Background: an optimization exercise with open tools, aiming at small area. Do not read the settings as production practice. Where RTL was checked, it was by simulation tests only, not by an equivalence proof against the original. The series may have gaps, and a smaller design here may also do less where the tests do not look. No functional check of the RTL was part of runs 2 and 3. In runs 5 to 15 the design's own scripts or RTL, not TritonCTS, make the clock network. No driver is modelled on the clock port, so clock power and skew are understated where the tree is cut down; a real chip needs a root buffer or a tree.

## flow/design.v

```verilog
module transmitter
(
    input tx_en,
    input [7:0] data,
    input arst_n,
    input rst,
    input clk,
    output reg TX,
    output reg busy,
    output reg done
);
parameter IDLE = 2'b00;
parameter DATA = 2'b01;
parameter ERR = 2'b10;
parameter DONE = 2'b11;
reg [1:0] cs,ns;
reg [13:0] baud_counter;
reg load_baud_transmitter;
wire zero_flag;
reg [3:0] counter;
reg [9:0] frame_shift;
reg en_PISO;
always @(posedge clk or negedge arst_n) begin
    if(~arst_n)
        baud_counter <= 14'b0;
    else if(rst)
        baud_counter <= 14'b0;
    else if(load_baud_transmitter)
        baud_counter <= 14'd10416;  
    else if(baud_counter != 14'b0)
        baud_counter <= baud_counter - 1'b1;
end
assign zero_flag = (baud_counter == 14'b0)? 1:0;
always @(posedge clk or negedge arst_n) begin
    if(~arst_n) begin
        frame_shift <= 10'b0;
        counter <= 4'b0;
    end
    else if(rst) begin 
        frame_shift <= 10'b0;
        counter <= 4'b0;
    end
    else if(cs ==IDLE && tx_en) begin
            frame_shift <= {1'b1,data[7:0],1'b0};
            counter <= 4'b0;  
    end
    else if(en_PISO && zero_flag) begin
        frame_shift <= (frame_shift >> 1);
        counter <= counter + 1'b1;
    end
end
always @(posedge clk or negedge arst_n) begin
    if (~arst_n) begin
        done <= 1'b0;
    end
    else if (rst) begin
        done <= 1'b0;
    end
    else begin
        if (cs == DONE)
            done <= 1'b1;
    end
end
always @(posedge clk or negedge arst_n) begin
    if(~arst_n)
        cs <= IDLE;
    else if(rst)
        cs <= IDLE;
    else
        cs <= ns;
end
always @(*) begin
    ns = cs;
    load_baud_transmitter = 1'b0;
    en_PISO = 1'b0;
    busy = 1'b0;
    TX = 1'b1;
    case(cs)
    IDLE : begin
        if(tx_en) begin
            ns = DATA;
            load_baud_transmitter = 1'b1;
            busy = 1'b1;
        end
    end
    DATA : begin
        TX = frame_shift[0];
        en_PISO = 1'b1;
        busy = 1'b1;
        if(zero_flag) begin
            load_baud_transmitter = 1'b1;  
            if(counter == 4'd9) begin
                if(TX == 1'b1)
                    ns = DONE;
                else
                    ns = ERR;
            end
        end
    end
    DONE : ns = IDLE;
    ERR : ns = IDLE;
    default : ns = IDLE;
endcase
end
endmodule
module receiver
(
    input clk,
    input rst,
    input arst_n,
    input rx_en,
    input RX,
    output reg busy,
    output reg done,
    output reg err,
    output [7:0] data  
);
parameter IDLE = 3'b000;
parameter START = 3'b001;
parameter DATA = 3'b010;
parameter ERR = 3'b011;
parameter DONE = 3'b100;
reg [2:0] cs,ns;
reg [13:0] baud_counter;  
reg load_baud_start;  
reg load_baud_data;  
wire zero_flag;  
reg [3:0] bit_counter;   
reg en_SIPO;  
reg [9:0] SIPO_reg;  
wire edge_detect;
reg RX_reg;
reg RX_temp;
always @(posedge clk or negedge arst_n) begin
    if(~arst_n) begin 
        RX_reg <= 1'b1;
        RX_temp <= 1'b1;
    end
    else if(rst) begin 
        RX_reg <= 1'b1;
        RX_temp <= 1'b1;
    end
    else begin
        RX_temp <= RX_reg;
        RX_reg <= RX;
    end
end
assign edge_detect = (RX_temp == 1 && RX_reg == 0)? 1 : 0;
always @(posedge clk or negedge arst_n) begin
    if(~arst_n)
        baud_counter <= 14'b0;
    else if(rst)
        baud_counter <= 14'b0;
    else if(load_baud_start)
        baud_counter <= 14'd5207;  
    else if(load_baud_data)
        baud_counter <= 14'd10416;  
    else if(baud_counter != 14'b0)
        baud_counter <= baud_counter - 1'b1;  
end
assign zero_flag = (baud_counter == 0)? 1 : 0;
always @(posedge clk or negedge arst_n) begin
    if(~arst_n)
        bit_counter <= 4'b0;
    else if(rst)
        bit_counter <= 4'b0;
    else if(cs == IDLE)
        bit_counter <= 4'b0;
    else if(cs == DATA && zero_flag) 
        bit_counter <= bit_counter + 1'b1;
end
always @(posedge clk or negedge arst_n) begin
    if(~arst_n)
        SIPO_reg <= 10'b0;
    else if(rst)
        SIPO_reg <= 10'b0;    
    else if(en_SIPO && zero_flag) 
        SIPO_reg <= {RX,SIPO_reg[9:1]};
end
assign data = SIPO_reg [7:0];
always @(posedge clk or negedge arst_n) begin
    if (~arst_n) begin
        done <= 1'b0;
        err <= 1'b0;
    end
    else if (rst) begin
        done <= 1'b0;
        err <= 1'b0;
    end
    else begin
        if (cs == DONE)
            done <= 1'b1;
        if (cs == ERR)
            err <= 1'b1;
    end
end
always @(posedge clk or negedge arst_n) begin
    if(~arst_n)
        cs <= IDLE;
    else if(rst)
        cs <= IDLE;
    else
        cs <= ns;
end
always @(*) begin
        ns = cs;
        busy = 1'b0;
        load_baud_start = 1'b0;
        load_baud_data  = 1'b0;
        en_SIPO         = 1'b0;
    case(cs)
    IDLE : begin
        busy = 1'b0;
        load_baud_start = 1'b0;
        load_baud_data  = 1'b0;
        en_SIPO         = 1'b0;
        if(edge_detect && rx_en) begin
            ns = START;
            load_baud_start = 1;
            busy = 1'b1;
        end
        end
    START : begin
        busy = 1'b1;
        if(zero_flag) begin
            ns = DATA;
            load_baud_start = 1'b1;
        end
        end
    DATA : begin
        busy = 1'b1;
        en_SIPO = 1'b1;
        if(zero_flag) begin
            load_baud_data = 1'b1;
            if(bit_counter == 4'd9) begin
                if(RX == 1'b1)
                    ns = DONE;
                else
                    ns = ERR;
            end
        end
        end
    ERR : ns = IDLE;
    DONE : ns = IDLE;
    default : ns = IDLE;
    endcase
end
endmodule 
module APB
(
    input PCLK,
    input PRESETn,
    input [31:0] PADDR,
    input PSEL,
    input PENABLE,
    input PWRITE,
    input [31:0] PWDATA,
    output reg [31:0] PRDATA,
    output reg PREADY
);
reg [31:0] CTRL_REG;  
reg [31:0] TX_DATA;
wire [31:0] RX_DATA;
wire [31:0] STATS_REG;
parameter IDLE = 2'b00;
parameter WRITE = 2'b01;
parameter READ = 2'b10;
reg [1:0] cs,ns;
wire tx;
wire tx_busy,tx_done;
transmitter transmitter_UART
(
    .tx_en(CTRL_REG[0]),
    .data(TX_DATA[7:0]),
    .arst_n(PRESETn),
    .rst(CTRL_REG[1]),
    .clk(PCLK),
    .TX(tx),
    .busy(tx_busy),
    .done(tx_done)
);
wire rx_busy,rx_done,rx_err;
wire [7:0] rx_data_wire;
receiver receiver_UART
(
    .clk(PCLK),
    .rst(CTRL_REG[3]),
    .arst_n(PRESETn),
    .rx_en(CTRL_REG[2]),
    .RX(tx),
    .busy(rx_busy),
    .done(rx_done),
    .err(rx_err),
    .data(rx_data_wire)
);
assign STATS_REG = {27'b0,rx_err,rx_done,rx_busy,tx_done,tx_busy};
assign RX_DATA = {24'b0, rx_data_wire};
always @(posedge PCLK or negedge PRESETn) begin
    if(~PRESETn) begin
        CTRL_REG <= 32'b0;
        TX_DATA <= 32'b0;
    end
    else begin
        if(cs == WRITE) begin
            case(PADDR)
                32'd0 : CTRL_REG <= PWDATA;
                32'd2 : TX_DATA <= PWDATA;
                default : ;
            endcase
        end
    end
end
always @(posedge PCLK or negedge PRESETn) begin
    if(~PRESETn)
        cs <= IDLE;
    else
        cs <= ns;
end
always @(*) begin
    PREADY = 1'b0;
    PRDATA = 32'b0;
    ns = cs;
    case(cs)
        IDLE : begin
            PREADY = 1'b0;
            if(PENABLE && PSEL && PWRITE)
                ns = WRITE;
            else if(PENABLE && PSEL && ~PWRITE)
                ns = READ;
        end
        WRITE : begin
            PREADY = 1'b1;
            ns = IDLE;
        end
        READ : begin
            PREADY = 1'b1;
            case(PADDR) 
                32'd0 : PRDATA = CTRL_REG;
                32'd1 : PRDATA = STATS_REG;
                32'd2 : PRDATA = TX_DATA;
                32'd3 : PRDATA = RX_DATA;
                default : PRDATA = 32'b0;
            endcase
            ns = IDLE;
        end
        default : ns = IDLE;
    endcase
end
endmodule
```

## flow/constraint.sdc

```tcl
create_clock -name core_clock -period 10.0 [get_ports {PCLK}]
set_input_delay 2.0000 -clock core_clock [delete_from_list [all_inputs] [get_ports {PCLK}]]
set_output_delay 2.0000 -clock core_clock [all_outputs]
set_load 0.01 [all_outputs]
```

## flow/config.mk

```make
export PLATFORM = sky130hd
export DESIGN_NAME = APB
export DESIGN_NICKNAME = APB
export VERILOG_FILES = /design/flow/design.v
export SDC_FILE = /design/flow/constraint.sdc
export NUM_CORES = 4
export LEC_CHECK = 0
export CAP_MARGIN = 20
export CORE_MARGIN = 2
export CORE_UTILIZATION = 40
export PLACE_DENSITY = 0.6
export SLEW_MARGIN = 20
```

## flow/run.sh

```bash
#!/bin/bash
# synth_recipe.tcl (not shown) runs the flow's synth.tcl, then flattens the netlist and writes it again
# the make line also repeats each setting of config.mk as NAME=value (left out here)
make -C /OpenROAD-flow-scripts/flow DESIGN_CONFIG=/design/flow/config.mk WORK_HOME=/design/flow/orfs CLKGATE_MAP_FILE= SYNTH_SCRIPT=/design/flow/synth_recipe.tcl finish
```

==> results.json, run 1 <==
{
  "drc": 0,
  "startpoint": "PADDR[16]",
  "ctsResizeCount": 0,
  "htree_num_levels": 4,
  "numCtsBuffers": 17,
  "arrival_ns": 5.07,
  "clkbuf_count": 18,
  "cpPeakStageDelay_ns": 0.80,
  "top_usage_layer": "met2",
  "path_buf_inv": 2,
  "hold_viol_final": 0,
  "dominant_cells": "registers",
  "max_cap_violations": 0,
  "seq-cell-share_pct": 39.7,
  "synth.avg_cell_area_sq_um": 10.8,
  "synthCells": 605,
  "ctsRootBufferMaster": "clkbuf_16",
  "grt_max_degree": 70,
  "wl_met1_mm": 7.32,
  "synth_largest_area_cell": "dfrtp_1",
  "criticalPathCategory": "input port to output port",
  "drv_slew": 0,
  "whs_endpoint": "transmitter_UART.frame_shift[9]$_DFFE_PN0P_",
  "clock_latency_ns": 0.42,
  "rsz0062_at_grt": "no",
  "async_reset_ff_share_pct": 100,
  "synth_top_family_by_area": "multiplexers",
  "top_layer_used": "met4",
  "ios": 102,
  "finClkSkew_ns": 0.00643,
  "cp-end-kind": "output port",
  "numPortBuffers": 101,
  "coreArea_sq_um": 15900,
  "antenna_found_initial": 0,
  "r2r_start": "receiver_UART.baud_counter[0]$_DFFE_PN0P_",
  "rows": 46,
  "yosysMostFrequentCell": "dfrtp_1",
  "placed_cell_area_sq_um": 7720,
  "final_util_pct": 52.3,
  "post-route-period-util_pct": 70.7,
  "fin_cells": 928,
  "cts_tree": "yes",
  "worstHoldStart": "transmitter_UART.frame_shift[9]$_DFFE_PN0P_",
  "fin_area_sq_um": 8330,
  "n_all_inverters": 12,
  "via_per_inst": 5.26,
  "synthAdderAreaFrac_pct": 1.72,
  "seqCellArea_sq_um": 3310,
  "dpl.cell_count": 896,
  "gr-usage-met1_pct": 25.0,
  "clk_share_pct": 7.36,
  "setup_tns_ns": 0,
  "path_clk_slew_ns": 0.06,
  "area_delta_synth_final_pct": 27.5,
  "min_period_ns": 7.07,
  "drtAntennaViolNets": 0,
  "multi_input_gates": 431,
  "grt_pass1_vias": 5179,
  "holdPathStages": 1,
  "final_common_cell": "dfrtp_1",
  "wl_per_cell_microns": 16.7,
  "grt_pass1_wl_mm": 26.2,
  "fin_nets": 777,
  "synth_compound_area_share_pct": 8.75,
  "gp_congestion": 0.817,
  "hold_slack_ns": 0.491,
  "synth_xor_area_share_pct": 3.08,
  "synth_flop_cell": "dfrtp_1",
  "grtUsageTotal_pct": 18.8,
  "met2_usage_pct": 29.5,
  "layout_common_cells": "130 x dfrtp_1, 99 x clkdlybuf4s50_1, 76 x nor2_1",
  "synth.cell_area_sq_um": 6540,
  "drive_gt1_share_pct": 17.1,
  "holdBufCountCts": 0,
  "synth_enable_flop_cells": 0,
  "multiInputGateArea_sq_um": 3060,
  "totalWireLength_mm": 15.5,
  "start_util_pct": 41.0,
  "ys_types": 54,
  "route.met2.wl_mm": 7.16,
  "fmax_ghz": 0.142,
  "die-height_microns": 132,
  "setup_viol": 0,
  "fillers": 1441,
  "crit_cells": 7,
  "hp-class": "register to register",
  "outcome": "no timing/DRC/antenna violations",
  "regToRegEndpoint": "receiver_UART.baud_counter[1]$_DFFE_PN0P_",
  "buffers": 105
}
### Close-up of the layout, run 1

Region (46, 72) to (86, 112) microns. Cells in gray, sequential cells in the stronger gray; small squares are vias.
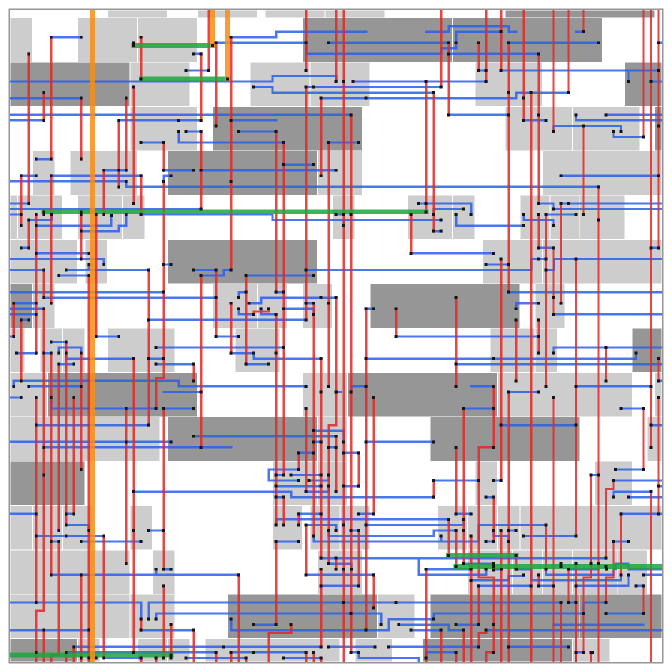
[M1] blue
[M2] red
[M4] orange
[M3] green
most frequent: dfrtp_1 (16), nand2_1 (9), a22oi_1 (8)
sequential cells in the window: 16
cells with their middle in the window: 89
netlist names of flops here include: `transmitter_UART.frame_shift` (7), `receiver_UART.SIPO_reg` (4), `CTRL_REG` (2)

### Clock tree after CTS, run 1

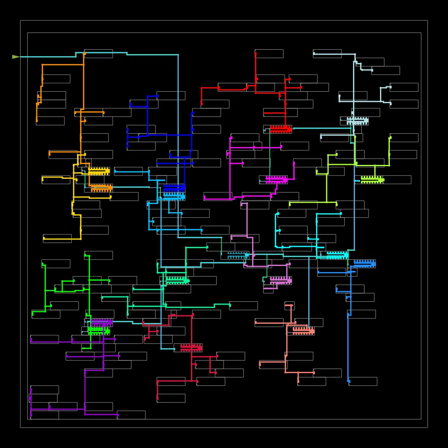
Seq Cell Count: 132
CTS sink cnt: 132

### Local utilization, run 1

Scale: 3 px per micron. The die is cut into 13 by 13 equal tiles; black is low, pale yellow is high, 0 to 100% covered.
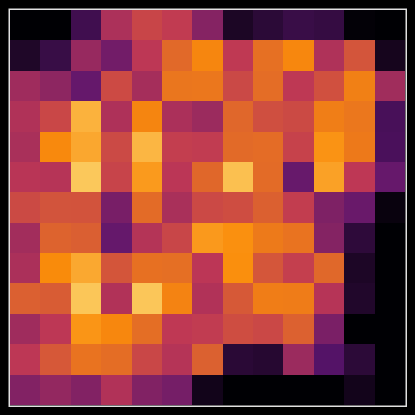
emptiest ninth of the die: lower right
densest ninth of the die: center
nearly empty tiles: 8.9%
tiles over 75% full: 8.9%
mean over tiles: 46%
fullest tile: 88%

==> run 1 -> run 2 <==
==> flow/design.v (replaced) <==
module transmitter
(
    input tx_en,
    input [7:0] data,
    input arst_n,
    input rst,
    input clk,
    output TX,
    output busy,
    output reg done
);
localparam [13:0] BAUD_LOAD = 14'b10101010101010;
localparam [13:0] BAUD_LAST = 14'b10010011111001;
reg [13:0] baud;
wire tick = (baud == BAUD_LAST);
reg [9:0] frame;
reg fin;  
wire upper_zero = ~|frame[9:1];
wire sending = ~upper_zero | frame[0];
wire last = upper_zero & frame[0];
wire start = ~sending & ~fin & tx_en;
assign TX = frame[0] | upper_zero;
assign busy = sending | (~fin & tx_en);
always @(posedge clk) begin
    if (start | tick)
        baud <= BAUD_LOAD;
    else
        baud <= {~baud[12:0], baud[13] ^ baud[12]};
end
always @(posedge clk or negedge arst_n) begin
    if (~arst_n) begin
        frame <= 10'b0;
        fin <= 1'b0;
        done <= 1'b0;
    end else if (rst) begin
        frame <= 10'b0;
        fin <= 1'b0;
        done <= 1'b0;
    end else begin
        if (start)
            frame <= {1'b1, data, 1'b0};
        else if (tick)
            frame <= frame >> 1;
        fin <= tick & last;
        done <= done | fin;
    end
end
endmodule
module receiver
(
    input clk,
    input rst,
    input arst_n,
    input rx_en,
    input RX,
    output busy,
    output reg done,
    output reg err,
    output [7:0] data
);
localparam [13:0] BAUD_LOAD  = 14'b10101010101010;
localparam [13:0] BAUD_START = 14'b10101010101011;
localparam [13:0] BAUD_LAST  = 14'b10010011111001;
localparam [3:0] S_IDLE = 4'd0;
localparam [3:0] S_FIRST = 4'd5;
localparam [3:0] S_FIN = 4'd15;
reg [13:0] baud;
reg [3:0] st;
reg [9:0] sipo;
reg rx_s1, rx_s2;  
wire tick = (baud == BAUD_LAST);
wire idle = (st == S_IDLE);
wire fin = (st == S_FIN);
wire receiving = ~idle & ~fin;
wire start = idle & rx_s2 & ~rx_s1 & rx_en;
wire sample = receiving & tick;
assign busy = receiving | start;
assign data = sipo[7:0];
always @(posedge clk) begin
    if (rst) begin
        rx_s1 <= 1'b1;
        rx_s2 <= 1'b1;
    end else begin
        rx_s1 <= RX;
        rx_s2 <= rx_s1;
    end
end
always @(posedge clk) begin
    if (start)
        baud <= BAUD_START;
    else if (tick)
        baud <= BAUD_LOAD;
    else
        baud <= {~baud[12:0], baud[13] ^ baud[12]};
end
always @(posedge clk or negedge arst_n) begin
    if (~arst_n) begin
        st <= S_IDLE;
        sipo <= 10'b0;
        done <= 1'b0;
        err <= 1'b0;
    end else if (rst) begin
        st <= S_IDLE;
        sipo <= 10'b0;
        done <= 1'b0;
        err <= 1'b0;
    end else begin
        if (start)
            st <= S_FIRST;
        else if (sample | fin)
            st <= st + 4'd1;
        if (sample)
            sipo <= {RX, sipo[9:1]};
        if (fin) begin
            done <= done | sipo[9];
            err <= err | ~sipo[9];
        end
    end
end
endmodule
module APB
(
    input PCLK,
    input PRESETn,
    input [31:0] PADDR,
    input PSEL,
    input PENABLE,
    input PWRITE,
    input [31:0] PWDATA,
    output reg [31:0] PRDATA,
    output PREADY
);
reg [31:0] CTRL_REG;  
reg [31:0] TX_DATA;
reg acc;
assign PREADY = acc;
wire tx;
wire tx_busy, tx_done;
transmitter transmitter_UART
(
    .tx_en(CTRL_REG[0]),
    .data(TX_DATA[7:0]),
    .arst_n(PRESETn),
    .rst(CTRL_REG[1]),
    .clk(PCLK),
    .TX(tx),
    .busy(tx_busy),
    .done(tx_done)
);
wire rx_busy, rx_done, rx_err;
wire [7:0] rx_data_wire;
receiver receiver_UART
(
    .clk(PCLK),
    .rst(CTRL_REG[3]),
    .arst_n(PRESETn),
    .rx_en(CTRL_REG[2]),
    .RX(tx),
    .busy(rx_busy),
    .done(rx_done),
    .err(rx_err),
    .data(rx_data_wire)
);
wire hi_zero = ~|PADDR[31:2];
wire sel0 = hi_zero & (PADDR[1:0] == 2'd0);
wire sel1 = hi_zero & (PADDR[1:0] == 2'd1);
wire sel2 = hi_zero & (PADDR[1:0] == 2'd2);
wire sel3 = hi_zero & (PADDR[1:0] == 2'd3);
wire wr = acc & PWRITE;
always @(posedge PCLK or negedge PRESETn) begin
    if (~PRESETn)
        acc <= 1'b0;
    else
        acc <= ~acc & PSEL & PENABLE;
end
always @(posedge PCLK or negedge PRESETn) begin
    if (~PRESETn) begin
        CTRL_REG <= 32'b0;
        TX_DATA <= 32'b0;
    end else begin
        if (wr & sel0) CTRL_REG <= PWDATA;
        if (wr & sel2) TX_DATA <= PWDATA;
    end
end
always @(*) begin
    PRDATA = ({32{sel0}} & CTRL_REG)
           | ({32{sel2}} & TX_DATA)
           | ({32{sel1}} & {27'b0, rx_err, rx_done, rx_busy, tx_done, tx_busy})
           | ({32{sel3}} & {24'b0, rx_data_wire});
end
endmodule
### Local utilization, run 2

Scale: 3 px per micron. The die is cut into 12 by 12 equal tiles; black is low, pale yellow is high, 0 to 100% covered.
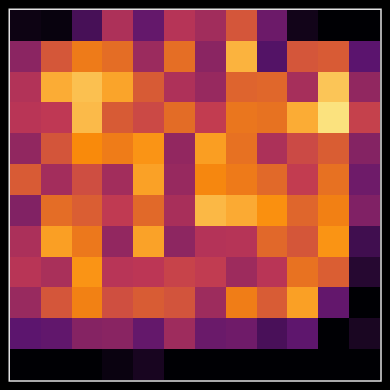
tiles over 75% full: 13%
densest ninth of the die: center
emptiest ninth of the die: lower right
fullest tile: 94%
nearly empty tiles: 9.7%
mean over tiles: 47%

### Close-up of the layout, run 2

Region (42, 66) to (82, 106) microns. Cells in gray, sequential cells in the stronger gray; small squares are vias.
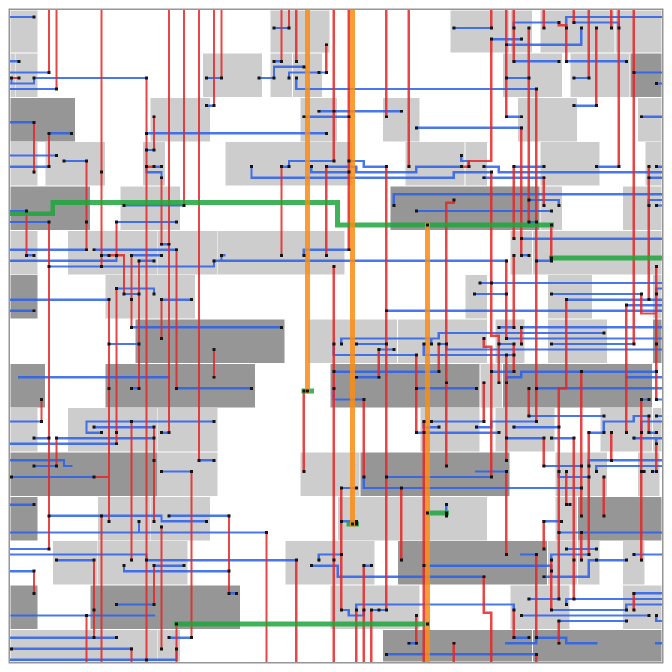
[M4] orange
[M3] green
[M2] red
[M1] blue
sequential cells in the window: 13
most frequent: clkdlybuf4s50_1 (15), dfrtp_1 (13)
netlist names of flops here include: `TX_DATA` (5), `transmitter_UART.frame` (4), `CTRL_REG` (3)
cells with their middle in the window: 73

==> results.json, run 2 <==
{
  "outcome": "no timing/DRC/antenna violations",
  "r2r_start": "transmitter_UART.frame[3]$_DFFE_PN0P_",
  "startpoint": "PADDR[0]",
  "holdPathStages": 1,
  "cpPeakStageDelay_ns": 0.57,
  "synth_flop_cell": "dfrtp_1",
  "multi_input_gates": 296,
  "drv_slew": 0,
  "route.met2.wl_mm": 5.93,
  "top_usage_layer": "met2",
  "synth_top_family_by_area": "multiplexers",
  "grt_pass1_vias": 4068,
  "placed_cell_area_sq_um": 6790,
  "finClkSkew_ns": 0.00531,
  "via_per_inst": 5.13,
  "layout_common_cells": "99 x clkdlybuf4s50_1, 93 x dfrtp_1, 60 x mux2_4",
  "drc": 0,
  "synthAdderAreaFrac_pct": 0.878,
  "fmax_ghz": 0.156,
  "numPortBuffers": 101,
  "ctsRootBufferMaster": "clkbuf_16",
  "ctsResizeCount": 0,
  "met2_usage_pct": 27.3,
  "fin_area_sq_um": 7370,
  "path_clk_slew_ns": 0.06,
  "cts_tree": "yes",
  "htree_num_levels": 4,
  "synth_compound_area_share_pct": 4.92,
  "wl_met1_mm": 6.06,
  "min_period_ns": 6.42,
  "holdBufCountCts": 0,
  "criticalPathCategory": "input port to output port",
  "drtAntennaViolNets": 0,
  "yosysMostFrequentCell": "dfrtp_1",
  "antenna_found_initial": 0,
  "seq_cell_count": 123,
  "clk_share_pct": 7.93,
  "rows": 43,
  "setup_viol": 0,
  "synth_enable_flop_cells": 0,
  "clock_sinks": 123,
  "fin_nets": 631,
  "path_buf_inv": 3,
  "synth_xor_area_share_pct": 0,
  "clkbuf_count": 19,
  "regToRegEndpoint": "transmitter_UART.frame[1]$_DFFE_PN0P_",
  "clock_latency_ns": 0.41,
  "dpl.cell_count": 719,
  "synthCells": 460,
  "hold_viol_final": 0,
  "synth_largest_area_cell": "dfrtp_1",
  "grt_pass1_wl_mm": 20.8,
  "synth.avg_cell_area_sq_um": 12.4,
  "ys_types": 45,
  "max_cap_violations": 0,
  "synth.cell_area_sq_um": 5700,
  "totalWireLength_mm": 12.9,
  "async_reset_ff_share_pct": 75.6,
  "arrival_ns": 4.42,
  "buffers": 106,
  "start_util_pct": 41.1,
  "coreArea_sq_um": 13900,
  "die-height_microns": 123,
  "gp_congestion": 0.755,
  "multiInputGateArea_sq_um": 2540
}
==> run 2 -> run 3 <==
--- a/flow/config.mk
+++ b/flow/config.mk
@@ -5,8 +5,10 @@
 export SDC_FILE = /design/flow/constraint.sdc
 export NUM_CORES = 4
 export LEC_CHECK = 0
+export ABC_AREA = 1
 export CAP_MARGIN = 20
 export CORE_MARGIN = 2
 export CORE_UTILIZATION = 40
+export CTS_BUF_LIST = sky130_fd_sc_hd__clkbuf_2 sky130_fd_sc_hd__clkbuf_4
 export PLACE_DENSITY = 0.6
 export SLEW_MARGIN = 20
### Placed cells, one color a class, run 3

Scale: 4 px per micron.
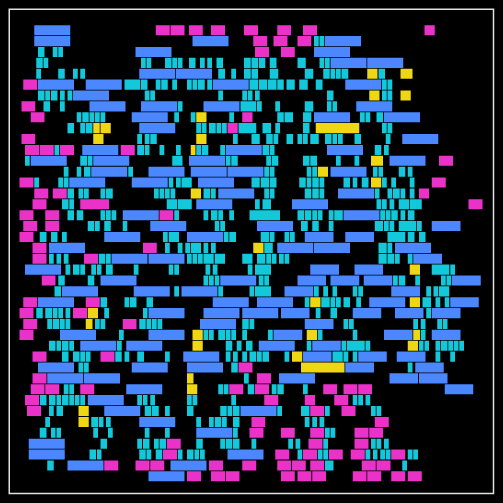
[sequential cells] blue | cells: 123
[remaining buffers and delay cells] magenta | cells: 106
[remaining logic cells] cyan | cells: 522
[clock drivers and dummy loads] yellow | cells: 32

### Clock tree after CTS, run 3

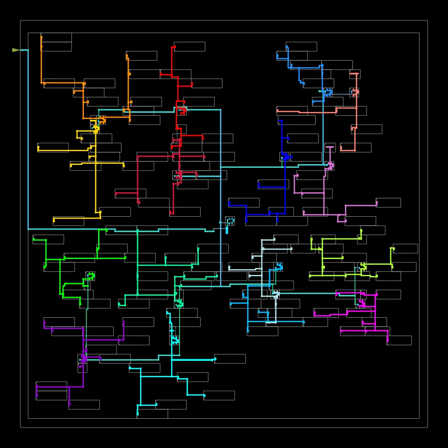
CTS sink cnt: 123
number of CTS-inserted buffers: 17
Seq Cell Count: 123
Root Driver: clkbuf_4

==> results.json, run 3 <==
{
  "outcome": "no timing/DRC/antenna violations",
  "top_layer_used": "met4",
  "clock_latency_ns": 0.54,
  "fin_nets": 843,
  "synthCells": 676,
  "yosys.area_share.simple_pct": 30.8,
  "fillers": 1313,
  "worstHoldStart": "transmitter_UART.baud[12]$_SDFF_PP0_",
  "top_usage_layer": "met2",
  "wl_per_cell_microns": 13.7,
  "clkbuf_count": 20,
  "start_util_pct": 41.1,
  "synth_flop_cell": "dfrtp_1",
  "totalWireLength_mm": 13.1,
  "synth_enable_flop_cells": 0,
  "relSlewSlack_pct": 36.8,
  "synthAdderAreaFrac_pct": 0.919,
  "post-route-period-util_pct": 67.5,
  "holdPathStages": 1,
  "synth_xor_area_share_pct": 0.161,
  "seqCellArea_sq_um": 2930,
  "multiInputGateArea_sq_um": 2120,
  "rows": 42,
  "die-height_microns": 121,
  "synth_compound_area_share_pct": 7.01,
  "ctsResizeCount": 0,
  "regToRegEndpoint": "receiver_UART.sipo[6]$_DFFE_PN0P_",
  "drive_gt1_share_pct": 6.51,
  "n_all_inverters": 58,
  "hold_viol_final": 0,
  "placed_cell_area_sq_um": 6530,
  "fin_area_sq_um": 6820,
  "min_period_ns": 6.75,
  "fin_cells": 960,
  "synth_top_family_by_area": "simple AND/OR/NAND/NOR gates",
  "final_util_pct": 51.5,
  "setup_tns_ns": 0,
  "cpPeakStageDelay_ns": 0.59,
  "buffers": 106,
  "holdBufCountCts": 0,
  "crit_cells": 12,
  "numPortBuffers": 101,
  "netlist.area_leader.share_pct": 42.7,
  "critical-path-top-delay-family": "buffers and inverters",
  "path_clk_slew_ns": 0.10,
  "ios": 102,
  "path_buf_inv": 4,
  "multi_input_gates": 464,
  "gr-usage-met1_pct": 25.2,
  "startpoint": "PADDR[3]",
  "grt_pass1_vias": 4669,
  "antenna_found_initial": 1,
  "via_per_inst": 4.84,
  "area_delta_synth_final_pct": 25.3,
  "grt-ovfl-total": 0,
  "required_ns": 8.00,
  "grt_pass1_wl_mm": 22.5,
  "finClkSkew_ns": 0.0201,
  "r2r_start": "receiver_UART.st[0]$_DFFE_PN0P_",
  "hold_slack_ns": 0.395,
  "rsz0062_at_grt": "no",
  "htree_num_levels": 4,
  "met2_usage_pct": 31.2,
  "seq-cell-share_pct": 42.9,
  "synthMuxAreaShare_pct": 0,
  "max_cap_violations": 0,
  "ys_types": 34,
  "synth_largest_area_cell": "dfrtp_1",
  "grtUsageTotal_pct": 19.7,
  "drc": 0,
  "layout_common_cells": "228 x nand2_1, 100 x clkdlybuf4s50_1, 93 x dfrtp_1",
  "synth.cell_area_sq_um": 5440,
  "grt_max_degree": 66,
  "criticalPathCategory": "input port to output port",
  "synth.avg_cell_area_sq_um": 8.05,
  "cp-end-kind": "output port",
  "final_common_cell": "nand2_1",
  "drtAntennaViolNets": 0,
  "dpl.cell_count": 926,
  "gp_congestion": 0.776,
  "wl_met1_mm": 5.99,
  "cts_tree": "yes",
  "fmax_ghz": 0.148,
  "async_reset_ff_share_pct": 75.6,
  "coreArea_sq_um": 13200,
  "dominant_cells": "registers",
  "arrival_ns": 4.75,
  "route.met2.wl_mm": 6.26,
  "whs_endpoint": "transmitter_UART.baud[13]$_SDFF_PP1_",
  "drv_slew": 0,
  "yosysMostFrequentCell": "nand2_1",
  "setup_viol": 0,
  "clk_share_pct": 4.02,
  "pre_cts_slack_ns": 3.27,
  "hp-class": "register to register"
}
==> run 3 -> run 4 <==
--- a/flow/design.v
+++ b/flow/design.v
@@ -14,13 +14,18 @@
 reg [13:0] baud;
 wire tick = (baud == BAUD_LAST);
 reg [9:0] frame;
-reg fin;  
 wire upper_zero = ~|frame[9:1];
-wire sending = ~upper_zero | frame[0];
+wire fin = frame[9] & frame[0];
+wire sending = (~upper_zero | frame[0]) & ~fin;
 wire last = upper_zero & frame[0];
-wire start = ~sending & ~fin & tx_en;
+wire start = upper_zero & ~frame[0] & tx_en;
 assign TX = frame[0] | upper_zero;
 assign busy = sending | (~fin & tx_en);
+wire keep = ~rst;
+wire f_load = start & keep;
+wire f_shift = tick & ~fin & keep;
+wire f_hold = ~tick & ~fin & keep;
+wire f_last = tick & last & keep;
 always @(posedge clk) begin
     if (start | tick)
         baud <= BAUD_LOAD;
@@ -30,19 +35,13 @@
 always @(posedge clk or negedge arst_n) begin
     if (~arst_n) begin
         frame <= 10'b0;
-        fin <= 1'b0;
-        done <= 1'b0;
-    end else if (rst) begin
-        frame <= 10'b0;
-        fin <= 1'b0;
         done <= 1'b0;
     end else begin
-        if (start)
-            frame <= {1'b1, data, 1'b0};
-        else if (tick)
-            frame <= frame >> 1;
-        fin <= tick & last;
-        done <= done | fin;
+    frame <= ({10{f_load}} & {1'b1, data, 1'b0})
+           | ({10{f_shift}} & {1'b0, frame[9:1]})
+           | ({10{f_hold}} & frame)
+           | {f_last, 8'b0, f_last};
+    done <= keep & (done | fin);
     end
 end
 endmodule
@@ -62,8 +61,8 @@
 localparam [13:0] BAUD_START = 14'b10101010101011;
 localparam [13:0] BAUD_LAST  = 14'b10010011111001;
 localparam [3:0] S_IDLE = 4'd0;
-localparam [3:0] S_FIRST = 4'd5;
-localparam [3:0] S_FIN = 4'd15;
+localparam [3:0] S_FIRST = 4'd13;
+localparam [3:0] S_FIN = 4'd2;
 reg [13:0] baud;
 reg [3:0] st;
 reg [9:0] sipo;
@@ -76,14 +75,12 @@
 wire sample = receiving & tick;
 assign busy = receiving | start;
 assign data = sipo[7:0];
+wire keep = ~rst;
+wire s_shift = sample & keep;
+wire s_hold = ~sample & keep;
 always @(posedge clk) begin
-    if (rst) begin
-        rx_s1 <= 1'b1;
-        rx_s2 <= 1'b1;
-    end else begin
-        rx_s1 <= RX;
-        rx_s2 <= rx_s1;
-    end
+    rx_s1 <= RX | rst;
+    rx_s2 <= rx_s1 | rst;
 end
 always @(posedge clk) begin
     if (start)
@@ -99,22 +96,18 @@
         sipo <= 10'b0;
         done <= 1'b0;
         err <= 1'b0;
-    end else if (rst) begin
+    end else begin
+    if (~keep)
         st <= S_IDLE;
-        sipo <= 10'b0;
-        done <= 1'b0;
-        err <= 1'b0;
-    end else begin
-        if (start)
-            st <= S_FIRST;
-        else if (sample | fin)
-            st <= st + 4'd1;
-        if (sample)
-            sipo <= {RX, sipo[9:1]};
-        if (fin) begin
-            done <= done | sipo[9];
-            err <= err | ~sipo[9];
-        end
+    else if (start)
+        st <= S_FIRST;
+    else if (fin)
+        st <= S_IDLE;
+    else if (sample)
+        st <= {st[2:0], st[3] ^ st[2]};
+    sipo <= ({10{s_shift}} & {RX, sipo[9:1]}) | ({10{s_hold}} & sipo);
+    done <= keep & (done | (fin & sipo[9]));
+    err <= keep & (err | (fin & ~sipo[9]));
     end
 end
 endmodule
@@ -167,19 +160,19 @@
 wire sel2 = hi_zero & (PADDR[1:0] == 2'd2);
 wire sel3 = hi_zero & (PADDR[1:0] == 2'd3);
 wire wr = acc & PWRITE;
-always @(posedge PCLK or negedge PRESETn) begin
-    if (~PRESETn)
-        acc <= 1'b0;
-    else
-        acc <= ~acc & PSEL & PENABLE;
-end
+wire ctrl_load = wr & sel0;
+wire ctrl_hold = ~(wr & sel0);
+wire txd_load = wr & sel2;
+wire txd_hold = ~(wr & sel2);
 always @(posedge PCLK or negedge PRESETn) begin
     if (~PRESETn) begin
+        acc <= 1'b0;
         CTRL_REG <= 32'b0;
         TX_DATA <= 32'b0;
     end else begin
-        if (wr & sel0) CTRL_REG <= PWDATA;
-        if (wr & sel2) TX_DATA <= PWDATA;
+        acc <= ~acc & PSEL & PENABLE;
+        CTRL_REG <= ({32{ctrl_load}} & PWDATA) | ({32{ctrl_hold}} & CTRL_REG);
+        TX_DATA <= ({32{txd_load}} & PWDATA) | ({32{txd_hold}} & TX_DATA);
     end
 end
 always @(*) begin
==> flow/config.mk (replaced) <==
export PLATFORM = sky130hd
export DESIGN_NAME = APB
export DESIGN_NICKNAME = APB
export VERILOG_FILES = /design/flow/design.v
export SDC_FILE = /design/flow/constraint.sdc
export NUM_CORES = 4
export LEC_CHECK = 0
export CAP_MARGIN = 20
export CORE_MARGIN = 2
export CORE_UTILIZATION = 60
export CTS_BUF_LIST = sky130_fd_sc_hd__clkbuf_8
export PLACE_DENSITY = 0.75
export SLEW_MARGIN = 20
### Close-up of the layout, run 4

Region (29, 49) to (69, 89) microns. Cells in gray, sequential cells in the stronger gray; small squares are vias.
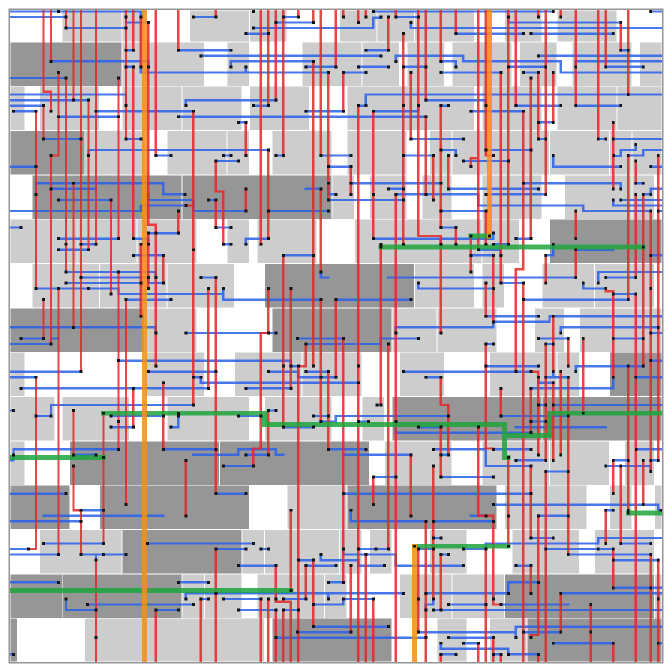

### Cell sizes after repair, run 4

Scale: 4 px per micron.
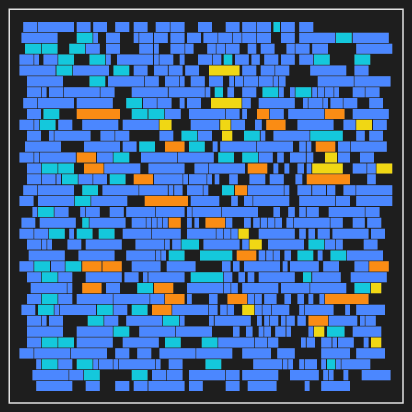
[x1 and smaller] blue | cells: 450 | most used: clkdlybuf4s50_1
[x2] cyan | cells: 73 | most used: mux2_2
[x3 and x4] yellow | cells: 15 | most used: buf_4
[x6 and larger] orange | cells: 26 | most used: clkbuf_8

==> results.json, run 4 <==
{
  "outcome": "no timing/DRC/antenna violations",
  "wl_per_cell_microns": 17.8,
  "ys_types": 41,
  "synth_top_family_by_area": "multiplexers",
  "path_buf_inv": 2,
  "fillers": 555,
  "via_per_inst": 5.65,
  "clock_sinks": 122,
  "top_layer_used": "met4",
  "seq-cell-share_pct": 42.5,
  "synth_largest_area_cell": "dfrtp_1",
  "cts_tree": "yes",
  "start_util_pct": 61.5,
  "multiInputGateArea_sq_um": 2260,
  "relSlewSlack_pct": 31.6,
  "whs_endpoint": "receiver_UART.baud[1]$_SDFF_PP1_",
  "fin_cells": 672,
  "n_all_inverters": 10,
  "worst_setup_path_start_kind": "input port",
  "layout_common_cells": "99 x clkdlybuf4s50_1, 92 x dfrtp_1, 60 x mux2_2",
  "coreArea_sq_um": 8640,
  "synthAdderAreaFrac_pct": 0.707,
  "die-height_microns": 98.1,
  "crit_cells": 6,
  "dpl.cell_count": 640,
  "critical-path-top-delay-family": "buffers and inverters",
  "post-route-period-util_pct": 67.1,
  "pre_cts_slack_ns": 3.28,
  "startpoint": "PADDR[0]",
  "seqCellArea_sq_um": 2900,
  "fmax_ghz": 0.149,
  "met2_usage_pct": 44.6,
  "cp-end-kind": "output port",
  "area_delta_synth_final_pct": 28.6,
  "placed_cell_area_sq_um": 6380,
  "drtAntennaViolNets": 0,
  "grt_pass1_wl_mm": 20.4,
  "seq_cell_count": 122,
  "fin_area_sq_um": 6830,
  "drv_slew": 0,
  "rows": 34,
  "async_reset_ff_share_pct": 75.4,
  "fin_nets": 623,
  "holdBufCountCts": 0,
  "netlist.area_leader.share_pct": 43.3,
  "min_period_ns": 6.71,
  "setup_tns_ns": 0,
  "synth_xor_area_share_pct": 0,
  "synth_enable_flop_cells": 0,
  "wl_met1_mm": 5.10,
  "numPortBuffers": 101,
  "synth_compound_area_share_pct": 6.17,
  "r2r_start": "transmitter_UART.frame[5]$_DFF_PN0_",
  "arrival_ns": 4.71,
  "final_common_cell": "clkdlybuf4s50_1",
  "yosysMostFrequentCell": "dfrtp_1",
  "route.met2.wl_mm": 6.04,
  "totalWireLength_mm": 12.0,
  "gp_congestion": 0.857,
  "synthMuxAreaShare_pct": 22.2,
  "yosys.area_share.simple_pct": 13.4,
  "antenna_found_initial": 0,
  "rsz0062_at_grt": "no",
  "clkbuf_count": 19,
  "numCtsBuffers": 17,
  "max_cap_violations": 0,
  "setup_viol": 0,
  "clk_share_pct": 6.61,
  "drive_gt1_share_pct": 20.2,
  "grt_max_degree": 58,
  "gr-usage-met1_pct": 34.0,
  "finClkSkew_ns": 0.0111,
  "ios": 102,
  "synthCells": 450,
  "htree_num_levels": 4,
  "ys_seq_area_share_pct": 54.7,
  "hold_viol_final": 0,
  "dominant_cells": "registers",
  "hold_slack_ns": 0.384,
  "synth.cell_area_sq_um": 5310,
  "buffers": 106,
  "grtUsageTotal_pct": 26.8,
  "regToRegEndpoint": "transmitter_UART.baud[1]$_SDFF_PP1_",
  "holdPathStages": 1,
  "synth_flop_cell": "dfrtp_1",
  "required_ns": 8.00,
  "synth.avg_cell_area_sq_um": 11.8,
  "worstHoldStart": "receiver_UART.baud[0]$_SDFF_PP1_",
  "path_clk_slew_ns": 0.08,
  "final_util_pct": 79.1,
  "cpPeakStageDelay_ns": 0.81,
  "grt_pass1_vias": 4106,
  "criticalPathCategory": "input port to output port",
  "die_w_microns": 98.1,
  "grt-ovfl-total": 0,
  "drc": 0,
  "top_usage_layer": "met2",
  "ctsRootBufferMaster": "clkbuf_8",
  "hp-class": "register to register",
  "clock_latency_ns": 0.43
}
==> run 5: a larger rewrite; changed files in full <==
removed: flow/run.sh
==> flow/design.v <==
module transmitter
(
    input tx_en,
    input [7:0] data,
    input arst_n,
    input rst,
    input clk,
    output TX,
    output busy,
    output reg done
);
localparam [13:0] BAUD_LOAD = 14'b10101010101010;
localparam [13:0] BAUD_LAST = 14'b10010011111001;
reg [13:0] baud;
wire tick = (baud == BAUD_LAST);
reg [9:0] frame;
reg fin;  
wire upper_zero = ~|frame[9:1];
wire sending = ~upper_zero | frame[0];
wire last = upper_zero & frame[0];
wire start = ~sending & ~fin & tx_en;  
assign TX = frame[0] | upper_zero;
assign busy = sending | (~fin & tx_en);
wire keep = arst_n & ~rst;
wire f_load = start & keep;
wire f_shift = tick & keep;
wire f_hold = ~tick & keep;
always @(posedge clk) begin
    if (start | tick)
        baud <= BAUD_LOAD;
    else
        baud <= {~baud[12:0], baud[13] ^ baud[12]};
end
always @(posedge clk) begin
    frame <= ({10{f_load}} & {1'b1, data, 1'b0})
           | ({10{f_shift}} & {1'b0, frame[9:1]})
           | ({10{f_hold}} & frame);
    fin <= f_shift & last;
    done <= keep & (done | fin);
end
endmodule
module receiver
(
    input clk,
    input rst,
    input arst_n,
    input rx_en,
    input RX,
    output busy,
    output reg done,
    output reg err,
    output [7:0] data
);
localparam [13:0] BAUD_LOAD  = 14'b10101010101010;
localparam [13:0] BAUD_START = 14'b10101010101011;
localparam [13:0] BAUD_LAST  = 14'b10010011111001;
localparam [3:0] S_IDLE = 4'd0;
localparam [3:0] S_FIRST = 4'd5;
localparam [3:0] S_FIN = 4'd15;
reg [13:0] baud;
reg [3:0] st;
reg [9:0] sipo;
reg rx_s1, rx_s2;  
wire tick = (baud == BAUD_LAST);
wire idle = (st == S_IDLE);
wire fin = (st == S_FIN);
wire receiving = ~idle & ~fin;
wire start = idle & rx_s2 & ~rx_s1 & rx_en;
wire sample = receiving & tick;
assign busy = receiving | start;
assign data = sipo[7:0];
wire keep = arst_n & ~rst;
wire s_shift = sample & keep;
wire s_hold = ~sample & keep;
always @(posedge clk) begin
    rx_s1 <= RX | rst;
    rx_s2 <= rx_s1 | rst;
end
always @(posedge clk) begin
    if (start)
        baud <= BAUD_START;
    else if (tick)
        baud <= BAUD_LOAD;
    else
        baud <= {~baud[12:0], baud[13] ^ baud[12]};
end
always @(posedge clk) begin
    if (~keep)
        st <= S_IDLE;
    else if (start)
        st <= S_FIRST;
    else if (sample | fin)
        st <= st + 4'd1;
    sipo <= ({10{s_shift}} & {RX, sipo[9:1]}) | ({10{s_hold}} & sipo);
    done <= keep & (done | (fin & sipo[9]));
    err <= keep & (err | (fin & ~sipo[9]));
end
endmodule
module APB
(
    input PCLK,
    input PRESETn,
    input [31:0] PADDR,
    input PSEL,
    input PENABLE,
    input PWRITE,
    input [31:0] PWDATA,
    output reg [31:0] PRDATA,
    output PREADY
);
reg [31:0] CTRL_REG;  
reg [31:0] TX_DATA;
reg acc;
assign PREADY = acc;
wire tx;
wire tx_busy, tx_done;
transmitter transmitter_UART
(
    .tx_en(CTRL_REG[0]),
    .data(TX_DATA[7:0]),
    .arst_n(PRESETn),
    .rst(CTRL_REG[1]),
    .clk(PCLK),
    .TX(tx),
    .busy(tx_busy),
    .done(tx_done)
);
wire rx_busy, rx_done, rx_err;
wire [7:0] rx_data_wire;
receiver receiver_UART
(
    .clk(PCLK),
    .rst(CTRL_REG[3]),
    .arst_n(PRESETn),
    .rx_en(CTRL_REG[2]),
    .RX(tx),
    .busy(rx_busy),
    .done(rx_done),
    .err(rx_err),
    .data(rx_data_wire)
);
wire hi_zero = ~|PADDR[31:2];
wire sel0 = hi_zero & (PADDR[1:0] == 2'd0);
wire sel1 = hi_zero & (PADDR[1:0] == 2'd1);
wire sel2 = hi_zero & (PADDR[1:0] == 2'd2);
wire sel3 = hi_zero & (PADDR[1:0] == 2'd3);
wire wr = acc & PWRITE;
wire ctrl_load = wr & sel0 & PRESETn;
wire ctrl_hold = ~(wr & sel0) & PRESETn;
wire txd_load = wr & sel2 & PRESETn;
wire txd_hold = ~(wr & sel2) & PRESETn;
always @(posedge PCLK) begin
    acc <= PRESETn & ~acc & PSEL & PENABLE;
    CTRL_REG <= ({32{ctrl_load}} & PWDATA) | ({32{ctrl_hold}} & CTRL_REG);
    TX_DATA <= ({32{txd_load}} & PWDATA) | ({32{txd_hold}} & TX_DATA);
end
always @(*) begin
    PRDATA = ({32{sel0}} & CTRL_REG)
           | ({32{sel2}} & TX_DATA)
           | ({32{sel1}} & {27'b0, rx_err, rx_done, rx_busy, tx_done, tx_busy})
           | ({32{sel3}} & {24'b0, rx_data_wire});
end
endmodule
==> flow/flow/run.sh <==
#!/bin/bash
# Layout flow: the standard flow (standard.sh) with three changes.
#  1. After the standard synthesis, the combinational logic is mapped again
#     by ABC for area (flow/remap.ys, flow/remap.abc). The flip-flops of the
#     standard synthesis are kept: same cells, same names.
#  2. Port buffers use the smallest buffer cell.
#  3. The clock tree is built by flow/clock_tree.tcl: the clock port drives
#     one root buffer, which drives a few leaf buffers, each at the centre of
#     the flip-flops it clocks (no dummy loads).
set -euo pipefail
here=$(pwd)
plat=$FLOW_HOME/platforms/$FLOW_PLATFORM
res=$here/orfs/results/$FLOW_PLATFORM/APB/base
lib=$plat/lib/sky130_fd_sc_hd__tt_025C_1v80.lib
YOSYS=$(command -v yosys || echo $FLOW_HOME/../tools/install/yosys/bin/yosys)
OPENROAD=$(command -v openroad || echo $FLOW_HOME/../tools/install/OpenROAD/bin/openroad)
export BUFFER_PORTS_ARGS="-buffer_cell sky130_fd_sc_hd__buf_1"
source flow/settings.sh

bash standard.sh synth > synth.log 2>&1
cp $res/1_2_yosys.v $here/1_2_yosys.std.v
dontuse=$(sed -n '/DONT_USE_CELLS/,/^$/p' $plat/config.mk | grep -o 'sky130_fd_sc_hd__[a-z0-9_]*' | sed 's/^/-dont_use /' | tr '\n' ' ')
sed -e "s#@LIB@#$lib#g" -e "s#@IN@#$here/1_2_yosys.std.v#" -e "s#@OUT@#$res/1_2_yosys.v#" \
    -e "s#@ABC@#$here/flow/remap.abc#" -e "s#@DONTUSE@#$dontuse#" flow/remap.ys > remap_run.ys
$YOSYS -l remap.log -q remap_run.ys > /dev/null 2>&1
python3 flow/downsize.py $res/1_2_yosys.v $lib > downsize.log 2>&1
rm -f $res/1_synth.odb $res/1_synth.sdc
bash standard.sh synth > synth_odb.log 2>&1
bash standard.sh place > place.log 2>&1
RES=$res PLAT=$plat $OPENROAD -no_init -exit flow/clock_tree.tcl > cts.log 2>&1
bash standard.sh finish > finish.log 2>&1
==> flow/flow/clock_tree.tcl <==
# Clock tree: the clock port drives one root buffer; the root drives a few
# leaf buffers, each placed at the centre of a group of flip-flops it clocks.
# Reads 3_place.odb, writes 4_1_cts.odb and 4_cts.sdc.
# env: RES (results folder), PLAT (platform folder), LEAVES, ROOT_BUF, LEAF_BUF
set plat $::env(PLAT)
set res $::env(RES)
read_lef $plat/lef/sky130_fd_sc_hd.tlef
read_lef $plat/lef/sky130_fd_sc_hd_merged.lef
read_liberty $plat/lib/sky130_fd_sc_hd__tt_025C_1v80.lib
read_db $res/3_place.odb
read_sdc $res/3_place.sdc
source $plat/setRC.tcl

set db [ord::get_db]
set block [ord::get_db_block]
set clk [$block findNet PCLK]
set root_m [$db findMaster $::env(ROOT_BUF)]
set leaf_m [$db findMaster $::env(LEAF_BUF)]
set nleaf $::env(LEAVES)

# sinks: every instance pin on the clock net
set sinks {}
foreach it [$clk getITerms] {
  set inst [$it getInst]
  set bb [$inst getBBox]
  lappend sinks [list $it [expr ([$bb xMin] + [$bb xMax]) / 2] [expr ([$bb yMin] + [$bb yMax]) / 2]]
}
set n [llength $sinks]
puts "clock sinks: $n"

# k-means on sink positions, seeded along the x axis
set sorted [lsort -real -index 1 $sinks]
set cents {}
for {set k 0} {$k < $nleaf} {incr k} {
  set s [lindex $sorted [expr int(($k + 0.5) * $n / $nleaf)]]
  lappend cents [list [lindex $s 1] [lindex $s 2]]
}
for {set iter 0} {$iter < 30} {incr iter} {
  set groups {}
  for {set k 0} {$k < $nleaf} {incr k} { lappend groups {} }
  foreach s $sinks {
    set best 0; set bd 1e18
    for {set k 0} {$k < $nleaf} {incr k} {
      set c [lindex $cents $k]
      set d [expr abs([lindex $s 1] - [lindex $c 0]) + abs([lindex $s 2] - [lindex $c 1])]
      if {$d < $bd} { set bd $d; set best $k }
    }
    lset groups $best [concat [lindex $groups $best] [list $s]]
  }
  set cents {}
  foreach g $groups {
    set sx 0; set sy 0
    foreach s $g { set sx [expr $sx + [lindex $s 1]]; set sy [expr $sy + [lindex $s 2]] }
    set m [llength $g]
    if {$m == 0} { set m 1 }
    lappend cents [list [expr int($sx / $m)] [expr int($sy / $m)]]
  }
}

proc add_buf {block master name x y innet} {
  set inst [odb::dbInst_create $block $master $name]
  $inst setLocation [expr $x - [$master getWidth] / 2] [expr $y - [$master getHeight] / 2]
  $inst setPlacementStatus PLACED
  set out [odb::dbNet_create $block ${name}_net]
  $out setSigType CLOCK
  [$inst findITerm A] connect $innet
  [$inst findITerm X] connect $out
  return $out
}

# root at the centre of the leaves
set rx 0; set ry 0
foreach c $cents { set rx [expr $rx + [lindex $c 0]]; set ry [expr $ry + [lindex $c 1]] }
set rx [expr int($rx / $nleaf)]; set ry [expr int($ry / $nleaf)]
foreach s $sinks { [lindex $s 0] disconnect }
set rootnet [add_buf $block $root_m clkbuf_root $rx $ry $clk]
for {set k 0} {$k < $nleaf} {incr k} {
  set g [lindex $groups $k]
  if {[llength $g] == 0} { continue }
  set c [lindex $cents $k]
  if {$nleaf == 1} {
    set net $rootnet
  } else {
    set net [add_buf $block $leaf_m clkbuf_leaf_$k [lindex $c 0] [lindex $c 1] $rootnet]
  }
  puts "leaf $k: [llength $g] sinks"
  foreach s $g { [lindex $s 0] connect $net }
}

set_propagated_clock [all_clocks]
detailed_placement
check_placement -verbose
estimate_parasitics -placement
set m 0
foreach p [get_pins -hierarchical */CLK] {
  set sl [get_property $p slew_max]
  if {$sl > $m} { set m $sl }
}
puts "max flip-flop clock slew (placement estimate): $m"
report_clock_skew
report_checks -path_delay min -format end -group_path_count 3
report_checks -path_delay max -format end -group_path_count 3
write_db $res/4_1_cts.odb
write_sdc -no_timestamp $res/4_cts.sdc
==> flow/flow/downsize.py <==
#!/usr/bin/env python3
"""Swap every combinational cell of a mapped netlist for the smallest drive
strength of the same cell (same function and pins). Flip-flops are kept."""
import re, sys
netlist, lib = sys.argv[1], sys.argv[2]
text = open(lib).read()
area = {}
for m in re.finditer(r'cell\s*\(\s*"?sky130_fd_sc_hd__(\w+?)"?\s*\)\s*\{', text):
    a = re.search(r'\n\s*area\s*:\s*([\d.]+)', text[m.end():m.end() + 4000])
    if a:
        area[m.group(1)] = float(a.group(1))
dont = set(sys.argv[3].split()) if len(sys.argv) > 3 else set()
def smallest(cell):
    base = re.sub(r'_\d+$', '', cell)
    cands = [c for c in area if re.sub(r'_\d+$', '', c) == base
             and 'sky130_fd_sc_hd__' + c not in dont]
    return min(cands, key=lambda c: (area[c], c)) if cands else cell
seq = re.compile(r'^(df|edf|sdf|sedf|dl|ebuf|einv|conb|clkdly|dlygate|dlymetal)')
src = open(netlist).read()
n = 0
def sub(m):
    global n
    cell = m.group(1)
    if seq.match(cell):
        return m.group(0)
    s = smallest(cell)
    if s != cell:
        n += 1
    return 'sky130_fd_sc_hd__' + s + m.group(2)
src = re.sub(r'sky130_fd_sc_hd__(\w+)(\s+\S+\s*\()', sub, src)
open(netlist, 'w').write(src)
print(f"downsize: {n} cells swapped")
==> flow/flow/remap.abc <==
strash
balance -l
resub -K 6 -l
rewrite -l
resub -K 6 -N 2 -l
refactor -l
resub -K 8 -l
balance -l
resub -K 8 -N 2 -l
rewrite -l
resub -K 10 -l
rewrite -z -l
resub -K 10 -N 2 -l
balance -l
resub -K 12 -l
refactor -z -l
resub -K 12 -N 2 -l
rewrite -z -l
balance -l
balance -l
resub -K 6 -l
rewrite -l
resub -K 6 -N 2 -l
refactor -l
resub -K 8 -l
balance -l
resub -K 8 -N 2 -l
rewrite -l
resub -K 10 -l
rewrite -z -l
resub -K 10 -N 2 -l
balance -l
resub -K 12 -l
refactor -z -l
resub -K 12 -N 2 -l
rewrite -z -l
balance -l
dch -f
map -a
mfs2
strash
dch -f
map -a
mfs2
strash
dch -f
map -a
mfs2
strash
dch -f
map -a
topo
==> flow/flow/remap.ys <==
# Re-map the combinational logic of the standard synthesis for area. The
# flip-flop cells (and so their names, count and types) are kept as they are.
read_liberty -ignore_miss_func -ignore_miss_dir -ignore_miss_data_latch @LIB@
read_verilog @IN@
hierarchy -top APB
setattr -mod -set keep_hierarchy 1 sky130_fd_sc_hd__df*
flatten
delete t:$scopeinfo
opt_clean -purge
abc -liberty @LIB@ @DONTUSE@ -script @ABC@
opt_clean -purge
setundef -zero
hilomap -singleton -hicell sky130_fd_sc_hd__conb_1 HI -locell sky130_fd_sc_hd__conb_1 LO
splitnets
opt_clean -purge
stat -liberty @LIB@
select APB
write_verilog -noattr -nohex -nodec -selected @OUT@
==> flow/flow/settings.sh <==
# clock tree shape (flow/clock_tree.tcl)
export LEAVES=6
export ROOT_BUF=sky130_fd_sc_hd__clkbuf_16
export LEAF_BUF=sky130_fd_sc_hd__clkbuf_16
==> flow/standard.sh <==
#!/bin/bash
# synth_recipe.tcl (not shown) runs the flow's synth.tcl, then flattens the netlist and writes it again
# the make line also repeats each setting of config.mk as NAME=value (left out here)
make -C /OpenROAD-flow-scripts/flow DESIGN_CONFIG=/design/flow/config.mk WORK_HOME=/design/flow/orfs CLKGATE_MAP_FILE= SYNTH_SCRIPT=/design/flow/synth_recipe.tcl "${@:-finish}"
==> flow/config.mk <==
export PLATFORM = sky130hd
export DESIGN_NAME = APB
export DESIGN_NICKNAME = APB
export VERILOG_FILES = /design/flow/design.v
export SDC_FILE = /design/flow/constraint.sdc
export NUM_CORES = 4
export LEC_CHECK = 0
export CAP_MARGIN = 20
export CORE_MARGIN = 2
export CORE_UTILIZATION = 40
export PLACE_DENSITY = 0.6
export SLEW_MARGIN = 20
### Close-up of the layout, run 5

Region (35, 57) to (75, 97) microns. Cells in gray, sequential cells in the stronger gray; small squares are vias.
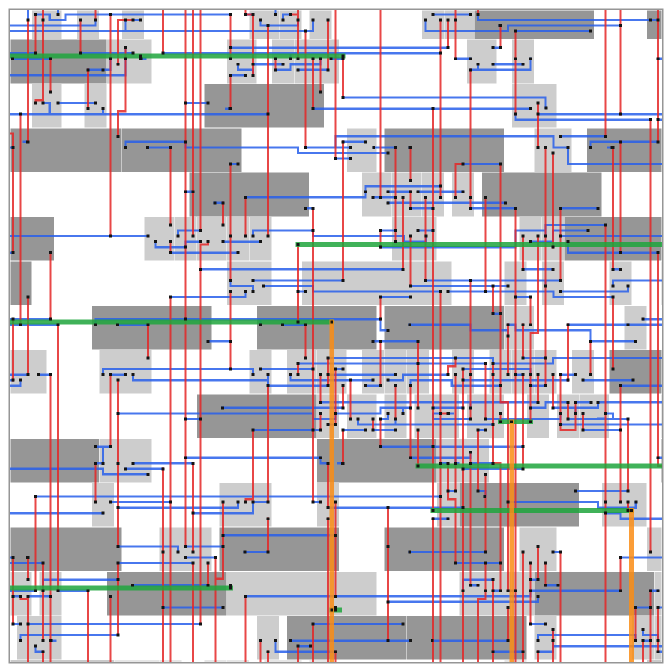
[M1] blue
[M4] orange
[M2] red
[M3] green
netlist names of flops here include: `receiver_UART.sipo` (10), `TX_DATA` (5), `CTRL_REG` (4)
sequential cells in the window: 24
most frequent: nand2_1 (27), dfxtp_1 (24), o21ai_0 (14)
cells with their middle in the window: 102

### Local utilization, run 5

Scale: 3 px per micron. The die is cut into 11 by 11 equal tiles; black is low, pale yellow is high, 0 to 100% covered.
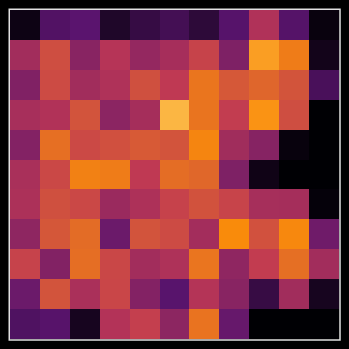
nearly empty tiles: 6.6%
fullest tile: 84%
tiles over 75% full: 2.5%

==> results.json, run 5 <==
{
  "wl_met3_microns": 631,
  "numPortBuffers": 101,
  "dieArea_sq_um": 12100,
  "wl_per_cell_microns": 13.9,
  "min_period_ns": 5.61,
  "route.met2.wl_mm": 5.35,
  "r2r_start": "receiver_UART.st[0]$_SDFFE_PN0P_",
  "drt_iter0_drc": 217,
  "crit_cells": 7,
  "placed_cell_area_sq_um": 5090,
  "dpl.cell_count": 802,
  "seq_cell_count": 123,
  "synthCells": 555,
  "rows": 38,
  "startpoint": "PADDR[11]",
  "setup_tns_ns": 0,
  "totalWireLength_mm": 11.3,
  "regToRegEndpoint": "receiver_UART.st[1]$_SDFFE_PP0P_",
  "fin_cells": 809,
  "grtUsageTotal_pct": 19.1,
  "multi_input_gates": 396,
  "worstHoldStart": "receiver_UART.baud[8]$_SDFF_PP0_",
  "dpl.hpwl_mm": 7.56,
  "fin_nets": 740,
  "drive_gt1_share_pct": 2.54,
  "critical-path-top-delay-family": "simple AND/OR/NAND/NOR gates",
  "seqCellArea_sq_um": 2460,
  "worstMarginPinSlew_ns": 0.927,
  "synth.avg_cell_area_sq_um": 8.06,
  "clock_latency_ns": 0.35,
  "rsz0062_at_grt": "no",
  "grt_max_degree": 52,
  "use_met3_pct": 2.90,
  "fillers": 1133,
  "via_per_inst": 5.11,
  "top_layer_used": "met4",
  "cpPeakStageDelay_ns": 0.51,
  "grt_pass1_vias": 4100,
  "die_w_microns": 110,
  "post-route-period-util_pct": 56.1,
  "holdPathStages": 1,
  "nWellTaps": 140,
  "hold_viol_final": 0,
  "n_all_inverters": 36,
  "drv_slew": 0,
  "grt-ovfl-total": 0,
  "cp-end-kind": "output port",
  "max_cap_violations": 0,
  "setup_slack_ns": 4.39,
  "path_clk_slew_ns": 0.08,
  "drc": 0,
  "gr-usage-met1_pct": 24.4,
  "area_delta_synth_final_pct": 17.8,
  "top_regs": "CTRL_REG (32), TX_DATA (32)",
  "syn_nets": 624,
  "dominant_cells": "registers",
  "ios": 102,
  "antenna_found_initial": 0,
  "relSlewSlack_pct": 38.0,
  "die-height_microns": 110,
  "fmax_ghz": 0.178,
  "worst_setup_path_start_kind": "input port",
  "final_common_cell": "nand2_1",
  "grt_pass1_wl_mm": 18.9,
  "setup_viol": 0,
  "required_ns": 8.00,
  "final_util_pct": 48.4,
  "criticalPathCategory": "input port to output port",
  "hold_slack_ns": 0.393,
  "synth.cell_area_sq_um": 4480,
  "wl_met1_mm": 5.08,
  "pre_cts_slack_ns": 4.37,
  "top_usage_layer": "met2",
  "drtAntennaViolNets": 0,
  "met2_usage_pct": 34.1,
  "path_buf_inv": 3,
  "fin_area_sq_um": 5270,
  "cp-endpoint": "PRDATA[5]",
  "outcome": "no timing/DRC/antenna violations",
  "arrival_ns": 3.61,
  "r2r_cells": 12,
  "finClkSkew_ns": 0.0223,
  "seq-cell-share_pct": 46.7,
  "layout_common_cells": "158 x nand2_1, 123 x dfxtp_1, 101 x buf_1",
  "gp_congestion": 0.776,
  "multiInputGateArea_sq_um": 1900,
  "start_util_pct": 41.1,
  "whs_endpoint": "receiver_UART.baud[9]$_SDFF_PP1_",
  "hp-class": "register to register",
  "coreArea_sq_um": 10900
}
==> run 5 -> run 6 <==
==> flow/flow/run.sh (replaced) <==
#!/bin/bash
# Layout flow: the standard flow (standard.sh) with three changes.
#  1. Synthesis is the standard synthesis (synth_recipe.tcl) except that
#     ABC's final technology mapping runs an area script (flow/area.abc)
#     instead of ORFS's speed script (flow/my_synth.tcl); flip-flops, their
#     names and cells are those of the standard synthesis. Combinational
#     cells are then set to their smallest drive strength (flow/downsize.py);
#     later timing repair upsizes where needed.
#  2. Port buffers use the smallest buffer cell.
#  3. The clock tree is built by flow/clock_tree.tcl: the clock port drives
#     one root buffer, which drives a few leaf buffers, each at the centre of
#     the flip-flops it clocks (no dummy loads).
# Each tool's output goes to a log file of its own in this folder.
set -euo pipefail
here=$(pwd)
plat=$FLOW_HOME/platforms/$FLOW_PLATFORM
res=$here/orfs/results/$FLOW_PLATFORM/APB/base
lib=$plat/lib/sky130_fd_sc_hd__tt_025C_1v80.lib
OPENROAD=$(command -v openroad || echo $FLOW_HOME/../tools/install/OpenROAD/bin/openroad)
export BUFFER_PORTS_ARGS="-buffer_cell sky130_fd_sc_hd__buf_1"
source flow/settings.sh

sed -e "s#@AREA_ABC@#$here/flow/area.abc#" -e "s#@FLOW_SYNTH@#$here/synth_recipe.tcl#" \
    flow/my_synth.tcl > $here/my_synth.tcl
sed -e "s#SYNTH_SCRIPT=[^ ]*#SYNTH_SCRIPT=$here/my_synth.tcl#" standard.sh > $here/my_standard.sh
bash my_standard.sh $res/1_2_yosys.v > synth.log 2>&1
cp $res/1_2_yosys.v $here/1_2_yosys.abc.v
python3 flow/downsize.py $res/1_2_yosys.v $lib > downsize.log 2>&1
bash standard.sh synth > synth_odb.log 2>&1
bash standard.sh place > place.log 2>&1
RES=$res PLAT=$plat $OPENROAD -no_init -exit flow/clock_tree.tcl > cts.log 2>&1
bash standard.sh finish > finish.log 2>&1
==> flow/flow/area.abc (new file) <==
strash
&get -n
&st
&dch -f
&nf -a -R 1000
&put
topo
==> flow/flow/my_synth.tcl (new file) <==
# The standard synthesis (synth_recipe.tcl) with one change: the final
# ABC technology mapping runs the area script flow/area.abc instead of
# ORFS's speed script. Everything before it (and so every flip-flop, its
# name and its cell) is the standard synthesis's.
proc abc {args} {
  set i [lsearch -exact $args -script]
  if {$i >= 0} { lset args [expr {$i + 1}] {@AREA_ABC@} }
  yosys abc {*}$args
}
source {@FLOW_SYNTH@}
removed: flow/flow/remap.abc
removed: flow/flow/remap.ys
### Local utilization, run 6

Scale: 4 px per micron. The die is cut into 11 by 11 equal tiles; black is low, pale yellow is high, 0 to 100% covered.
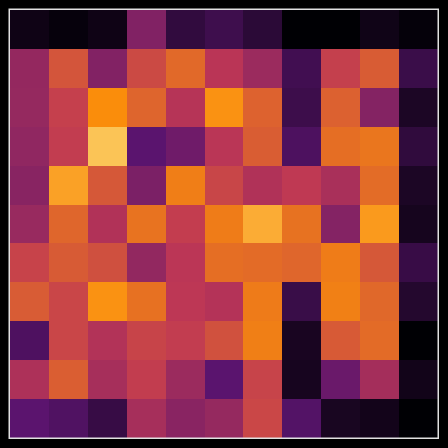
fullest tile: 87%
mean over tiles: 43%
nearly empty tiles: 5.0%
tiles over 75% full: 5.8%

### Cell sizes after repair, run 6

Scale: 4 px per micron.
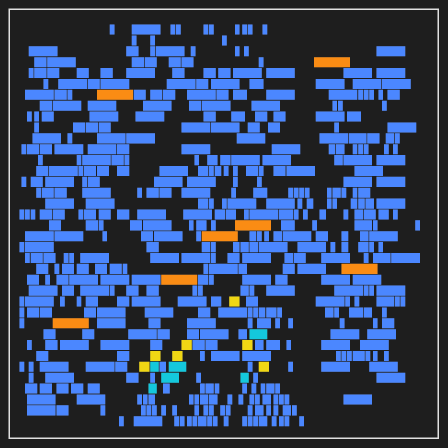
[x6 and larger] orange | cells: 7 | most used: clkbuf_16
[x2] cyan | cells: 6 | most used: nor2_2
[x3 and x4] yellow | cells: 7 | most used: buf_4
[x1 and smaller] blue | cells: 486 | most used: dfxtp_1

==> results.json, run 6 <==
{
  "coreArea_sq_um": 10300,
  "top_usage_layer": "met2",
  "critical-path-top-delay-family": "simple AND/OR/NAND/NOR gates",
  "ios": 102,
  "drv_slew": 0,
  "async_reset_ff_share_pct": 0,
  "yosys.area_share.simple_pct": 14.2,
  "r2r_cells": 7,
  "setup_viol": 0,
  "holdPathStages": 1,
  "syn_nets": 464,
  "dieArea_sq_um": 11400,
  "seqCellArea_sq_um": 2460,
  "yosysMostFrequentCell": "dfxtp_1",
  "synth_xor_area_share_pct": 0.414,
  "seq_cell_count": 123,
  "netlist.area_leader.share_pct": 58.2,
  "layout_common_cells": "123 x dfxtp_1, 101 x buf_1, 98 x a22o_1",
  "wl_met1_mm": 4.52,
  "wl_per_cell_microns": 15.4,
  "wl_met3_microns": 616,
  "ys_seq_area_share_pct": 58.2,
  "cpPeakStageDelay_ns": 0.78,
  "placed_cell_area_sq_um": 4860,
  "crit_cells": 7,
  "route.met2.wl_mm": 4.67,
  "gr-usage-met1_pct": 23.3,
  "dpl.hpwl_mm": 6.61,
  "totalWireLength_mm": 9.88,
  "multi_input_gates": 258,
  "arrival_ns": 3.85,
  "dpl.cell_count": 635,
  "ys_types": 31,
  "die_w_microns": 107,
  "drtAntennaViolNets": 0,
  "whs_endpoint": "transmitter_UART.baud[11]$_SDFF_PP1_",
  "regToRegEndpoint": "receiver_UART.sipo[9]$_DFF_P_",
  "gp_congestion": 0.780,
  "synth_flop_cell": "dfxtp_1",
  "outcome": "no timing/DRC/antenna violations",
  "via_per_inst": 5.38,
  "synth_compound_area_share_pct": 25.2,
  "die-height_microns": 107,
  "worst_setup_path_start_kind": "input port",
  "synth.avg_cell_area_sq_um": 10.8
}
==> run 6 -> run 7 <==
--- a/flow/design.v
+++ b/flow/design.v
@@ -14,17 +14,18 @@
 reg [13:0] baud;
 wire tick = (baud == BAUD_LAST);
 reg [9:0] frame;
-reg fin;  
 wire upper_zero = ~|frame[9:1];
-wire sending = ~upper_zero | frame[0];
+wire fin = frame[9] & frame[0];
+wire sending = (~upper_zero | frame[0]) & ~fin;
 wire last = upper_zero & frame[0];
-wire start = ~sending & ~fin & tx_en;  
+wire start = upper_zero & ~frame[0] & tx_en;
 assign TX = frame[0] | upper_zero;
 assign busy = sending | (~fin & tx_en);
 wire keep = arst_n & ~rst;
 wire f_load = start & keep;
-wire f_shift = tick & keep;
-wire f_hold = ~tick & keep;
+wire f_shift = tick & ~fin & keep;
+wire f_hold = ~tick & ~fin & keep;
+wire f_last = tick & last & keep;
 always @(posedge clk) begin
     if (start | tick)
         baud <= BAUD_LOAD;
@@ -34,8 +35,8 @@
 always @(posedge clk) begin
     frame <= ({10{f_load}} & {1'b1, data, 1'b0})
            | ({10{f_shift}} & {1'b0, frame[9:1]})
-           | ({10{f_hold}} & frame);
-    fin <= f_shift & last;
+           | ({10{f_hold}} & frame)
+           | {f_last, 8'b0, f_last};
     done <= keep & (done | fin);
 end
 endmodule
@@ -55,8 +56,8 @@
 localparam [13:0] BAUD_START = 14'b10101010101011;
 localparam [13:0] BAUD_LAST  = 14'b10010011111001;
 localparam [3:0] S_IDLE = 4'd0;
-localparam [3:0] S_FIRST = 4'd5;
-localparam [3:0] S_FIN = 4'd15;
+localparam [3:0] S_FIRST = 4'b0001;
+localparam [3:0] S_FIN = 4'b0111;
 reg [13:0] baud;
 reg [3:0] st;
 reg [9:0] sipo;
@@ -89,8 +90,10 @@
         st <= S_IDLE;
     else if (start)
         st <= S_FIRST;
-    else if (sample | fin)
-        st <= st + 4'd1;
+    else if (fin)
+        st <= S_IDLE;
+    else if (sample)
+        st <= {st[2:0], st[3] ^ st[2]};
     sipo <= ({10{s_shift}} & {RX, sipo[9:1]}) | ({10{s_hold}} & sipo);
     done <= keep & (done | (fin & sipo[9]));
     err <= keep & (err | (fin & ~sipo[9]));
--- a/flow/flow/clock_tree.tcl
+++ b/flow/flow/clock_tree.tcl
@@ -35,25 +35,35 @@
   set s [lindex $sorted [expr int(($k + 0.5) * $n / $nleaf)]]
   lappend cents [list [lindex $s 1] [lindex $s 2]]
 }
+set cap [expr {int(ceil(double($n) / $nleaf)) + 1}]
 for {set iter 0} {$iter < 30} {incr iter} {
-  set groups {}
-  for {set k 0} {$k < $nleaf} {incr k} { lappend groups {} }
-  foreach s $sinks {
-    set best 0; set bd 1e18
+  # capacity-limited assignment: closest (sink, centre) pairs first
+  set pairs {}
+  for {set i 0} {$i < $n} {incr i} {
+    set s [lindex $sinks $i]
     for {set k 0} {$k < $nleaf} {incr k} {
       set c [lindex $cents $k]
-      set d [expr abs([lindex $s 1] - [lindex $c 0]) + abs([lindex $s 2] - [lindex $c 1])]
-      if {$d < $bd} { set bd $d; set best $k }
+      lappend pairs [list [expr {abs([lindex $s 1] - [lindex $c 0]) + abs([lindex $s 2] - [lindex $c 1])}] $i $k]
     }
-    lset groups $best [concat [lindex $groups $best] [list $s]]
+  }
+  set pairs [lsort -real -index 0 $pairs]
+  set done [lrepeat $n 0]
+  set fill [lrepeat $nleaf 0]
+  set groups [lrepeat $nleaf {}]
+  foreach p $pairs {
+    lassign $p d i k
+    if {[lindex $done $i] || [lindex $fill $k] >= $cap} { continue }
+    lset done $i 1
+    lset fill $k [expr {[lindex $fill $k] + 1}]
+    lset groups $k [concat [lindex $groups $k] [list [lindex $sinks $i]]]
   }
   set cents {}
   foreach g $groups {
     set sx 0; set sy 0
-    foreach s $g { set sx [expr $sx + [lindex $s 1]]; set sy [expr $sy + [lindex $s 2]] }
+    foreach s $g { set sx [expr {$sx + [lindex $s 1]}]; set sy [expr {$sy + [lindex $s 2]}] }
     set m [llength $g]
     if {$m == 0} { set m 1 }
-    lappend cents [list [expr int($sx / $m)] [expr int($sy / $m)]]
+    lappend cents [list [expr {int($sx / $m)}] [expr {int($sy / $m)}]]
   }
 }
 
--- a/flow/config.mk
+++ b/flow/config.mk
@@ -7,6 +7,6 @@
 export LEC_CHECK = 0
 export CAP_MARGIN = 20
 export CORE_MARGIN = 2
-export CORE_UTILIZATION = 40
-export PLACE_DENSITY = 0.6
+export CORE_UTILIZATION = 60
+export PLACE_DENSITY = 0.75
 export SLEW_MARGIN = 20
### Local utilization, run 7

Scale: 4 px per micron. The die is cut into 9 by 9 equal tiles; black is low, pale yellow is high, 0 to 100% covered.
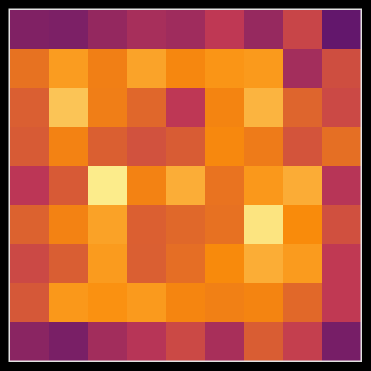
fullest tile: 96%
mean over tiles: 63%
tiles over 75% full: 22%

### Placed cells, one color a class, run 7

Scale: 6 px per micron.
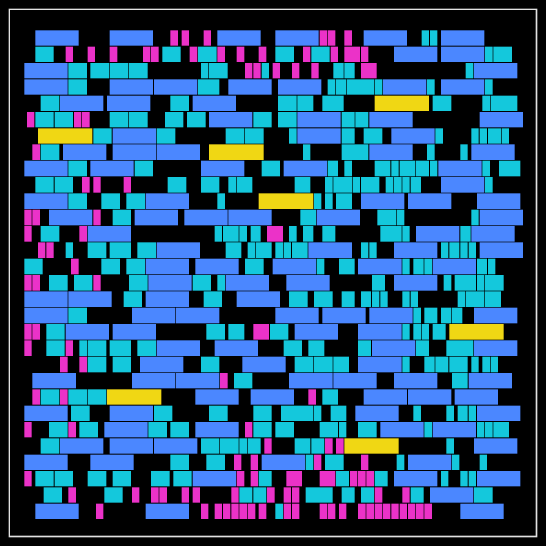
[remaining logic cells] cyan | cells: 266
[clock-net drivers] yellow | cells: 7
[remaining buffers and delay cells] magenta | cells: 107
[sequential cells] blue | cells: 122

==> results.json, run 7 <==
{
  "outcome": "no timing/DRC/antenna violations",
  "grt_pass1_vias": 3462,
  "final_common_cell": "dfxtp_1",
  "layout_common_cells": "122 x dfxtp_1, 101 x buf_1, 97 x a22o_1",
  "die-height_microns": 87.6,
  "start_util_pct": 61.8,
  "top_layer_used": "met4",
  "setup_tns_ns": 0,
  "dpl.hpwl_mm": 6.72,
  "dominant_cells": "registers",
  "holdPathStages": 1,
  "multiInputGateArea_sq_um": 1760,
  "multi_input_gates": 259,
  "synthMuxAreaShare_pct": 0,
  "regToRegEndpoint": "receiver_UART.sipo[5]$_DFF_P_",
  "drc": 0,
  "finClkSkew_ns": 0.0197,
  "synth_largest_area_cell": "dfxtp_1",
  "netlist.area_leader.share_pct": 58.2,
  "cp-endpoint": "PRDATA[0]",
  "grtUsageTotal_pct": 25.2,
  "pre_cts_slack_ns": 4.24,
  "cp-end-kind": "output port",
  "final_util_pct": 72.8,
  "synthCells": 388,
  "via_per_inst": 5.93,
  "top_usage_layer": "met2",
  "met2_usage_pct": 43.7,
  "nWellTaps": 96,
  "path_clk_slew_ns": 0.08,
  "synthAdderAreaFrac_pct": 0.596,
  "ys_seq_area_share_pct": 58.2,
  "wl_per_cell_microns": 16.7,
  "dpl.cell_count": 591,
  "synth.cell_area_sq_um": 4200,
  "whs_endpoint": "transmitter_UART.baud[3]$_SDFF_PP1_",
  "grt-ovfl-total": 0,
  "wl_met3_microns": 597,
  "drtAntennaViolNets": 0,
  "wl_met1_mm": 4.32,
  "syn_nets": 459,
  "dieArea_sq_um": 7680,
  "required_ns": 8.00,
  "drv_slew": 0,
  "synth_compound_area_share_pct": 25.8,
  "setup_slack_ns": 4.24,
  "r2r_start": "receiver_UART.baud[8]$_SDFF_PP0_",
  "n_all_inverters": 7,
  "r2r_cells": 6,
  "min_period_ns": 5.76
}
==> run 7 -> run 8 <==
==> flow/flow/settings.sh (replaced) <==
# clock tree shape (flow/clock_tree.tcl)
export LEAVES=5
export ROOT_BUF=sky130_fd_sc_hd__clkbuf_16
export LEAF_BUF=sky130_fd_sc_hd__clkbuf_16
--- a/flow/config.mk
+++ b/flow/config.mk
@@ -7,6 +7,6 @@
 export LEC_CHECK = 0
 export CAP_MARGIN = 20
 export CORE_MARGIN = 2
-export CORE_UTILIZATION = 60
-export PLACE_DENSITY = 0.75
+export CORE_UTILIZATION = 75
+export PLACE_DENSITY = 0.9
 export SLEW_MARGIN = 20
### Local utilization, run 8

Scale: 4 px per micron. The die is cut into 8 by 8 equal tiles; black is low, pale yellow is high, 0 to 100% covered.
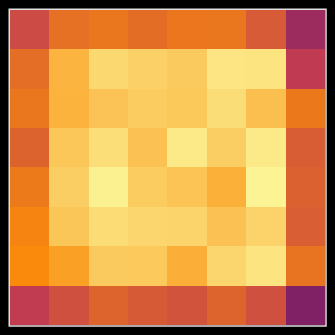
Starting Density: 77.2%
core footprint: 5440 sq um
post-layout util: 89.9%

### Cell sizes after repair, run 8

Scale: 6 px per micron.
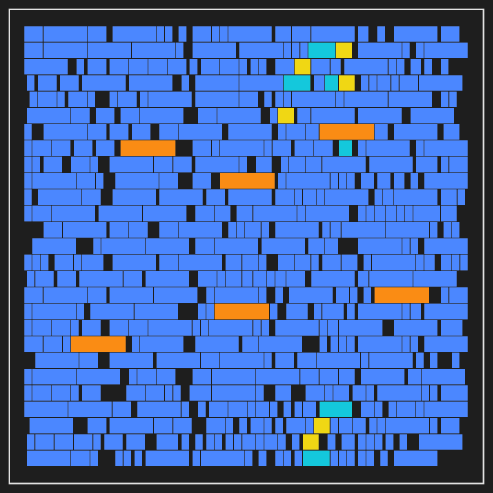
[x3 and x4] yellow | cells: 6 | most used: buf_4
[x1 and smaller] blue | cells: 483 | most used: dfxtp_1
[x6 and larger] orange | cells: 6 | most used: clkbuf_16
[x2] cyan | cells: 6

==> results.json, run 8 <==
{
  "outcome": "no timing/DRC/antenna violations",
  "route.met2.wl_mm": 5.90,
  "via_per_inst": 6.71,
  "seqCellArea_sq_um": 2440,
  "finClkSkew_ns": 0.0170,
  "drc": 0,
  "arrival_ns": 3.80,
  "top_layer_used": "met4",
  "met2_usage_pct": 64.8,
  "fin_cells": 573,
  "required_ns": 8.00,
  "clock_latency_ns": 0.33,
  "cp-end-kind": "output port",
  "grtUsageTotal_pct": 36.3,
  "placed_cell_area_sq_um": 4740,
  "grt_max_degree": 35,
  "path_buf_inv": 3,
  "die_w_microns": 78.8,
  "synth.cell_area_sq_um": 4200,
  "yosys.area_share.simple_pct": 14.6,
  "setup_slack_ns": 4.20,
  "crit_cells": 8,
  "dieArea_sq_um": 6210,
  "drive_gt1_share_pct": 3.59,
  "synth.avg_cell_area_sq_um": 10.8,
  "top_regs": "CTRL_REG (32), TX_DATA (32)",
  "startpoint": "PADDR[25]",
  "hold_slack_ns": 0.386,
  "synth_compound_area_share_pct": 25.8,
  "whs_endpoint": "transmitter_UART.baud[11]$_SDFF_PP1_",
  "netlist.area_leader.share_pct": 58.2,
  "synthMuxAreaShare_pct": 0,
  "drtAntennaViolNets": 0,
  "wl_met3_microns": 789,
  "regToRegEndpoint": "receiver_UART.sipo[9]$_DFF_P_",
  "layout_common_cells": "122 x dfxtp_1, 101 x buf_1, 97 x a22o_1",
  "fin_nets": 574,
  "grt-ovfl-total": 0,
  "synthCells": 388,
  "totalWireLength_mm": 11.4,
  "multiInputGateArea_sq_um": 1760,
  "r2r_start": "receiver_UART.baud[3]$_SDFF_PP1_",
  "top_usage_layer": "met2",
  "grt_pass1_vias": 3844,
  "dominant_cells": "registers",
  "min_period_ns": 5.80,
  "ys_seq_area_share_pct": 58.2,
  "synth_flop_cell": "dfxtp_1",
  "rsz0062_at_grt": "no",
  "post-route-period-util_pct": 58.0,
  "n_all_inverters": 7,
  "dpl.cell_count": 567,
  "drv_slew": 0,
  "criticalPathCategory": "input port to output port",
  "yosysMostFrequentCell": "dfxtp_1",
  "synthAdderAreaFrac_pct": 0.596,
  "cp-endpoint": "PRDATA[0]",
  "wl_per_cell_microns": 20.0,
  "nWellTaps": 72,
  "use_met3_pct": 4.66,
  "multi_input_gates": 259,
  "synth_largest_area_cell": "dfxtp_1",
  "die-height_microns": 78.8,
  "ios": 102,
  "antenna_found_initial": 0,
  "wl_met1_mm": 4.48,
  "numPortBuffers": 101,
  "syn_nets": 459,
  "async_reset_ff_share_pct": 0,
  "r2r_cells": 7,
  "critical-path-top-delay-family": "simple AND/OR/NAND/NOR gates",
  "path_clk_slew_ns": 0.09,
  "rows": 27,
  "ys_types": 35,
  "area_delta_synth_final_pct": 16.5,
  "gp_congestion": 0.862,
  "dpl.hpwl_mm": 7.20,
  "fillers": 258,
  "grt_pass1_wl_mm": 18.4,
  "holdPathStages": 1,
  "hp-class": "register to register",
  "worstHoldStart": "transmitter_UART.baud[10]$_SDFF_PP0_",
  "drt_iter0_drc": 465
}
==> run 8 -> run 9 <==
==> flow/flow/area.abc (replaced) <==
strash
&get -n
&st
&dch -f
&nf -a -R 1000
&put
mfs2
strash
&get -n
&st
&dch -f
&nf -a -R 1000
&put
topo
==> flow/flow/settings.sh (replaced) <==
# clock tree shape (flow/clock_tree.tcl)
export LEAVES=5
export ROOT_BUF=sky130_fd_sc_hd__clkbuf_4
export LEAF_BUF=sky130_fd_sc_hd__clkbuf_16
--- a/flow/config.mk
+++ b/flow/config.mk
@@ -7,6 +7,6 @@
 export LEC_CHECK = 0
 export CAP_MARGIN = 20
 export CORE_MARGIN = 2
-export CORE_UTILIZATION = 75
-export PLACE_DENSITY = 0.9
+export CORE_UTILIZATION = 65
+export PLACE_DENSITY = 0.8
 export SLEW_MARGIN = 20
### Placed cells, one color a class, run 9

Scale: 6 px per micron.
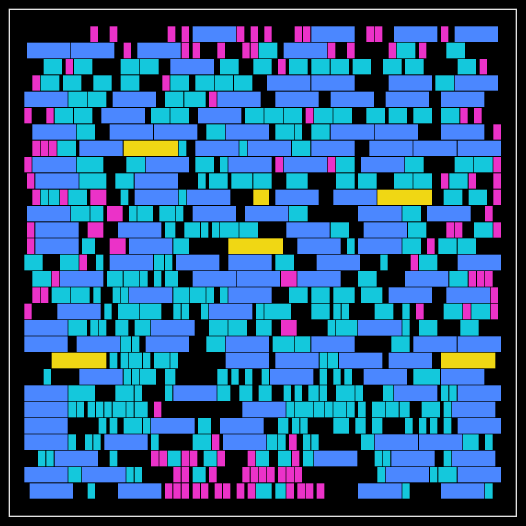
[sequential cells] blue | cells: 122
[remaining buffers and delay cells] magenta | cells: 107
[clock-net drivers] yellow | cells: 6
[remaining logic cells] cyan | cells: 271

### Close-up of the layout, run 9

Region (22, 39) to (62, 79) microns. Cells in gray, sequential cells in the stronger gray; small squares are vias.
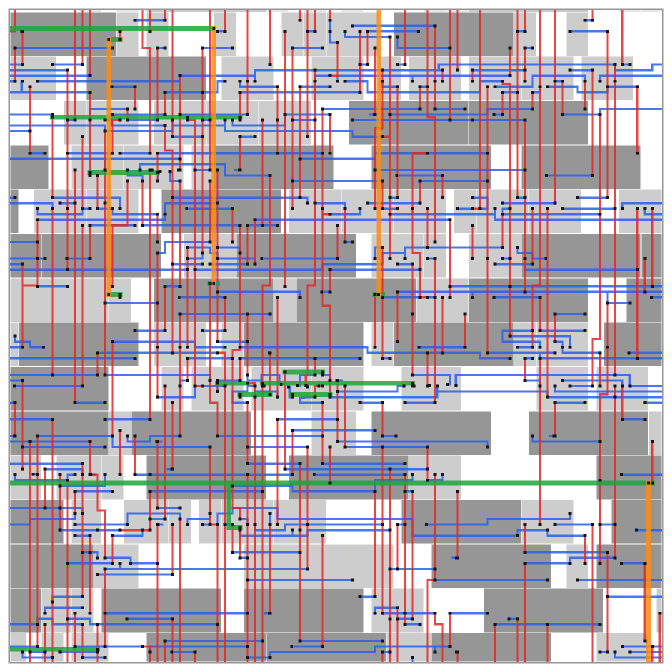
[M1] blue
[M3] green
[M4] orange
[M2] red
netlist names of flops here include: `TX_DATA` (14), `CTRL_REG` (10), `receiver_UART.sipo` (7)
sequential cells in the window: 36
most frequent: a22o_1 (37), dfxtp_1 (36), buf_1 (13)
cells with their middle in the window: 113

==> results.json, run 9 <==
{
  "ys_types": 28,
  "hp-class": "register to register",
  "criticalPathCategory": "input port to output port",
  "wl_met1_mm": 4.32,
  "synth_flop_cell": "dfxtp_1",
  "cpPeakStageDelay_ns": 0.67,
  "seq_cell_count": 122,
  "numPortBuffers": 101,
  "pre_cts_slack_ns": 3.91,
  "dpl.cell_count": 577,
  "r2r_cells": 7,
  "worstHoldStart": "transmitter_UART.baud[8]$_SDFF_PP0_",
  "critical-path-top-delay-family": "simple AND/OR/NAND/NOR gates",
  "drt_iter0_drc": 270,
  "worstMarginPinSlew_ns": 0.709,
  "coreArea_sq_um": 6280,
  "setup_viol": 0,
  "rsz0062_at_grt": "no",
  "synth.avg_cell_area_sq_um": 10.7,
  "fin_area_sq_um": 4870,
  "top_usage_layer": "met2",
  "arrival_ns": 4.21,
  "clock_latency_ns": 0.44,
  "grt_pass1_wl_mm": 15.9,
  "grt_max_degree": 34,
  "setup_slack_ns": 3.79,
  "relSlewSlack_pct": 52.6,
  "gp_congestion": 0.828,
  "synth_top_family_by_area": "compound AO/OA/AOI/OAI gates",
  "top_layer_used": "met4",
  "seq-cell-share_pct": 50.2,
  "n_all_inverters": 7,
  "synthAdderAreaFrac_pct": 0.598,
  "multiInputGateArea_sq_um": 1750,
  "ios": 102,
  "die_w_microns": 84.3,
  "multi_input_gates": 264,
  "fillers": 452,
  "grt_pass1_vias": 3340,
  "layout_common_cells": "122 x dfxtp_1, 101 x buf_1, 97 x a22o_1",
  "max_cap_violations": 0,
  "whs_endpoint": "transmitter_UART.baud[9]$_SDFF_PP1_",
  "synth_compound_area_share_pct": 24.8,
  "dpl.hpwl_mm": 6.32,
  "rows": 29,
  "grt-ovfl-total": 0,
  "worst_setup_path_start_kind": "input port",
  "synth_enable_flop_cells": 0,
  "required_ns": 8.00,
  "fin_cells": 583,
  "path_clk_slew_ns": 0.08,
  "startpoint": "PADDR[5]",
  "synth.cell_area_sq_um": 4190,
  "multi_input_area_share_pct": 35.9,
  "met2_usage_pct": 44.5,
  "use_met3_pct": 2.26,
  "drtAntennaViolNets": 0,
  "outcome": "no timing/DRC/antenna violations",
  "synth_largest_area_cell": "dfxtp_1",
  "dominant_cells": "registers",
  "synth_xor_area_share_pct": 0.209,
  "final_util_pct": 77.5,
  "path_buf_inv": 2,
  "totalWireLength_mm": 9.51,
  "regToRegEndpoint": "receiver_UART.sipo[9]$_DFF_P_",
  "route.met2.wl_mm": 4.55,
  "start_util_pct": 66.7,
  "cp-end-kind": "output port",
  "synthCells": 393,
  "fin_nets": 579,
  "drive_gt1_share_pct": 3.56,
  "cp-endpoint": "PRDATA[0]",
  "min_period_ns": 6.21,
  "nWellTaps": 77,
  "drv_slew": 0,
  "ys_seq_area_share_pct": 58.3,
  "setup_tns_ns": 0,
  "area_delta_synth_final_pct": 16.3,
  "gr-usage-met1_pct": 38.0,
  "hold_viol_final": 0,
  "wl_per_cell_microns": 16.3,
  "crit_chain": "buf_1 > or4_1 > nor3_1 > nand4_1 > nor3b_1 > a222oi_1 > nand2_1 > buf_1",
  "synthMuxAreaShare_pct": 0,
  "final_common_cell": "dfxtp_1",
  "syn_nets": 464,
  "die-height_microns": 84.3,
  "via_per_inst": 6.17,
  "finClkSkew_ns": 0.00763
}
==> run 9 -> run 10 <==
--- a/flow/design.v
+++ b/flow/design.v
@@ -56,8 +56,8 @@
 localparam [13:0] BAUD_START = 14'b10101010101011;
 localparam [13:0] BAUD_LAST  = 14'b10010011111001;
 localparam [3:0] S_IDLE = 4'd0;
-localparam [3:0] S_FIRST = 4'b0001;
-localparam [3:0] S_FIN = 4'b0111;
+localparam [3:0] S_FIRST = 4'd13;
+localparam [3:0] S_FIN = 4'd2;
 reg [13:0] baud;
 reg [3:0] st;
 reg [9:0] sipo;
--- a/flow/config.mk
+++ b/flow/config.mk
@@ -5,8 +5,8 @@
 export SDC_FILE = /design/flow/constraint.sdc
 export NUM_CORES = 4
 export LEC_CHECK = 0
-export CAP_MARGIN = 20
+export CAP_MARGIN = 0
 export CORE_MARGIN = 2
 export CORE_UTILIZATION = 65
 export PLACE_DENSITY = 0.8
-export SLEW_MARGIN = 20
+export SLEW_MARGIN = 0
### Placed cells, one color a class, run 10

Scale: 6 px per micron.
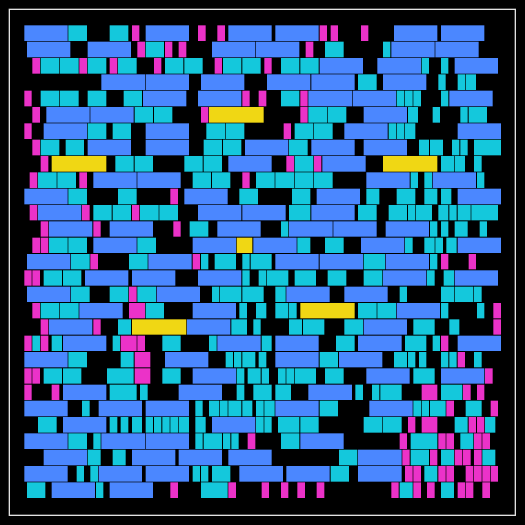
[clock-net drivers] yellow | cells: 6
[remaining buffers and delay cells] magenta | cells: 107
[sequential cells] blue | cells: 122
[remaining logic cells] cyan | cells: 261

### Local utilization, run 10

Scale: 4 px per micron. The die is cut into 8 by 8 equal tiles; black is low, pale yellow is high, 0 to 100% covered.
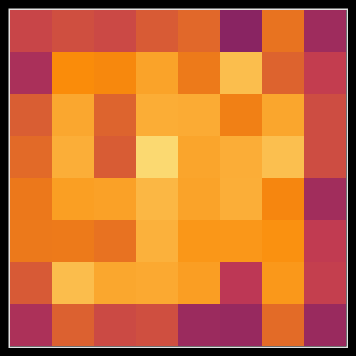
densest ninth of the die: center
tiles over 75% full: 39%
fullest tile: 92%
mean over tiles: 67%

==> results.json, run 10 <==
{
  "met2_usage_pct": 51.5,
  "path_clk_slew_ns": 0.10,
  "route.met2.wl_mm": 5.05,
  "grt_max_degree": 34,
  "totalWireLength_mm": 10.1,
  "worst_setup_path_start_kind": "input port",
  "ys_seq_area_share_pct": 58.5,
  "top_regs": "CTRL_REG (32), TX_DATA (32)",
  "seq_cell_count": 122,
  "holdPathStages": 1,
  "setup_tns_ns": 0,
  "area_delta_synth_final_pct": 16.3,
  "placed_cell_area_sq_um": 4720,
  "hp-class": "register to register",
  "multi_input_area_share_pct": 34.9,
  "synth_xor_area_share_pct": 0,
  "wl_per_cell_microns": 17.7,
  "multi_input_gates": 244,
  "drive_gt1_share_pct": 3.63,
  "grt-ovfl-total": 0,
  "crit_cells": 8,
  "ys_types": 27,
  "max_cap_violations": 0,
  "synth_largest_area_cell": "dfxtp_1",
  "synth_enable_flop_cells": 0,
  "yosysMostFrequentCell": "dfxtp_1",
  "nWellTaps": 77,
  "drc": 0,
  "ios": 102,
  "yosys.area_share.simple_pct": 12.5,
  "via_per_inst": 6.22,
  "relSlewSlack_pct": 48.1,
  "hold_viol_final": 0,
  "drt_iter0_drc": 325,
  "pre_cts_slack_ns": 3.93,
  "top_layer_used": "met4",
  "required_ns": 8.00,
  "criticalPathCategory": "input port to output port",
  "setup_viol": 0,
  "gp_congestion": 0.847,
  "fin_area_sq_um": 4850,
  "final_common_cell": "dfxtp_1",
  "r2r_start": "transmitter_UART.frame[4]$_DFF_P_",
  "dominant_cells": "registers",
  "startpoint": "PADDR[5]",
  "grtUsageTotal_pct": 27.8,
  "outcome": "no timing/DRC/antenna violations",
  "regToRegEndpoint": "transmitter_UART.frame[8]$_DFF_P_",
  "synthAdderAreaFrac_pct": 0.900,
  "syn_nets": 455,
  "n_all_inverters": 17,
  "wl_met1_mm": 4.15,
  "drv_slew": 0,
  "wl_met3_microns": 871,
  "synth_compound_area_share_pct": 26.5,
  "fin_cells": 573,
  "clock_latency_ns": 0.44,
  "numPortBuffers": 101,
  "r2r_cells": 7,
  "rows": 29,
  "cp-end-kind": "output port",
  "start_util_pct": 66.5,
  "use_met3_pct": 4.75,
  "arrival_ns": 4.14,
  "crit_chain": "buf_1 > or4_1 > nor3_1 > nand4_1 > nor3b_1 > o311ai_0 > nand3_1 > buf_1",
  "path_buf_inv": 2,
  "die-height_microns": 84.1,
  "fin_nets": 570,
  "seq-cell-share_pct": 50.3,
  "fillers": 457,
  "synthCells": 383,
  "netlist.area_leader.share_pct": 58.5,
  "worstMarginPinSlew_ns": 0.771,
  "whs_endpoint": "transmitter_UART.baud[7]$_SDFF_PP1_",
  "synth_flop_cell": "dfxtp_1",
  "synth.avg_cell_area_sq_um": 10.9,
  "cp-endpoint": "PRDATA[0]",
  "antenna_found_initial": 0,
  "fmax_ghz": 0.163,
  "final_util_pct": 77.3,
  "dieArea_sq_um": 7070,
  "seqCellArea_sq_um": 2440,
  "min_period_ns": 6.14,
  "dpl.hpwl_mm": 6.79,
  "async_reset_ff_share_pct": 0,
  "drtAntennaViolNets": 0,
  "post-route-period-util_pct": 61.4
}
==> run 10 -> run 11 <==
==> flow/flow/settings.sh (replaced) <==
# clock tree shape (flow/clock_tree.tcl)
export LEAVES=4
export ROOT_BUF=sky130_fd_sc_hd__clkbuf_4
export LEAF_BUF=sky130_fd_sc_hd__clkbuf_16
--- a/flow/config.mk
+++ b/flow/config.mk
@@ -5,8 +5,8 @@
 export SDC_FILE = /design/flow/constraint.sdc
 export NUM_CORES = 4
 export LEC_CHECK = 0
-export CAP_MARGIN = 0
+export CAP_MARGIN = 10
 export CORE_MARGIN = 2
 export CORE_UTILIZATION = 65
 export PLACE_DENSITY = 0.8
-export SLEW_MARGIN = 0
+export SLEW_MARGIN = 10
### Close-up of the layout, run 11

Region (22, 39) to (62, 79) microns. Cells in gray, sequential cells in the stronger gray; small squares are vias.
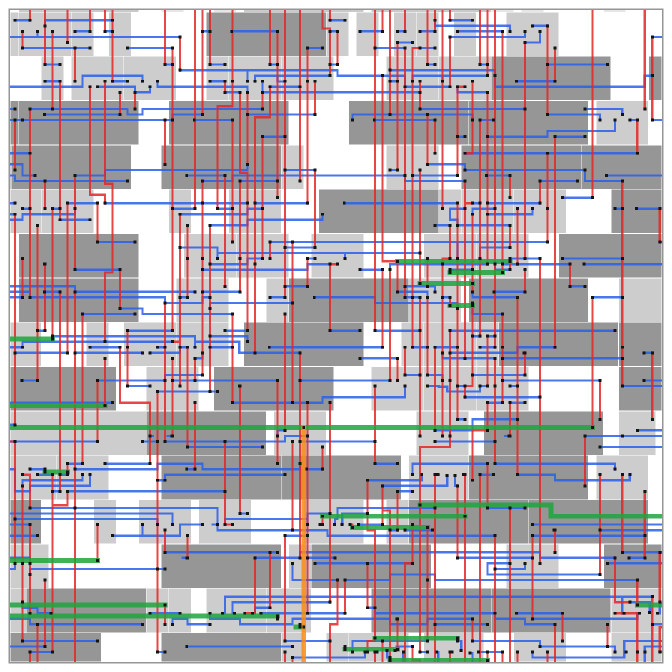

### Cell sizes after repair, run 11

Scale: 6 px per micron.
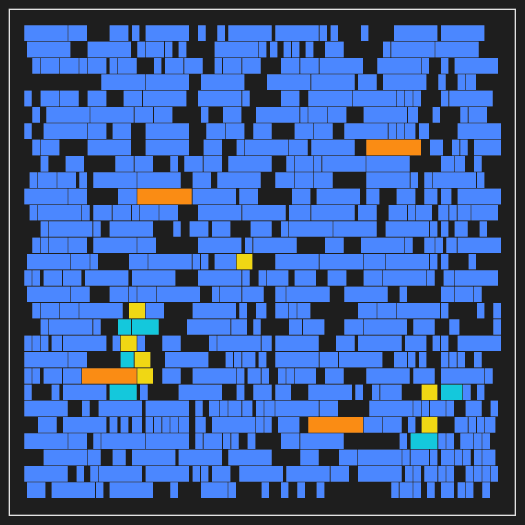
post-route cell area: 4830 sq um
area delta synth->final: 15.7%
fin worst setup slack: 3.83 ns

==> results.json, run 11 <==
{
  "setup_tns_ns": 0,
  "path_buf_inv": 2,
  "yosys.area_share.simple_pct": 12.5,
  "top_usage_layer": "met2",
  "synthMuxAreaShare_pct": 0,
  "top_layer_used": "met4",
  "final_util_pct": 76.9,
  "dpl.hpwl_mm": 6.79,
  "cp-endpoint": "PRDATA[0]",
  "setup_viol": 0,
  "criticalPathCategory": "input port to output port",
  "path_clk_slew_ns": 0.11,
  "die_w_microns": 84.1,
  "fin_cells": 572,
  "fmax_ghz": 0.162,
  "grt_max_degree": 34,
  "synthAdderAreaFrac_pct": 0.900,
  "synthCells": 383,
  "finClkSkew_ns": 0.0134,
  "placed_cell_area_sq_um": 4720,
  "rsz0062_at_grt": "no",
  "ios": 102,
  "syn_nets": 455,
  "layout_common_cells": "122 x dfxtp_1, 101 x buf_1, 98 x a22o_1",
  "arrival_ns": 4.17,
  "dominant_cells": "registers",
  "worstMarginPinSlew_ns": 0.788,
  "start_util_pct": 66.5,
  "regToRegEndpoint": "transmitter_UART.frame[8]$_DFF_P_",
  "drv_slew": 0,
  "fillers": 470,
  "ys_seq_area_share_pct": 58.5,
  "drive_gt1_share_pct": 3.43,
  "n_all_inverters": 17,
  "antenna_found_initial": 0,
  "synth_xor_area_share_pct": 0,
  "max_cap_violations": 0,
  "dieArea_sq_um": 7070,
  "cp-end-kind": "output port",
  "worst_setup_path_start_kind": "input port",
  "synth_largest_area_cell": "dfxtp_1",
  "r2r_cells": 7,
  "holdPathStages": 1,
  "seq_cell_count": 122,
  "grt-ovfl-total": 0,
  "pre_cts_slack_ns": 3.93,
  "seq-cell-share_pct": 50.6,
  "gr-usage-met1_pct": 34.9,
  "met2_usage_pct": 50.3,
  "nWellTaps": 77,
  "grt_pass1_wl_mm": 16.5,
  "outcome": "no timing/DRC/antenna violations",
  "via_per_inst": 6.24,
  "async_reset_ff_share_pct": 0,
  "multi_input_area_share_pct": 35.1,
  "hold_viol_final": 0,
  "wl_met3_microns": 760,
  "ys_types": 27,
  "seqCellArea_sq_um": 2440,
  "multi_input_gates": 244,
  "grtUsageTotal_pct": 27.5,
  "hold_slack_ns": 0.395,
  "hp-class": "register to register",
  "synth_compound_area_share_pct": 26.5,
  "drc": 0,
  "coreArea_sq_um": 6280,
  "gp_congestion": 0.847,
  "clock_latency_ns": 0.43,
  "final_common_cell": "dfxtp_1",
  "drtAntennaViolNets": 0,
  "startpoint": "PADDR[5]",
  "route.met2.wl_mm": 4.86,
  "cpPeakStageDelay_ns": 0.63,
  "netlist.area_leader.share_pct": 58.5,
  "multiInputGateArea_sq_um": 1690,
  "synth.avg_cell_area_sq_um": 10.9,
  "crit_chain": "buf_1 > or4_1 > nor3_1 > nand4_1 > nor3b_1 > o311ai_0 > nand3_1 > buf_1",
  "numPortBuffers": 101,
  "whs_endpoint": "transmitter_UART.baud[5]$_SDFF_PP1_",
  "relSlewSlack_pct": 46.9,
  "synth_flop_cell": "dfxtp_1",
  "required_ns": 8.00,
  "rows": 29,
  "use_met3_pct": 4.75,
  "synth_top_family_by_area": "compound AO/OA/AOI/OAI gates",
  "dpl.cell_count": 567,
  "critical-path-top-delay-family": "simple AND/OR/NAND/NOR gates",
  "r2r_start": "transmitter_UART.frame[4]$_DFF_P_",
  "yosysMostFrequentCell": "dfxtp_1",
  "grt_pass1_vias": 3523,
  "top_regs": "CTRL_REG (32), TX_DATA (32)",
  "worstHoldStart": "transmitter_UART.baud[4]$_SDFF_PP0_",
  "wl_per_cell_microns": 17.5,
  "fin_nets": 569,
  "crit_cells": 8,
  "die-height_microns": 84.1
}
==> run 11 -> run 12 <==
--- a/flow/flow/run.sh
+++ b/flow/flow/run.sh
@@ -2,8 +2,10 @@
 # Layout flow: the standard flow (standard.sh) with three changes.
 #  1. Synthesis is the standard synthesis (synth_recipe.tcl) except that
 #     ABC's final technology mapping runs an area script (flow/area.abc)
-#     instead of ORFS's speed script (flow/my_synth.tcl); flip-flops, their
-#     names and cells are those of the standard synthesis. Combinational
+#     instead of ORFS's speed script (flow/my_synth.tcl), and without ORFS's
+#     half/full adder extraction (ADDER_MAP_FILE empty), which left XOR gates
+#     as half-adder cells ABC cannot optimise; flip-flops, their names and
+#     cells are those of the standard synthesis. Combinational
 #     cells are then set to their smallest drive strength (flow/downsize.py);
 #     later timing repair upsizes where needed.
 #  2. Port buffers use the smallest buffer cell.
@@ -22,7 +24,7 @@
 
 sed -e "s#@AREA_ABC@#$here/flow/area.abc#" -e "s#@FLOW_SYNTH@#$here/synth_recipe.tcl#" \
     flow/my_synth.tcl > $here/my_synth.tcl
-sed -e "s#SYNTH_SCRIPT=[^ ]*#SYNTH_SCRIPT=$here/my_synth.tcl#" standard.sh > $here/my_standard.sh
+sed -e "s#SYNTH_SCRIPT=[^ ]*#SYNTH_SCRIPT=$here/my_synth.tcl ADDER_MAP_FILE=#" standard.sh > $here/my_standard.sh
 bash my_standard.sh $res/1_2_yosys.v > synth.log 2>&1
 cp $res/1_2_yosys.v $here/1_2_yosys.abc.v
 python3 flow/downsize.py $res/1_2_yosys.v $lib > downsize.log 2>&1
### Local utilization, run 12

Scale: 4 px per micron. The die is cut into 8 by 8 equal tiles; black is low, pale yellow is high, 0 to 100% covered.
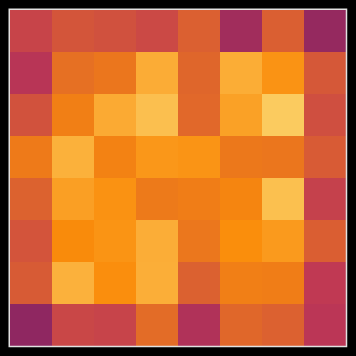
fullest tile: 89%
tiles over 75% full: 31%
mean over tiles: 67%

### Placed cells, one color a class, run 12

Scale: 6 px per micron.
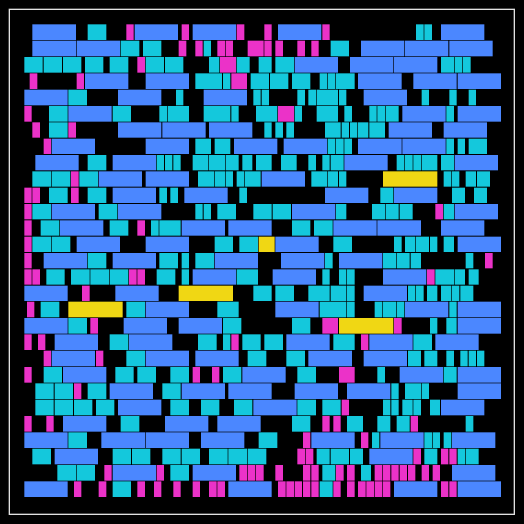
[remaining buffers and delay cells] magenta | cells: 107
[sequential cells] blue | cells: 122
[clock-net drivers] yellow | cells: 5
[remaining logic cells] cyan | cells: 265

==> results.json, run 12 <==
{
  "outcome": "no timing/DRC/antenna violations",
  "critical-path-top-delay-family": "simple AND/OR/NAND/NOR gates",
  "synth_top_family_by_area": "compound AO/OA/AOI/OAI gates",
  "dieArea_sq_um": 7040,
  "fmax_ghz": 0.163,
  "crit_cells": 8,
  "totalWireLength_mm": 9.47,
  "yosys.area_share.simple_pct": 14.0,
  "whs_endpoint": "transmitter_UART.baud[3]$_SDFF_PP1_",
  "r2r_cells": 6,
  "regToRegEndpoint": "transmitter_UART.frame[4]$_DFF_P_",
  "post-route-period-util_pct": 61.3,
  "synth_compound_area_share_pct": 26.0,
  "seq_cell_count": 122,
  "wl_per_cell_microns": 16.4,
  "dpl.cell_count": 571,
  "worst_setup_path_start_kind": "input port",
  "netlist.area_leader.share_pct": 58.8,
  "synthAdderAreaFrac_pct": 0,
  "synthCells": 387,
  "cp-endpoint": "PRDATA[4]",
  "seqCellArea_sq_um": 2440,
  "synth.avg_cell_area_sq_um": 10.7,
  "top_usage_layer": "met2",
  "drv_slew": 0,
  "grt-ovfl-total": 0,
  "route.met2.wl_mm": 4.51,
  "use_met3_pct": 3.76,
  "layout_common_cells": "122 x dfxtp_1, 101 x buf_1, 97 x a22o_1",
  "synth_flop_cell": "dfxtp_1",
  "die-height_microns": 83.9,
  "fin_nets": 570,
  "hold_slack_ns": 0.385,
  "multiInputGateArea_sq_um": 1710,
  "r2r_start": "transmitter_UART.baud[9]$_SDFF_PP1_",
  "grt_max_degree": 34,
  "start_util_pct": 66.2,
  "min_period_ns": 6.13,
  "hold_viol_final": 0,
  "multi_input_area_share_pct": 35.5,
  "nWellTaps": 77,
  "fin_area_sq_um": 4810,
  "synth_largest_area_cell": "dfxtp_1",
  "coreArea_sq_um": 6280,
  "synth.cell_area_sq_um": 4150,
  "holdPathStages": 1,
  "drtAntennaViolNets": 0,
  "setup_viol": 0,
  "final_util_pct": 76.6,
  "startpoint": "PADDR[5]",
  "final_common_cell": "dfxtp_1",
  "ys_types": 28,
  "required_ns": 8.00,
  "arrival_ns": 4.13,
  "rows": 29,
  "multi_input_gates": 257,
  "wl_met1_mm": 4.21,
  "antenna_found_initial": 0,
  "grt_pass1_wl_mm": 16.1,
  "rsz0062_at_grt": "no",
  "async_reset_ff_share_pct": 0,
  "max_cap_violations": 0,
  "worstMarginPinSlew_ns": 0.932,
  "gr-usage-met1_pct": 38.0,
  "ios": 102,
  "setup_slack_ns": 3.87,
  "die_w_microns": 83.9,
  "clock_latency_ns": 0.42,
  "fillers": 465,
  "drt_iter0_drc": 234,
  "n_all_inverters": 8,
  "synth_enable_flop_cells": 0,
  "ys_seq_area_share_pct": 58.8,
  "gp_congestion": 0.842,
  "grt_pass1_vias": 3384,
  "path_buf_inv": 2,
  "crit_chain": "buf_1 > or4_1 > nor3_1 > nand4_1 > nor3b_1 > a222oi_1 > nand2_1 > buf_1",
  "met2_usage_pct": 45.0,
  "worstHoldStart": "transmitter_UART.baud[2]$_SDFF_PP0_",
  "drc": 0,
  "hp-class": "register to register",
  "placed_cell_area_sq_um": 4700,
  "cp-end-kind": "output port",
  "syn_nets": 456,
  "wl_met3_microns": 662,
  "seq-cell-share_pct": 50.8,
  "setup_tns_ns": 0,
  "dpl.hpwl_mm": 6.45,
  "numPortBuffers": 101,
  "pre_cts_slack_ns": 3.87,
  "synth_xor_area_share_pct": 0.422
}
==> run 12 -> run 13 <==
--- a/flow/design.v
+++ b/flow/design.v
@@ -12,7 +12,8 @@
 localparam [13:0] BAUD_LOAD = 14'b10101010101010;
 localparam [13:0] BAUD_LAST = 14'b10010011111001;
 reg [13:0] baud;
-wire tick = (baud == BAUD_LAST);
+localparam [13:0] TICK_MASK = 14'b11110101111111;
+wire tick = ((baud & TICK_MASK) == (BAUD_LAST & TICK_MASK));
 reg [9:0] frame;
 wire upper_zero = ~|frame[9:1];
 wire fin = frame[9] & frame[0];
@@ -57,12 +58,13 @@
 localparam [13:0] BAUD_LAST  = 14'b10010011111001;
 localparam [3:0] S_IDLE = 4'd0;
 localparam [3:0] S_FIRST = 4'd13;
-localparam [3:0] S_FIN = 4'd2;
+localparam [3:0] S_FIN = 4'd1;
 reg [13:0] baud;
 reg [3:0] st;
 reg [9:0] sipo;
 reg rx_s1, rx_s2;  
-wire tick = (baud == BAUD_LAST);
+localparam [13:0] TICK_MASK = 14'b11110101111111;
+wire tick = ((baud & TICK_MASK) == (BAUD_LAST & TICK_MASK));
 wire idle = (st == S_IDLE);
 wire fin = (st == S_FIN);
 wire receiving = ~idle & ~fin;
@@ -93,7 +95,7 @@
     else if (fin)
         st <= S_IDLE;
     else if (sample)
-        st <= {st[2:0], st[3] ^ st[2]};
+        st <= {st[2:0], st[3] ^ st[0]};
     sipo <= ({10{s_shift}} & {RX, sipo[9:1]}) | ({10{s_hold}} & sipo);
     done <= keep & (done | (fin & sipo[9]));
     err <= keep & (err | (fin & ~sipo[9]));
### Close-up of the layout, run 13

Region (22, 39) to (62, 79) microns. Cells in gray, sequential cells in the stronger gray; small squares are vias.
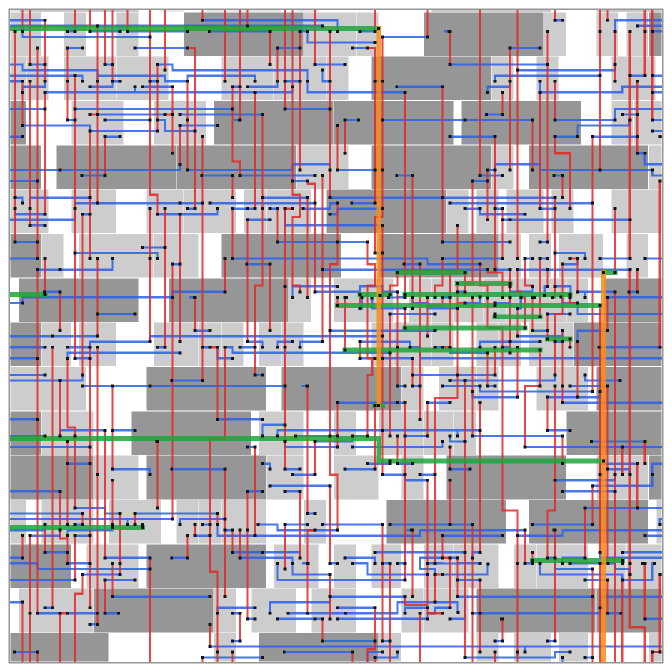
[M2] red
[M3] green
[M4] orange
[M1] blue
cells with their middle in the window: 139
netlist names of flops here include: `transmitter_UART.frame` (10), `CTRL_REG` (7), `TX_DATA` (5)
most frequent: dfxtp_1 (33), nand2_1 (32), a22o_1 (18)
sequential cells in the window: 33

### Local utilization, run 13

Scale: 4 px per micron. The die is cut into 8 by 8 equal tiles; black is low, pale yellow is high, 0 to 100% covered.
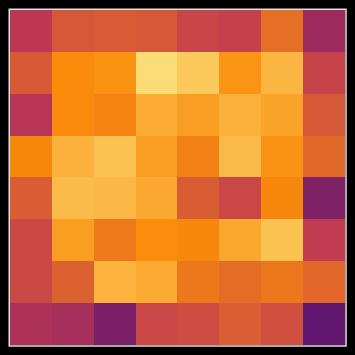
fullest tile: 92%
tiles over 75% full: 38%
mean over tiles: 67%

==> results.json, run 13 <==
{
  "outcome": "no timing/DRC/antenna violations",
  "min_period_ns": 6.29,
  "startpoint": "PADDR[5]",
  "synth_enable_flop_cells": 0,
  "holdPathStages": 1,
  "coreArea_sq_um": 6240,
  "totalWireLength_mm": 9.51,
  "fmax_ghz": 0.159,
  "fillers": 462,
  "final_common_cell": "dfxtp_1",
  "layout_common_cells": "122 x dfxtp_1, 101 x buf_1, 98 x a22o_1",
  "synthAdderAreaFrac_pct": 0,
  "dieArea_sq_um": 7020,
  "start_util_pct": 66.3,
  "drive_gt1_share_pct": 3.61,
  "seqCellArea_sq_um": 2440,
  "multiInputGateArea_sq_um": 1710,
  "die-height_microns": 83.8,
  "dpl.hpwl_mm": 6.59,
  "via_per_inst": 6.10,
  "max_cap_violations": 0,
  "cp-end-kind": "output port",
  "area_delta_synth_final_pct": 16.0,
  "hp-class": "register to register",
  "met2_usage_pct": 46.3,
  "fin_area_sq_um": 4800,
  "wl_met1_mm": 4.17,
  "numPortBuffers": 101,
  "synth.cell_area_sq_um": 4140,
  "yosys.area_share.simple_pct": 14.1,
  "worst_setup_path_start_kind": "input port",
  "synth_flop_cell": "dfxtp_1",
  "critical-path-top-delay-family": "simple AND/OR/NAND/NOR gates",
  "use_met3_pct": 2.87,
  "cpPeakStageDelay_ns": 0.72,
  "path_clk_slew_ns": 0.10,
  "grt-ovfl-total": 0,
  "top_layer_used": "met4",
  "grtUsageTotal_pct": 26.3,
  "dpl.cell_count": 571,
  "hold_viol_final": 0,
  "synth_compound_area_share_pct": 26.2,
  "r2r_start": "transmitter_UART.baud[11]$_SDFF_PP1_",
  "netlist.area_leader.share_pct": 59.0,
  "synthMuxAreaShare_pct": 0,
  "setup_slack_ns": 3.71,
  "final_util_pct": 76.9,
  "arrival_ns": 4.29,
  "cp-endpoint": "PRDATA[2]",
  "placed_cell_area_sq_um": 4690,
  "rows": 29,
  "required_ns": 8.00,
  "nWellTaps": 77,
  "seq_cell_count": 122,
  "route.met2.wl_mm": 4.73,
  "worstHoldStart": "transmitter_UART.baud[9]$_SDFF_PP1_",
  "gp_congestion": 0.840,
  "r2r_cells": 6,
  "path_buf_inv": 2,
  "clock_latency_ns": 0.43,
  "crit_cells": 9,
  "synth_xor_area_share_pct": 0.212,
  "finClkSkew_ns": 0.0170,
  "die_w_microns": 83.8,
  "dominant_cells": "registers",
  "pre_cts_slack_ns": 3.76,
  "fin_nets": 570,
  "wl_per_cell_microns": 16.5,
  "relSlewSlack_pct": 32.1,
  "gr-usage-met1_pct": 36.5,
  "synth.avg_cell_area_sq_um": 10.7,
  "setup_tns_ns": 0,
  "setup_viol": 0,
  "drtAntennaViolNets": 0,
  "yosysMostFrequentCell": "dfxtp_1"
}
==> run 13 -> run 14 <==
==> flow/flow/settings.sh (replaced) <==
# clock tree shape (flow/clock_tree.tcl)
export LEAVES=4
export ROOT_BUF=sky130_fd_sc_hd__clkbuf_4
export LEAF_BUF=sky130_fd_sc_hd__buf_12
--- a/flow/config.mk
+++ b/flow/config.mk
@@ -8,5 +8,6 @@
 export CAP_MARGIN = 10
 export CORE_MARGIN = 2
 export CORE_UTILIZATION = 65
+export GPL_TIMING_DRIVEN = 0
 export PLACE_DENSITY = 0.8
 export SLEW_MARGIN = 10
### Cell sizes after repair, run 14

Scale: 6 px per micron.
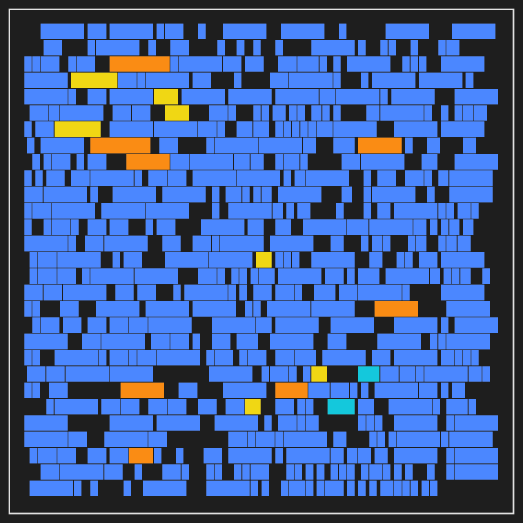
post-route cell area: 4850 sq um
fin worst setup slack: 3.57 ns
area delta synth->final: 17.3%

### Local utilization, run 14

Scale: 4 px per micron. The die is cut into 8 by 8 equal tiles; black is low, pale yellow is high, 0 to 100% covered.
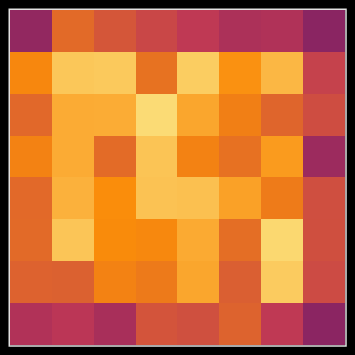
fullest tile: 92%
mean over tiles: 68%
tiles over 75% full: 34%

==> results.json, run 14 <==
{
  "gr-usage-met1_pct": 38.0,
  "via_per_inst": 6.18,
  "route.met2.wl_mm": 4.85,
  "required_ns": 8.00,
  "crit_cells": 9,
  "placed_cell_area_sq_um": 4770,
  "regToRegEndpoint": "receiver_UART.sipo[9]$_DFF_P_",
  "multi_input_area_share_pct": 35.7,
  "numPortBuffers": 101,
  "min_period_ns": 6.43,
  "fin_nets": 569,
  "totalWireLength_mm": 9.82,
  "setup_viol": 0,
  "worstHoldStart": "receiver_UART.baud[10]$_SDFF_PP0_",
  "post-route-period-util_pct": 64.3,
  "wl_met1_mm": 4.28,
  "gp_congestion": 0.848,
  "arrival_ns": 4.43,
  "crit_chain": "buf_1 > or4_1 > nor3_1 > nand4_1 > nor3b_2 > buf_4 > a222oi_1 > clkinv_1 > buf_1",
  "hold_viol_final": 0,
  "fmax_ghz": 0.155,
  "cp-endpoint": "PRDATA[6]",
  "drtAntennaViolNets": 0,
  "synthCells": 386,
  "synth_enable_flop_cells": 0,
  "grt_pass1_wl_mm": 16.4,
  "die-height_microns": 83.8,
  "r2r_cells": 7,
  "setup_tns_ns": 0,
  "start_util_pct": 66.3,
  "met2_usage_pct": 46.9,
  "hp-class": "register to register",
  "syn_nets": 455,
  "use_met3_pct": 3.07,
  "nWellTaps": 77,
  "outcome": "no timing/DRC/antenna violations",
  "die_w_microns": 83.8,
  "path_clk_slew_ns": 0.10,
  "seq_cell_count": 122,
  "r2r_start": "receiver_UART.baud[1]$_SDFF_PP1_",
  "rows": 29,
  "dpl.cell_count": 570,
  "dpl.hpwl_mm": 6.95,
  "finClkSkew_ns": 0.0150,
  "drv_slew": 0,
  "yosysMostFrequentCell": "dfxtp_1",
  "synth_largest_area_cell": "dfxtp_1",
  "yosys.area_share.simple_pct": 14.1,
  "wl_met3_microns": 550,
  "dominant_cells": "registers",
  "relSlewSlack_pct": 29.2,
  "max_cap_violations": 0,
  "synth.cell_area_sq_um": 4140,
  "ys_types": 27,
  "layout_common_cells": "122 x dfxtp_1, 101 x buf_1, 98 x a22o_1",
  "synthMuxAreaShare_pct": 0
}
==> run 14 -> run 15 <==
--- a/flow/config.mk
+++ b/flow/config.mk
@@ -8,6 +8,5 @@
 export CAP_MARGIN = 10
 export CORE_MARGIN = 2
 export CORE_UTILIZATION = 65
-export GPL_TIMING_DRIVEN = 0
 export PLACE_DENSITY = 0.8
 export SLEW_MARGIN = 10
### Cell sizes after repair, run 15

Scale: 6 px per micron.
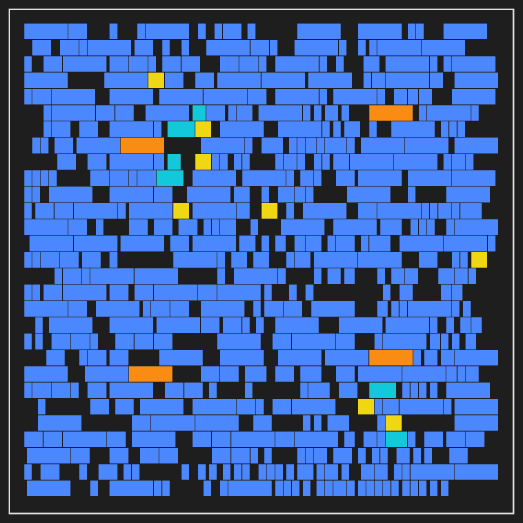
area delta synth->final: 15.5%
post-route cell area: 4780 sq um
fin worst setup slack: 3.73 ns

### Close-up of the layout, run 15

Region (22, 39) to (62, 79) microns. Cells in gray, sequential cells in the stronger gray; small squares are vias.
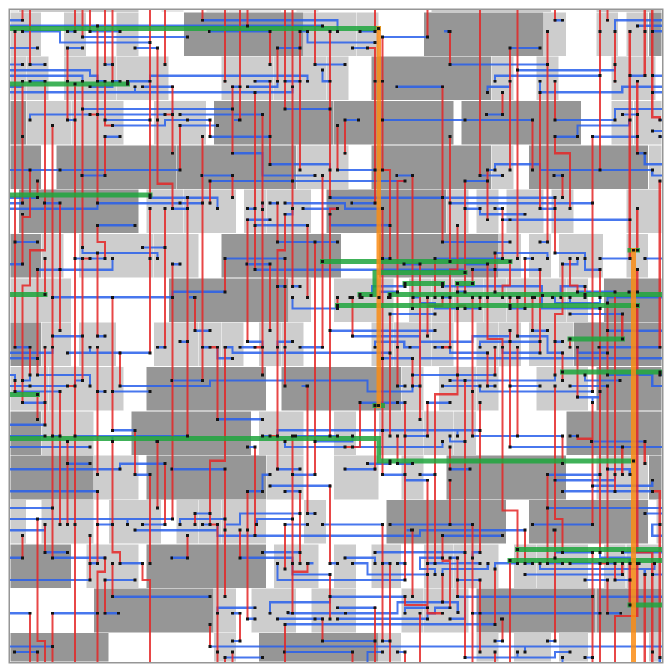
[M3] green
[M2] red
[M4] orange
[M1] blue
netlist names of flops here include: `transmitter_UART.frame` (10), `CTRL_REG` (7), `TX_DATA` (5)
sequential cells in the window: 33
most frequent: dfxtp_1 (33), nand2_1 (32), a22o_1 (18)
cells with their middle in the window: 139

==> results.json, run 15 <==
{
  "ios": 102,
  "fin_cells": 576,
  "worstHoldStart": "transmitter_UART.baud[9]$_SDFF_PP1_",
  "gp_congestion": 0.840,
  "seq-cell-share_pct": 51.1,
  "coreArea_sq_um": 6240,
  "setup_tns_ns": 0,
  "multiInputGateArea_sq_um": 1710,
  "wl_met1_mm": 4.16,
  "antenna_found_initial": 0,
  "finClkSkew_ns": 0.0141,
  "drc": 0,
  "dieArea_sq_um": 7020,
  "fmax_ghz": 0.159,
  "hold_viol_final": 0,
  "required_ns": 8.00,
  "seq_cell_count": 122,
  "async_reset_ff_share_pct": 0,
  "drv_slew": 0,
  "layout_common_cells": "122 x dfxtp_1, 101 x buf_1, 98 x a22o_1",
  "path_buf_inv": 2,
  "ys_seq_area_share_pct": 59.0,
  "route.met2.wl_mm": 4.64,
  "crit_cells": 9,
  "regToRegEndpoint": "transmitter_UART.frame[6]$_DFF_P_",
  "drive_gt1_share_pct": 3.61,
  "yosysMostFrequentCell": "dfxtp_1",
  "pre_cts_slack_ns": 3.76,
  "netlist.area_leader.share_pct": 59.0,
  "critical-path-top-delay-family": "simple AND/OR/NAND/NOR gates",
  "synth.avg_cell_area_sq_um": 10.7,
  "whs_endpoint": "transmitter_UART.baud[10]$_SDFF_PP0_",
  "relSlewSlack_pct": 33.1,
  "cp-end-kind": "output port",
  "ys_types": 27,
  "grtUsageTotal_pct": 26.1,
  "min_period_ns": 6.27,
  "grt_pass1_vias": 3381,
  "placed_cell_area_sq_um": 4690,
  "synth_xor_area_share_pct": 0.212,
  "grt_pass1_wl_mm": 15.8,
  "gr-usage-met1_pct": 36.7,
  "synthAdderAreaFrac_pct": 0,
  "totalWireLength_mm": 9.43,
  "die-height_microns": 83.8,
  "fin_nets": 570,
  "dpl.cell_count": 571,
  "cp-endpoint": "PRDATA[2]",
  "synth_flop_cell": "dfxtp_1",
  "synth_compound_area_share_pct": 26.2,
  "clock_latency_ns": 0.42,
  "numPortBuffers": 101,
  "wl_per_cell_microns": 16.4,
  "startpoint": "PADDR[5]",
  "hp-class": "register to register",
  "final_common_cell": "dfxtp_1",
  "final_util_pct": 76.6,
  "rows": 29,
  "hold_slack_ns": 0.389,
  "outcome": "no timing/DRC/antenna violations",
  "top_regs": "CTRL_REG (32), TX_DATA (32)",
  "start_util_pct": 66.3,
  "worstMarginPinSlew_ns": 0.994,
  "r2r_cells": 6,
  "drtAntennaViolNets": 0,
  "dominant_cells": "registers",
  "post-route-period-util_pct": 62.7
}

[what the ideal ports hide]
How much do the figures lean on ideal ports? The routed layouts below were timed once more, with nothing changed but the port constraints.
Step 1 sets driving cells, clkbuf_16 on the clock port and buf_2 on the other inputs (assumed; they add their load-dependent delay and slew).
Step 2 also shifts input and output timing later by t, the mid clock arrival at the registers, as if the neighbouring blocks saw the same clock.
Slacks: no drivers / after step 1 / after step 2; pairs: no drivers / after step 1.
| run | t (ns) | setup slack, ns | hold WS [ns] | worst setup path at the end |
|---|---|---|---|---|
| run 1 | 0.457 | 2.933 / 2.911 / 2.911 | 0.491 / 0.491 / 0.491 | input to output |
| run 2 | 0.447 | 3.581 / 3.552 / 3.552 | 0.372 / 0.372 / 0.372 | input to output |
| run 3 | 0.573 | 3.253 / 3.233 / 3.233 | 0.395 / 0.395 / 0.395 | input to output |
| run 4 | 0.452 | 3.289 / 3.254 / 3.254 | 0.384 / 0.384 / 0.384 | input to output |
| run 5 | 0.380 | 4.387 / 4.363 / 4.363 | 0.393 / 0.393 / 0.393 | input to output |
| run 6 | 0.378 | 4.146 / 4.125 / 4.125 | 0.380 / 0.380 / 0.380 | input to output |
| run 7 | 0.368 | 4.238 / 4.218 / 4.218 | 0.383 / 0.383 / 0.383 | input to output |
| run 8 | 0.357 | 4.204 / 4.183 / 4.183 | 0.386 / 0.386 / 0.386 | input to output |
| run 9 | 0.467 | 3.795 / 3.771 / 3.771 | 0.386 / 0.386 / 0.386 | input to output |
| run 10 | 0.465 | 3.857 / 3.831 / 3.831 | 0.393 / 0.393 / 0.393 | input to output |
| run 11 | 0.457 | 3.832 / 3.806 / 3.806 | 0.395 / 0.395 / 0.395 | input to output |
| run 12 | 0.440 | 3.868 / 3.847 / 3.847 | 0.385 / 0.385 / 0.385 | input to output |
| run 13 | 0.453 | 3.713 / 3.690 / 3.690 | 0.388 / 0.388 / 0.388 | input to output |
| run 14 | 0.447 | 3.566 / 3.538 / 3.538 | 0.391 / 0.391 / 0.391 | input to output |
| run 15 | 0.441 | 3.726 / 3.703 / 3.703 | 0.389 / 0.389 / 0.389 | input to output |
After both steps setup and hold are still met in every run listed. The setup slack of run 4, which loses most, moves by -0.035 ns with the drivers and by -0.035 ns with both steps.
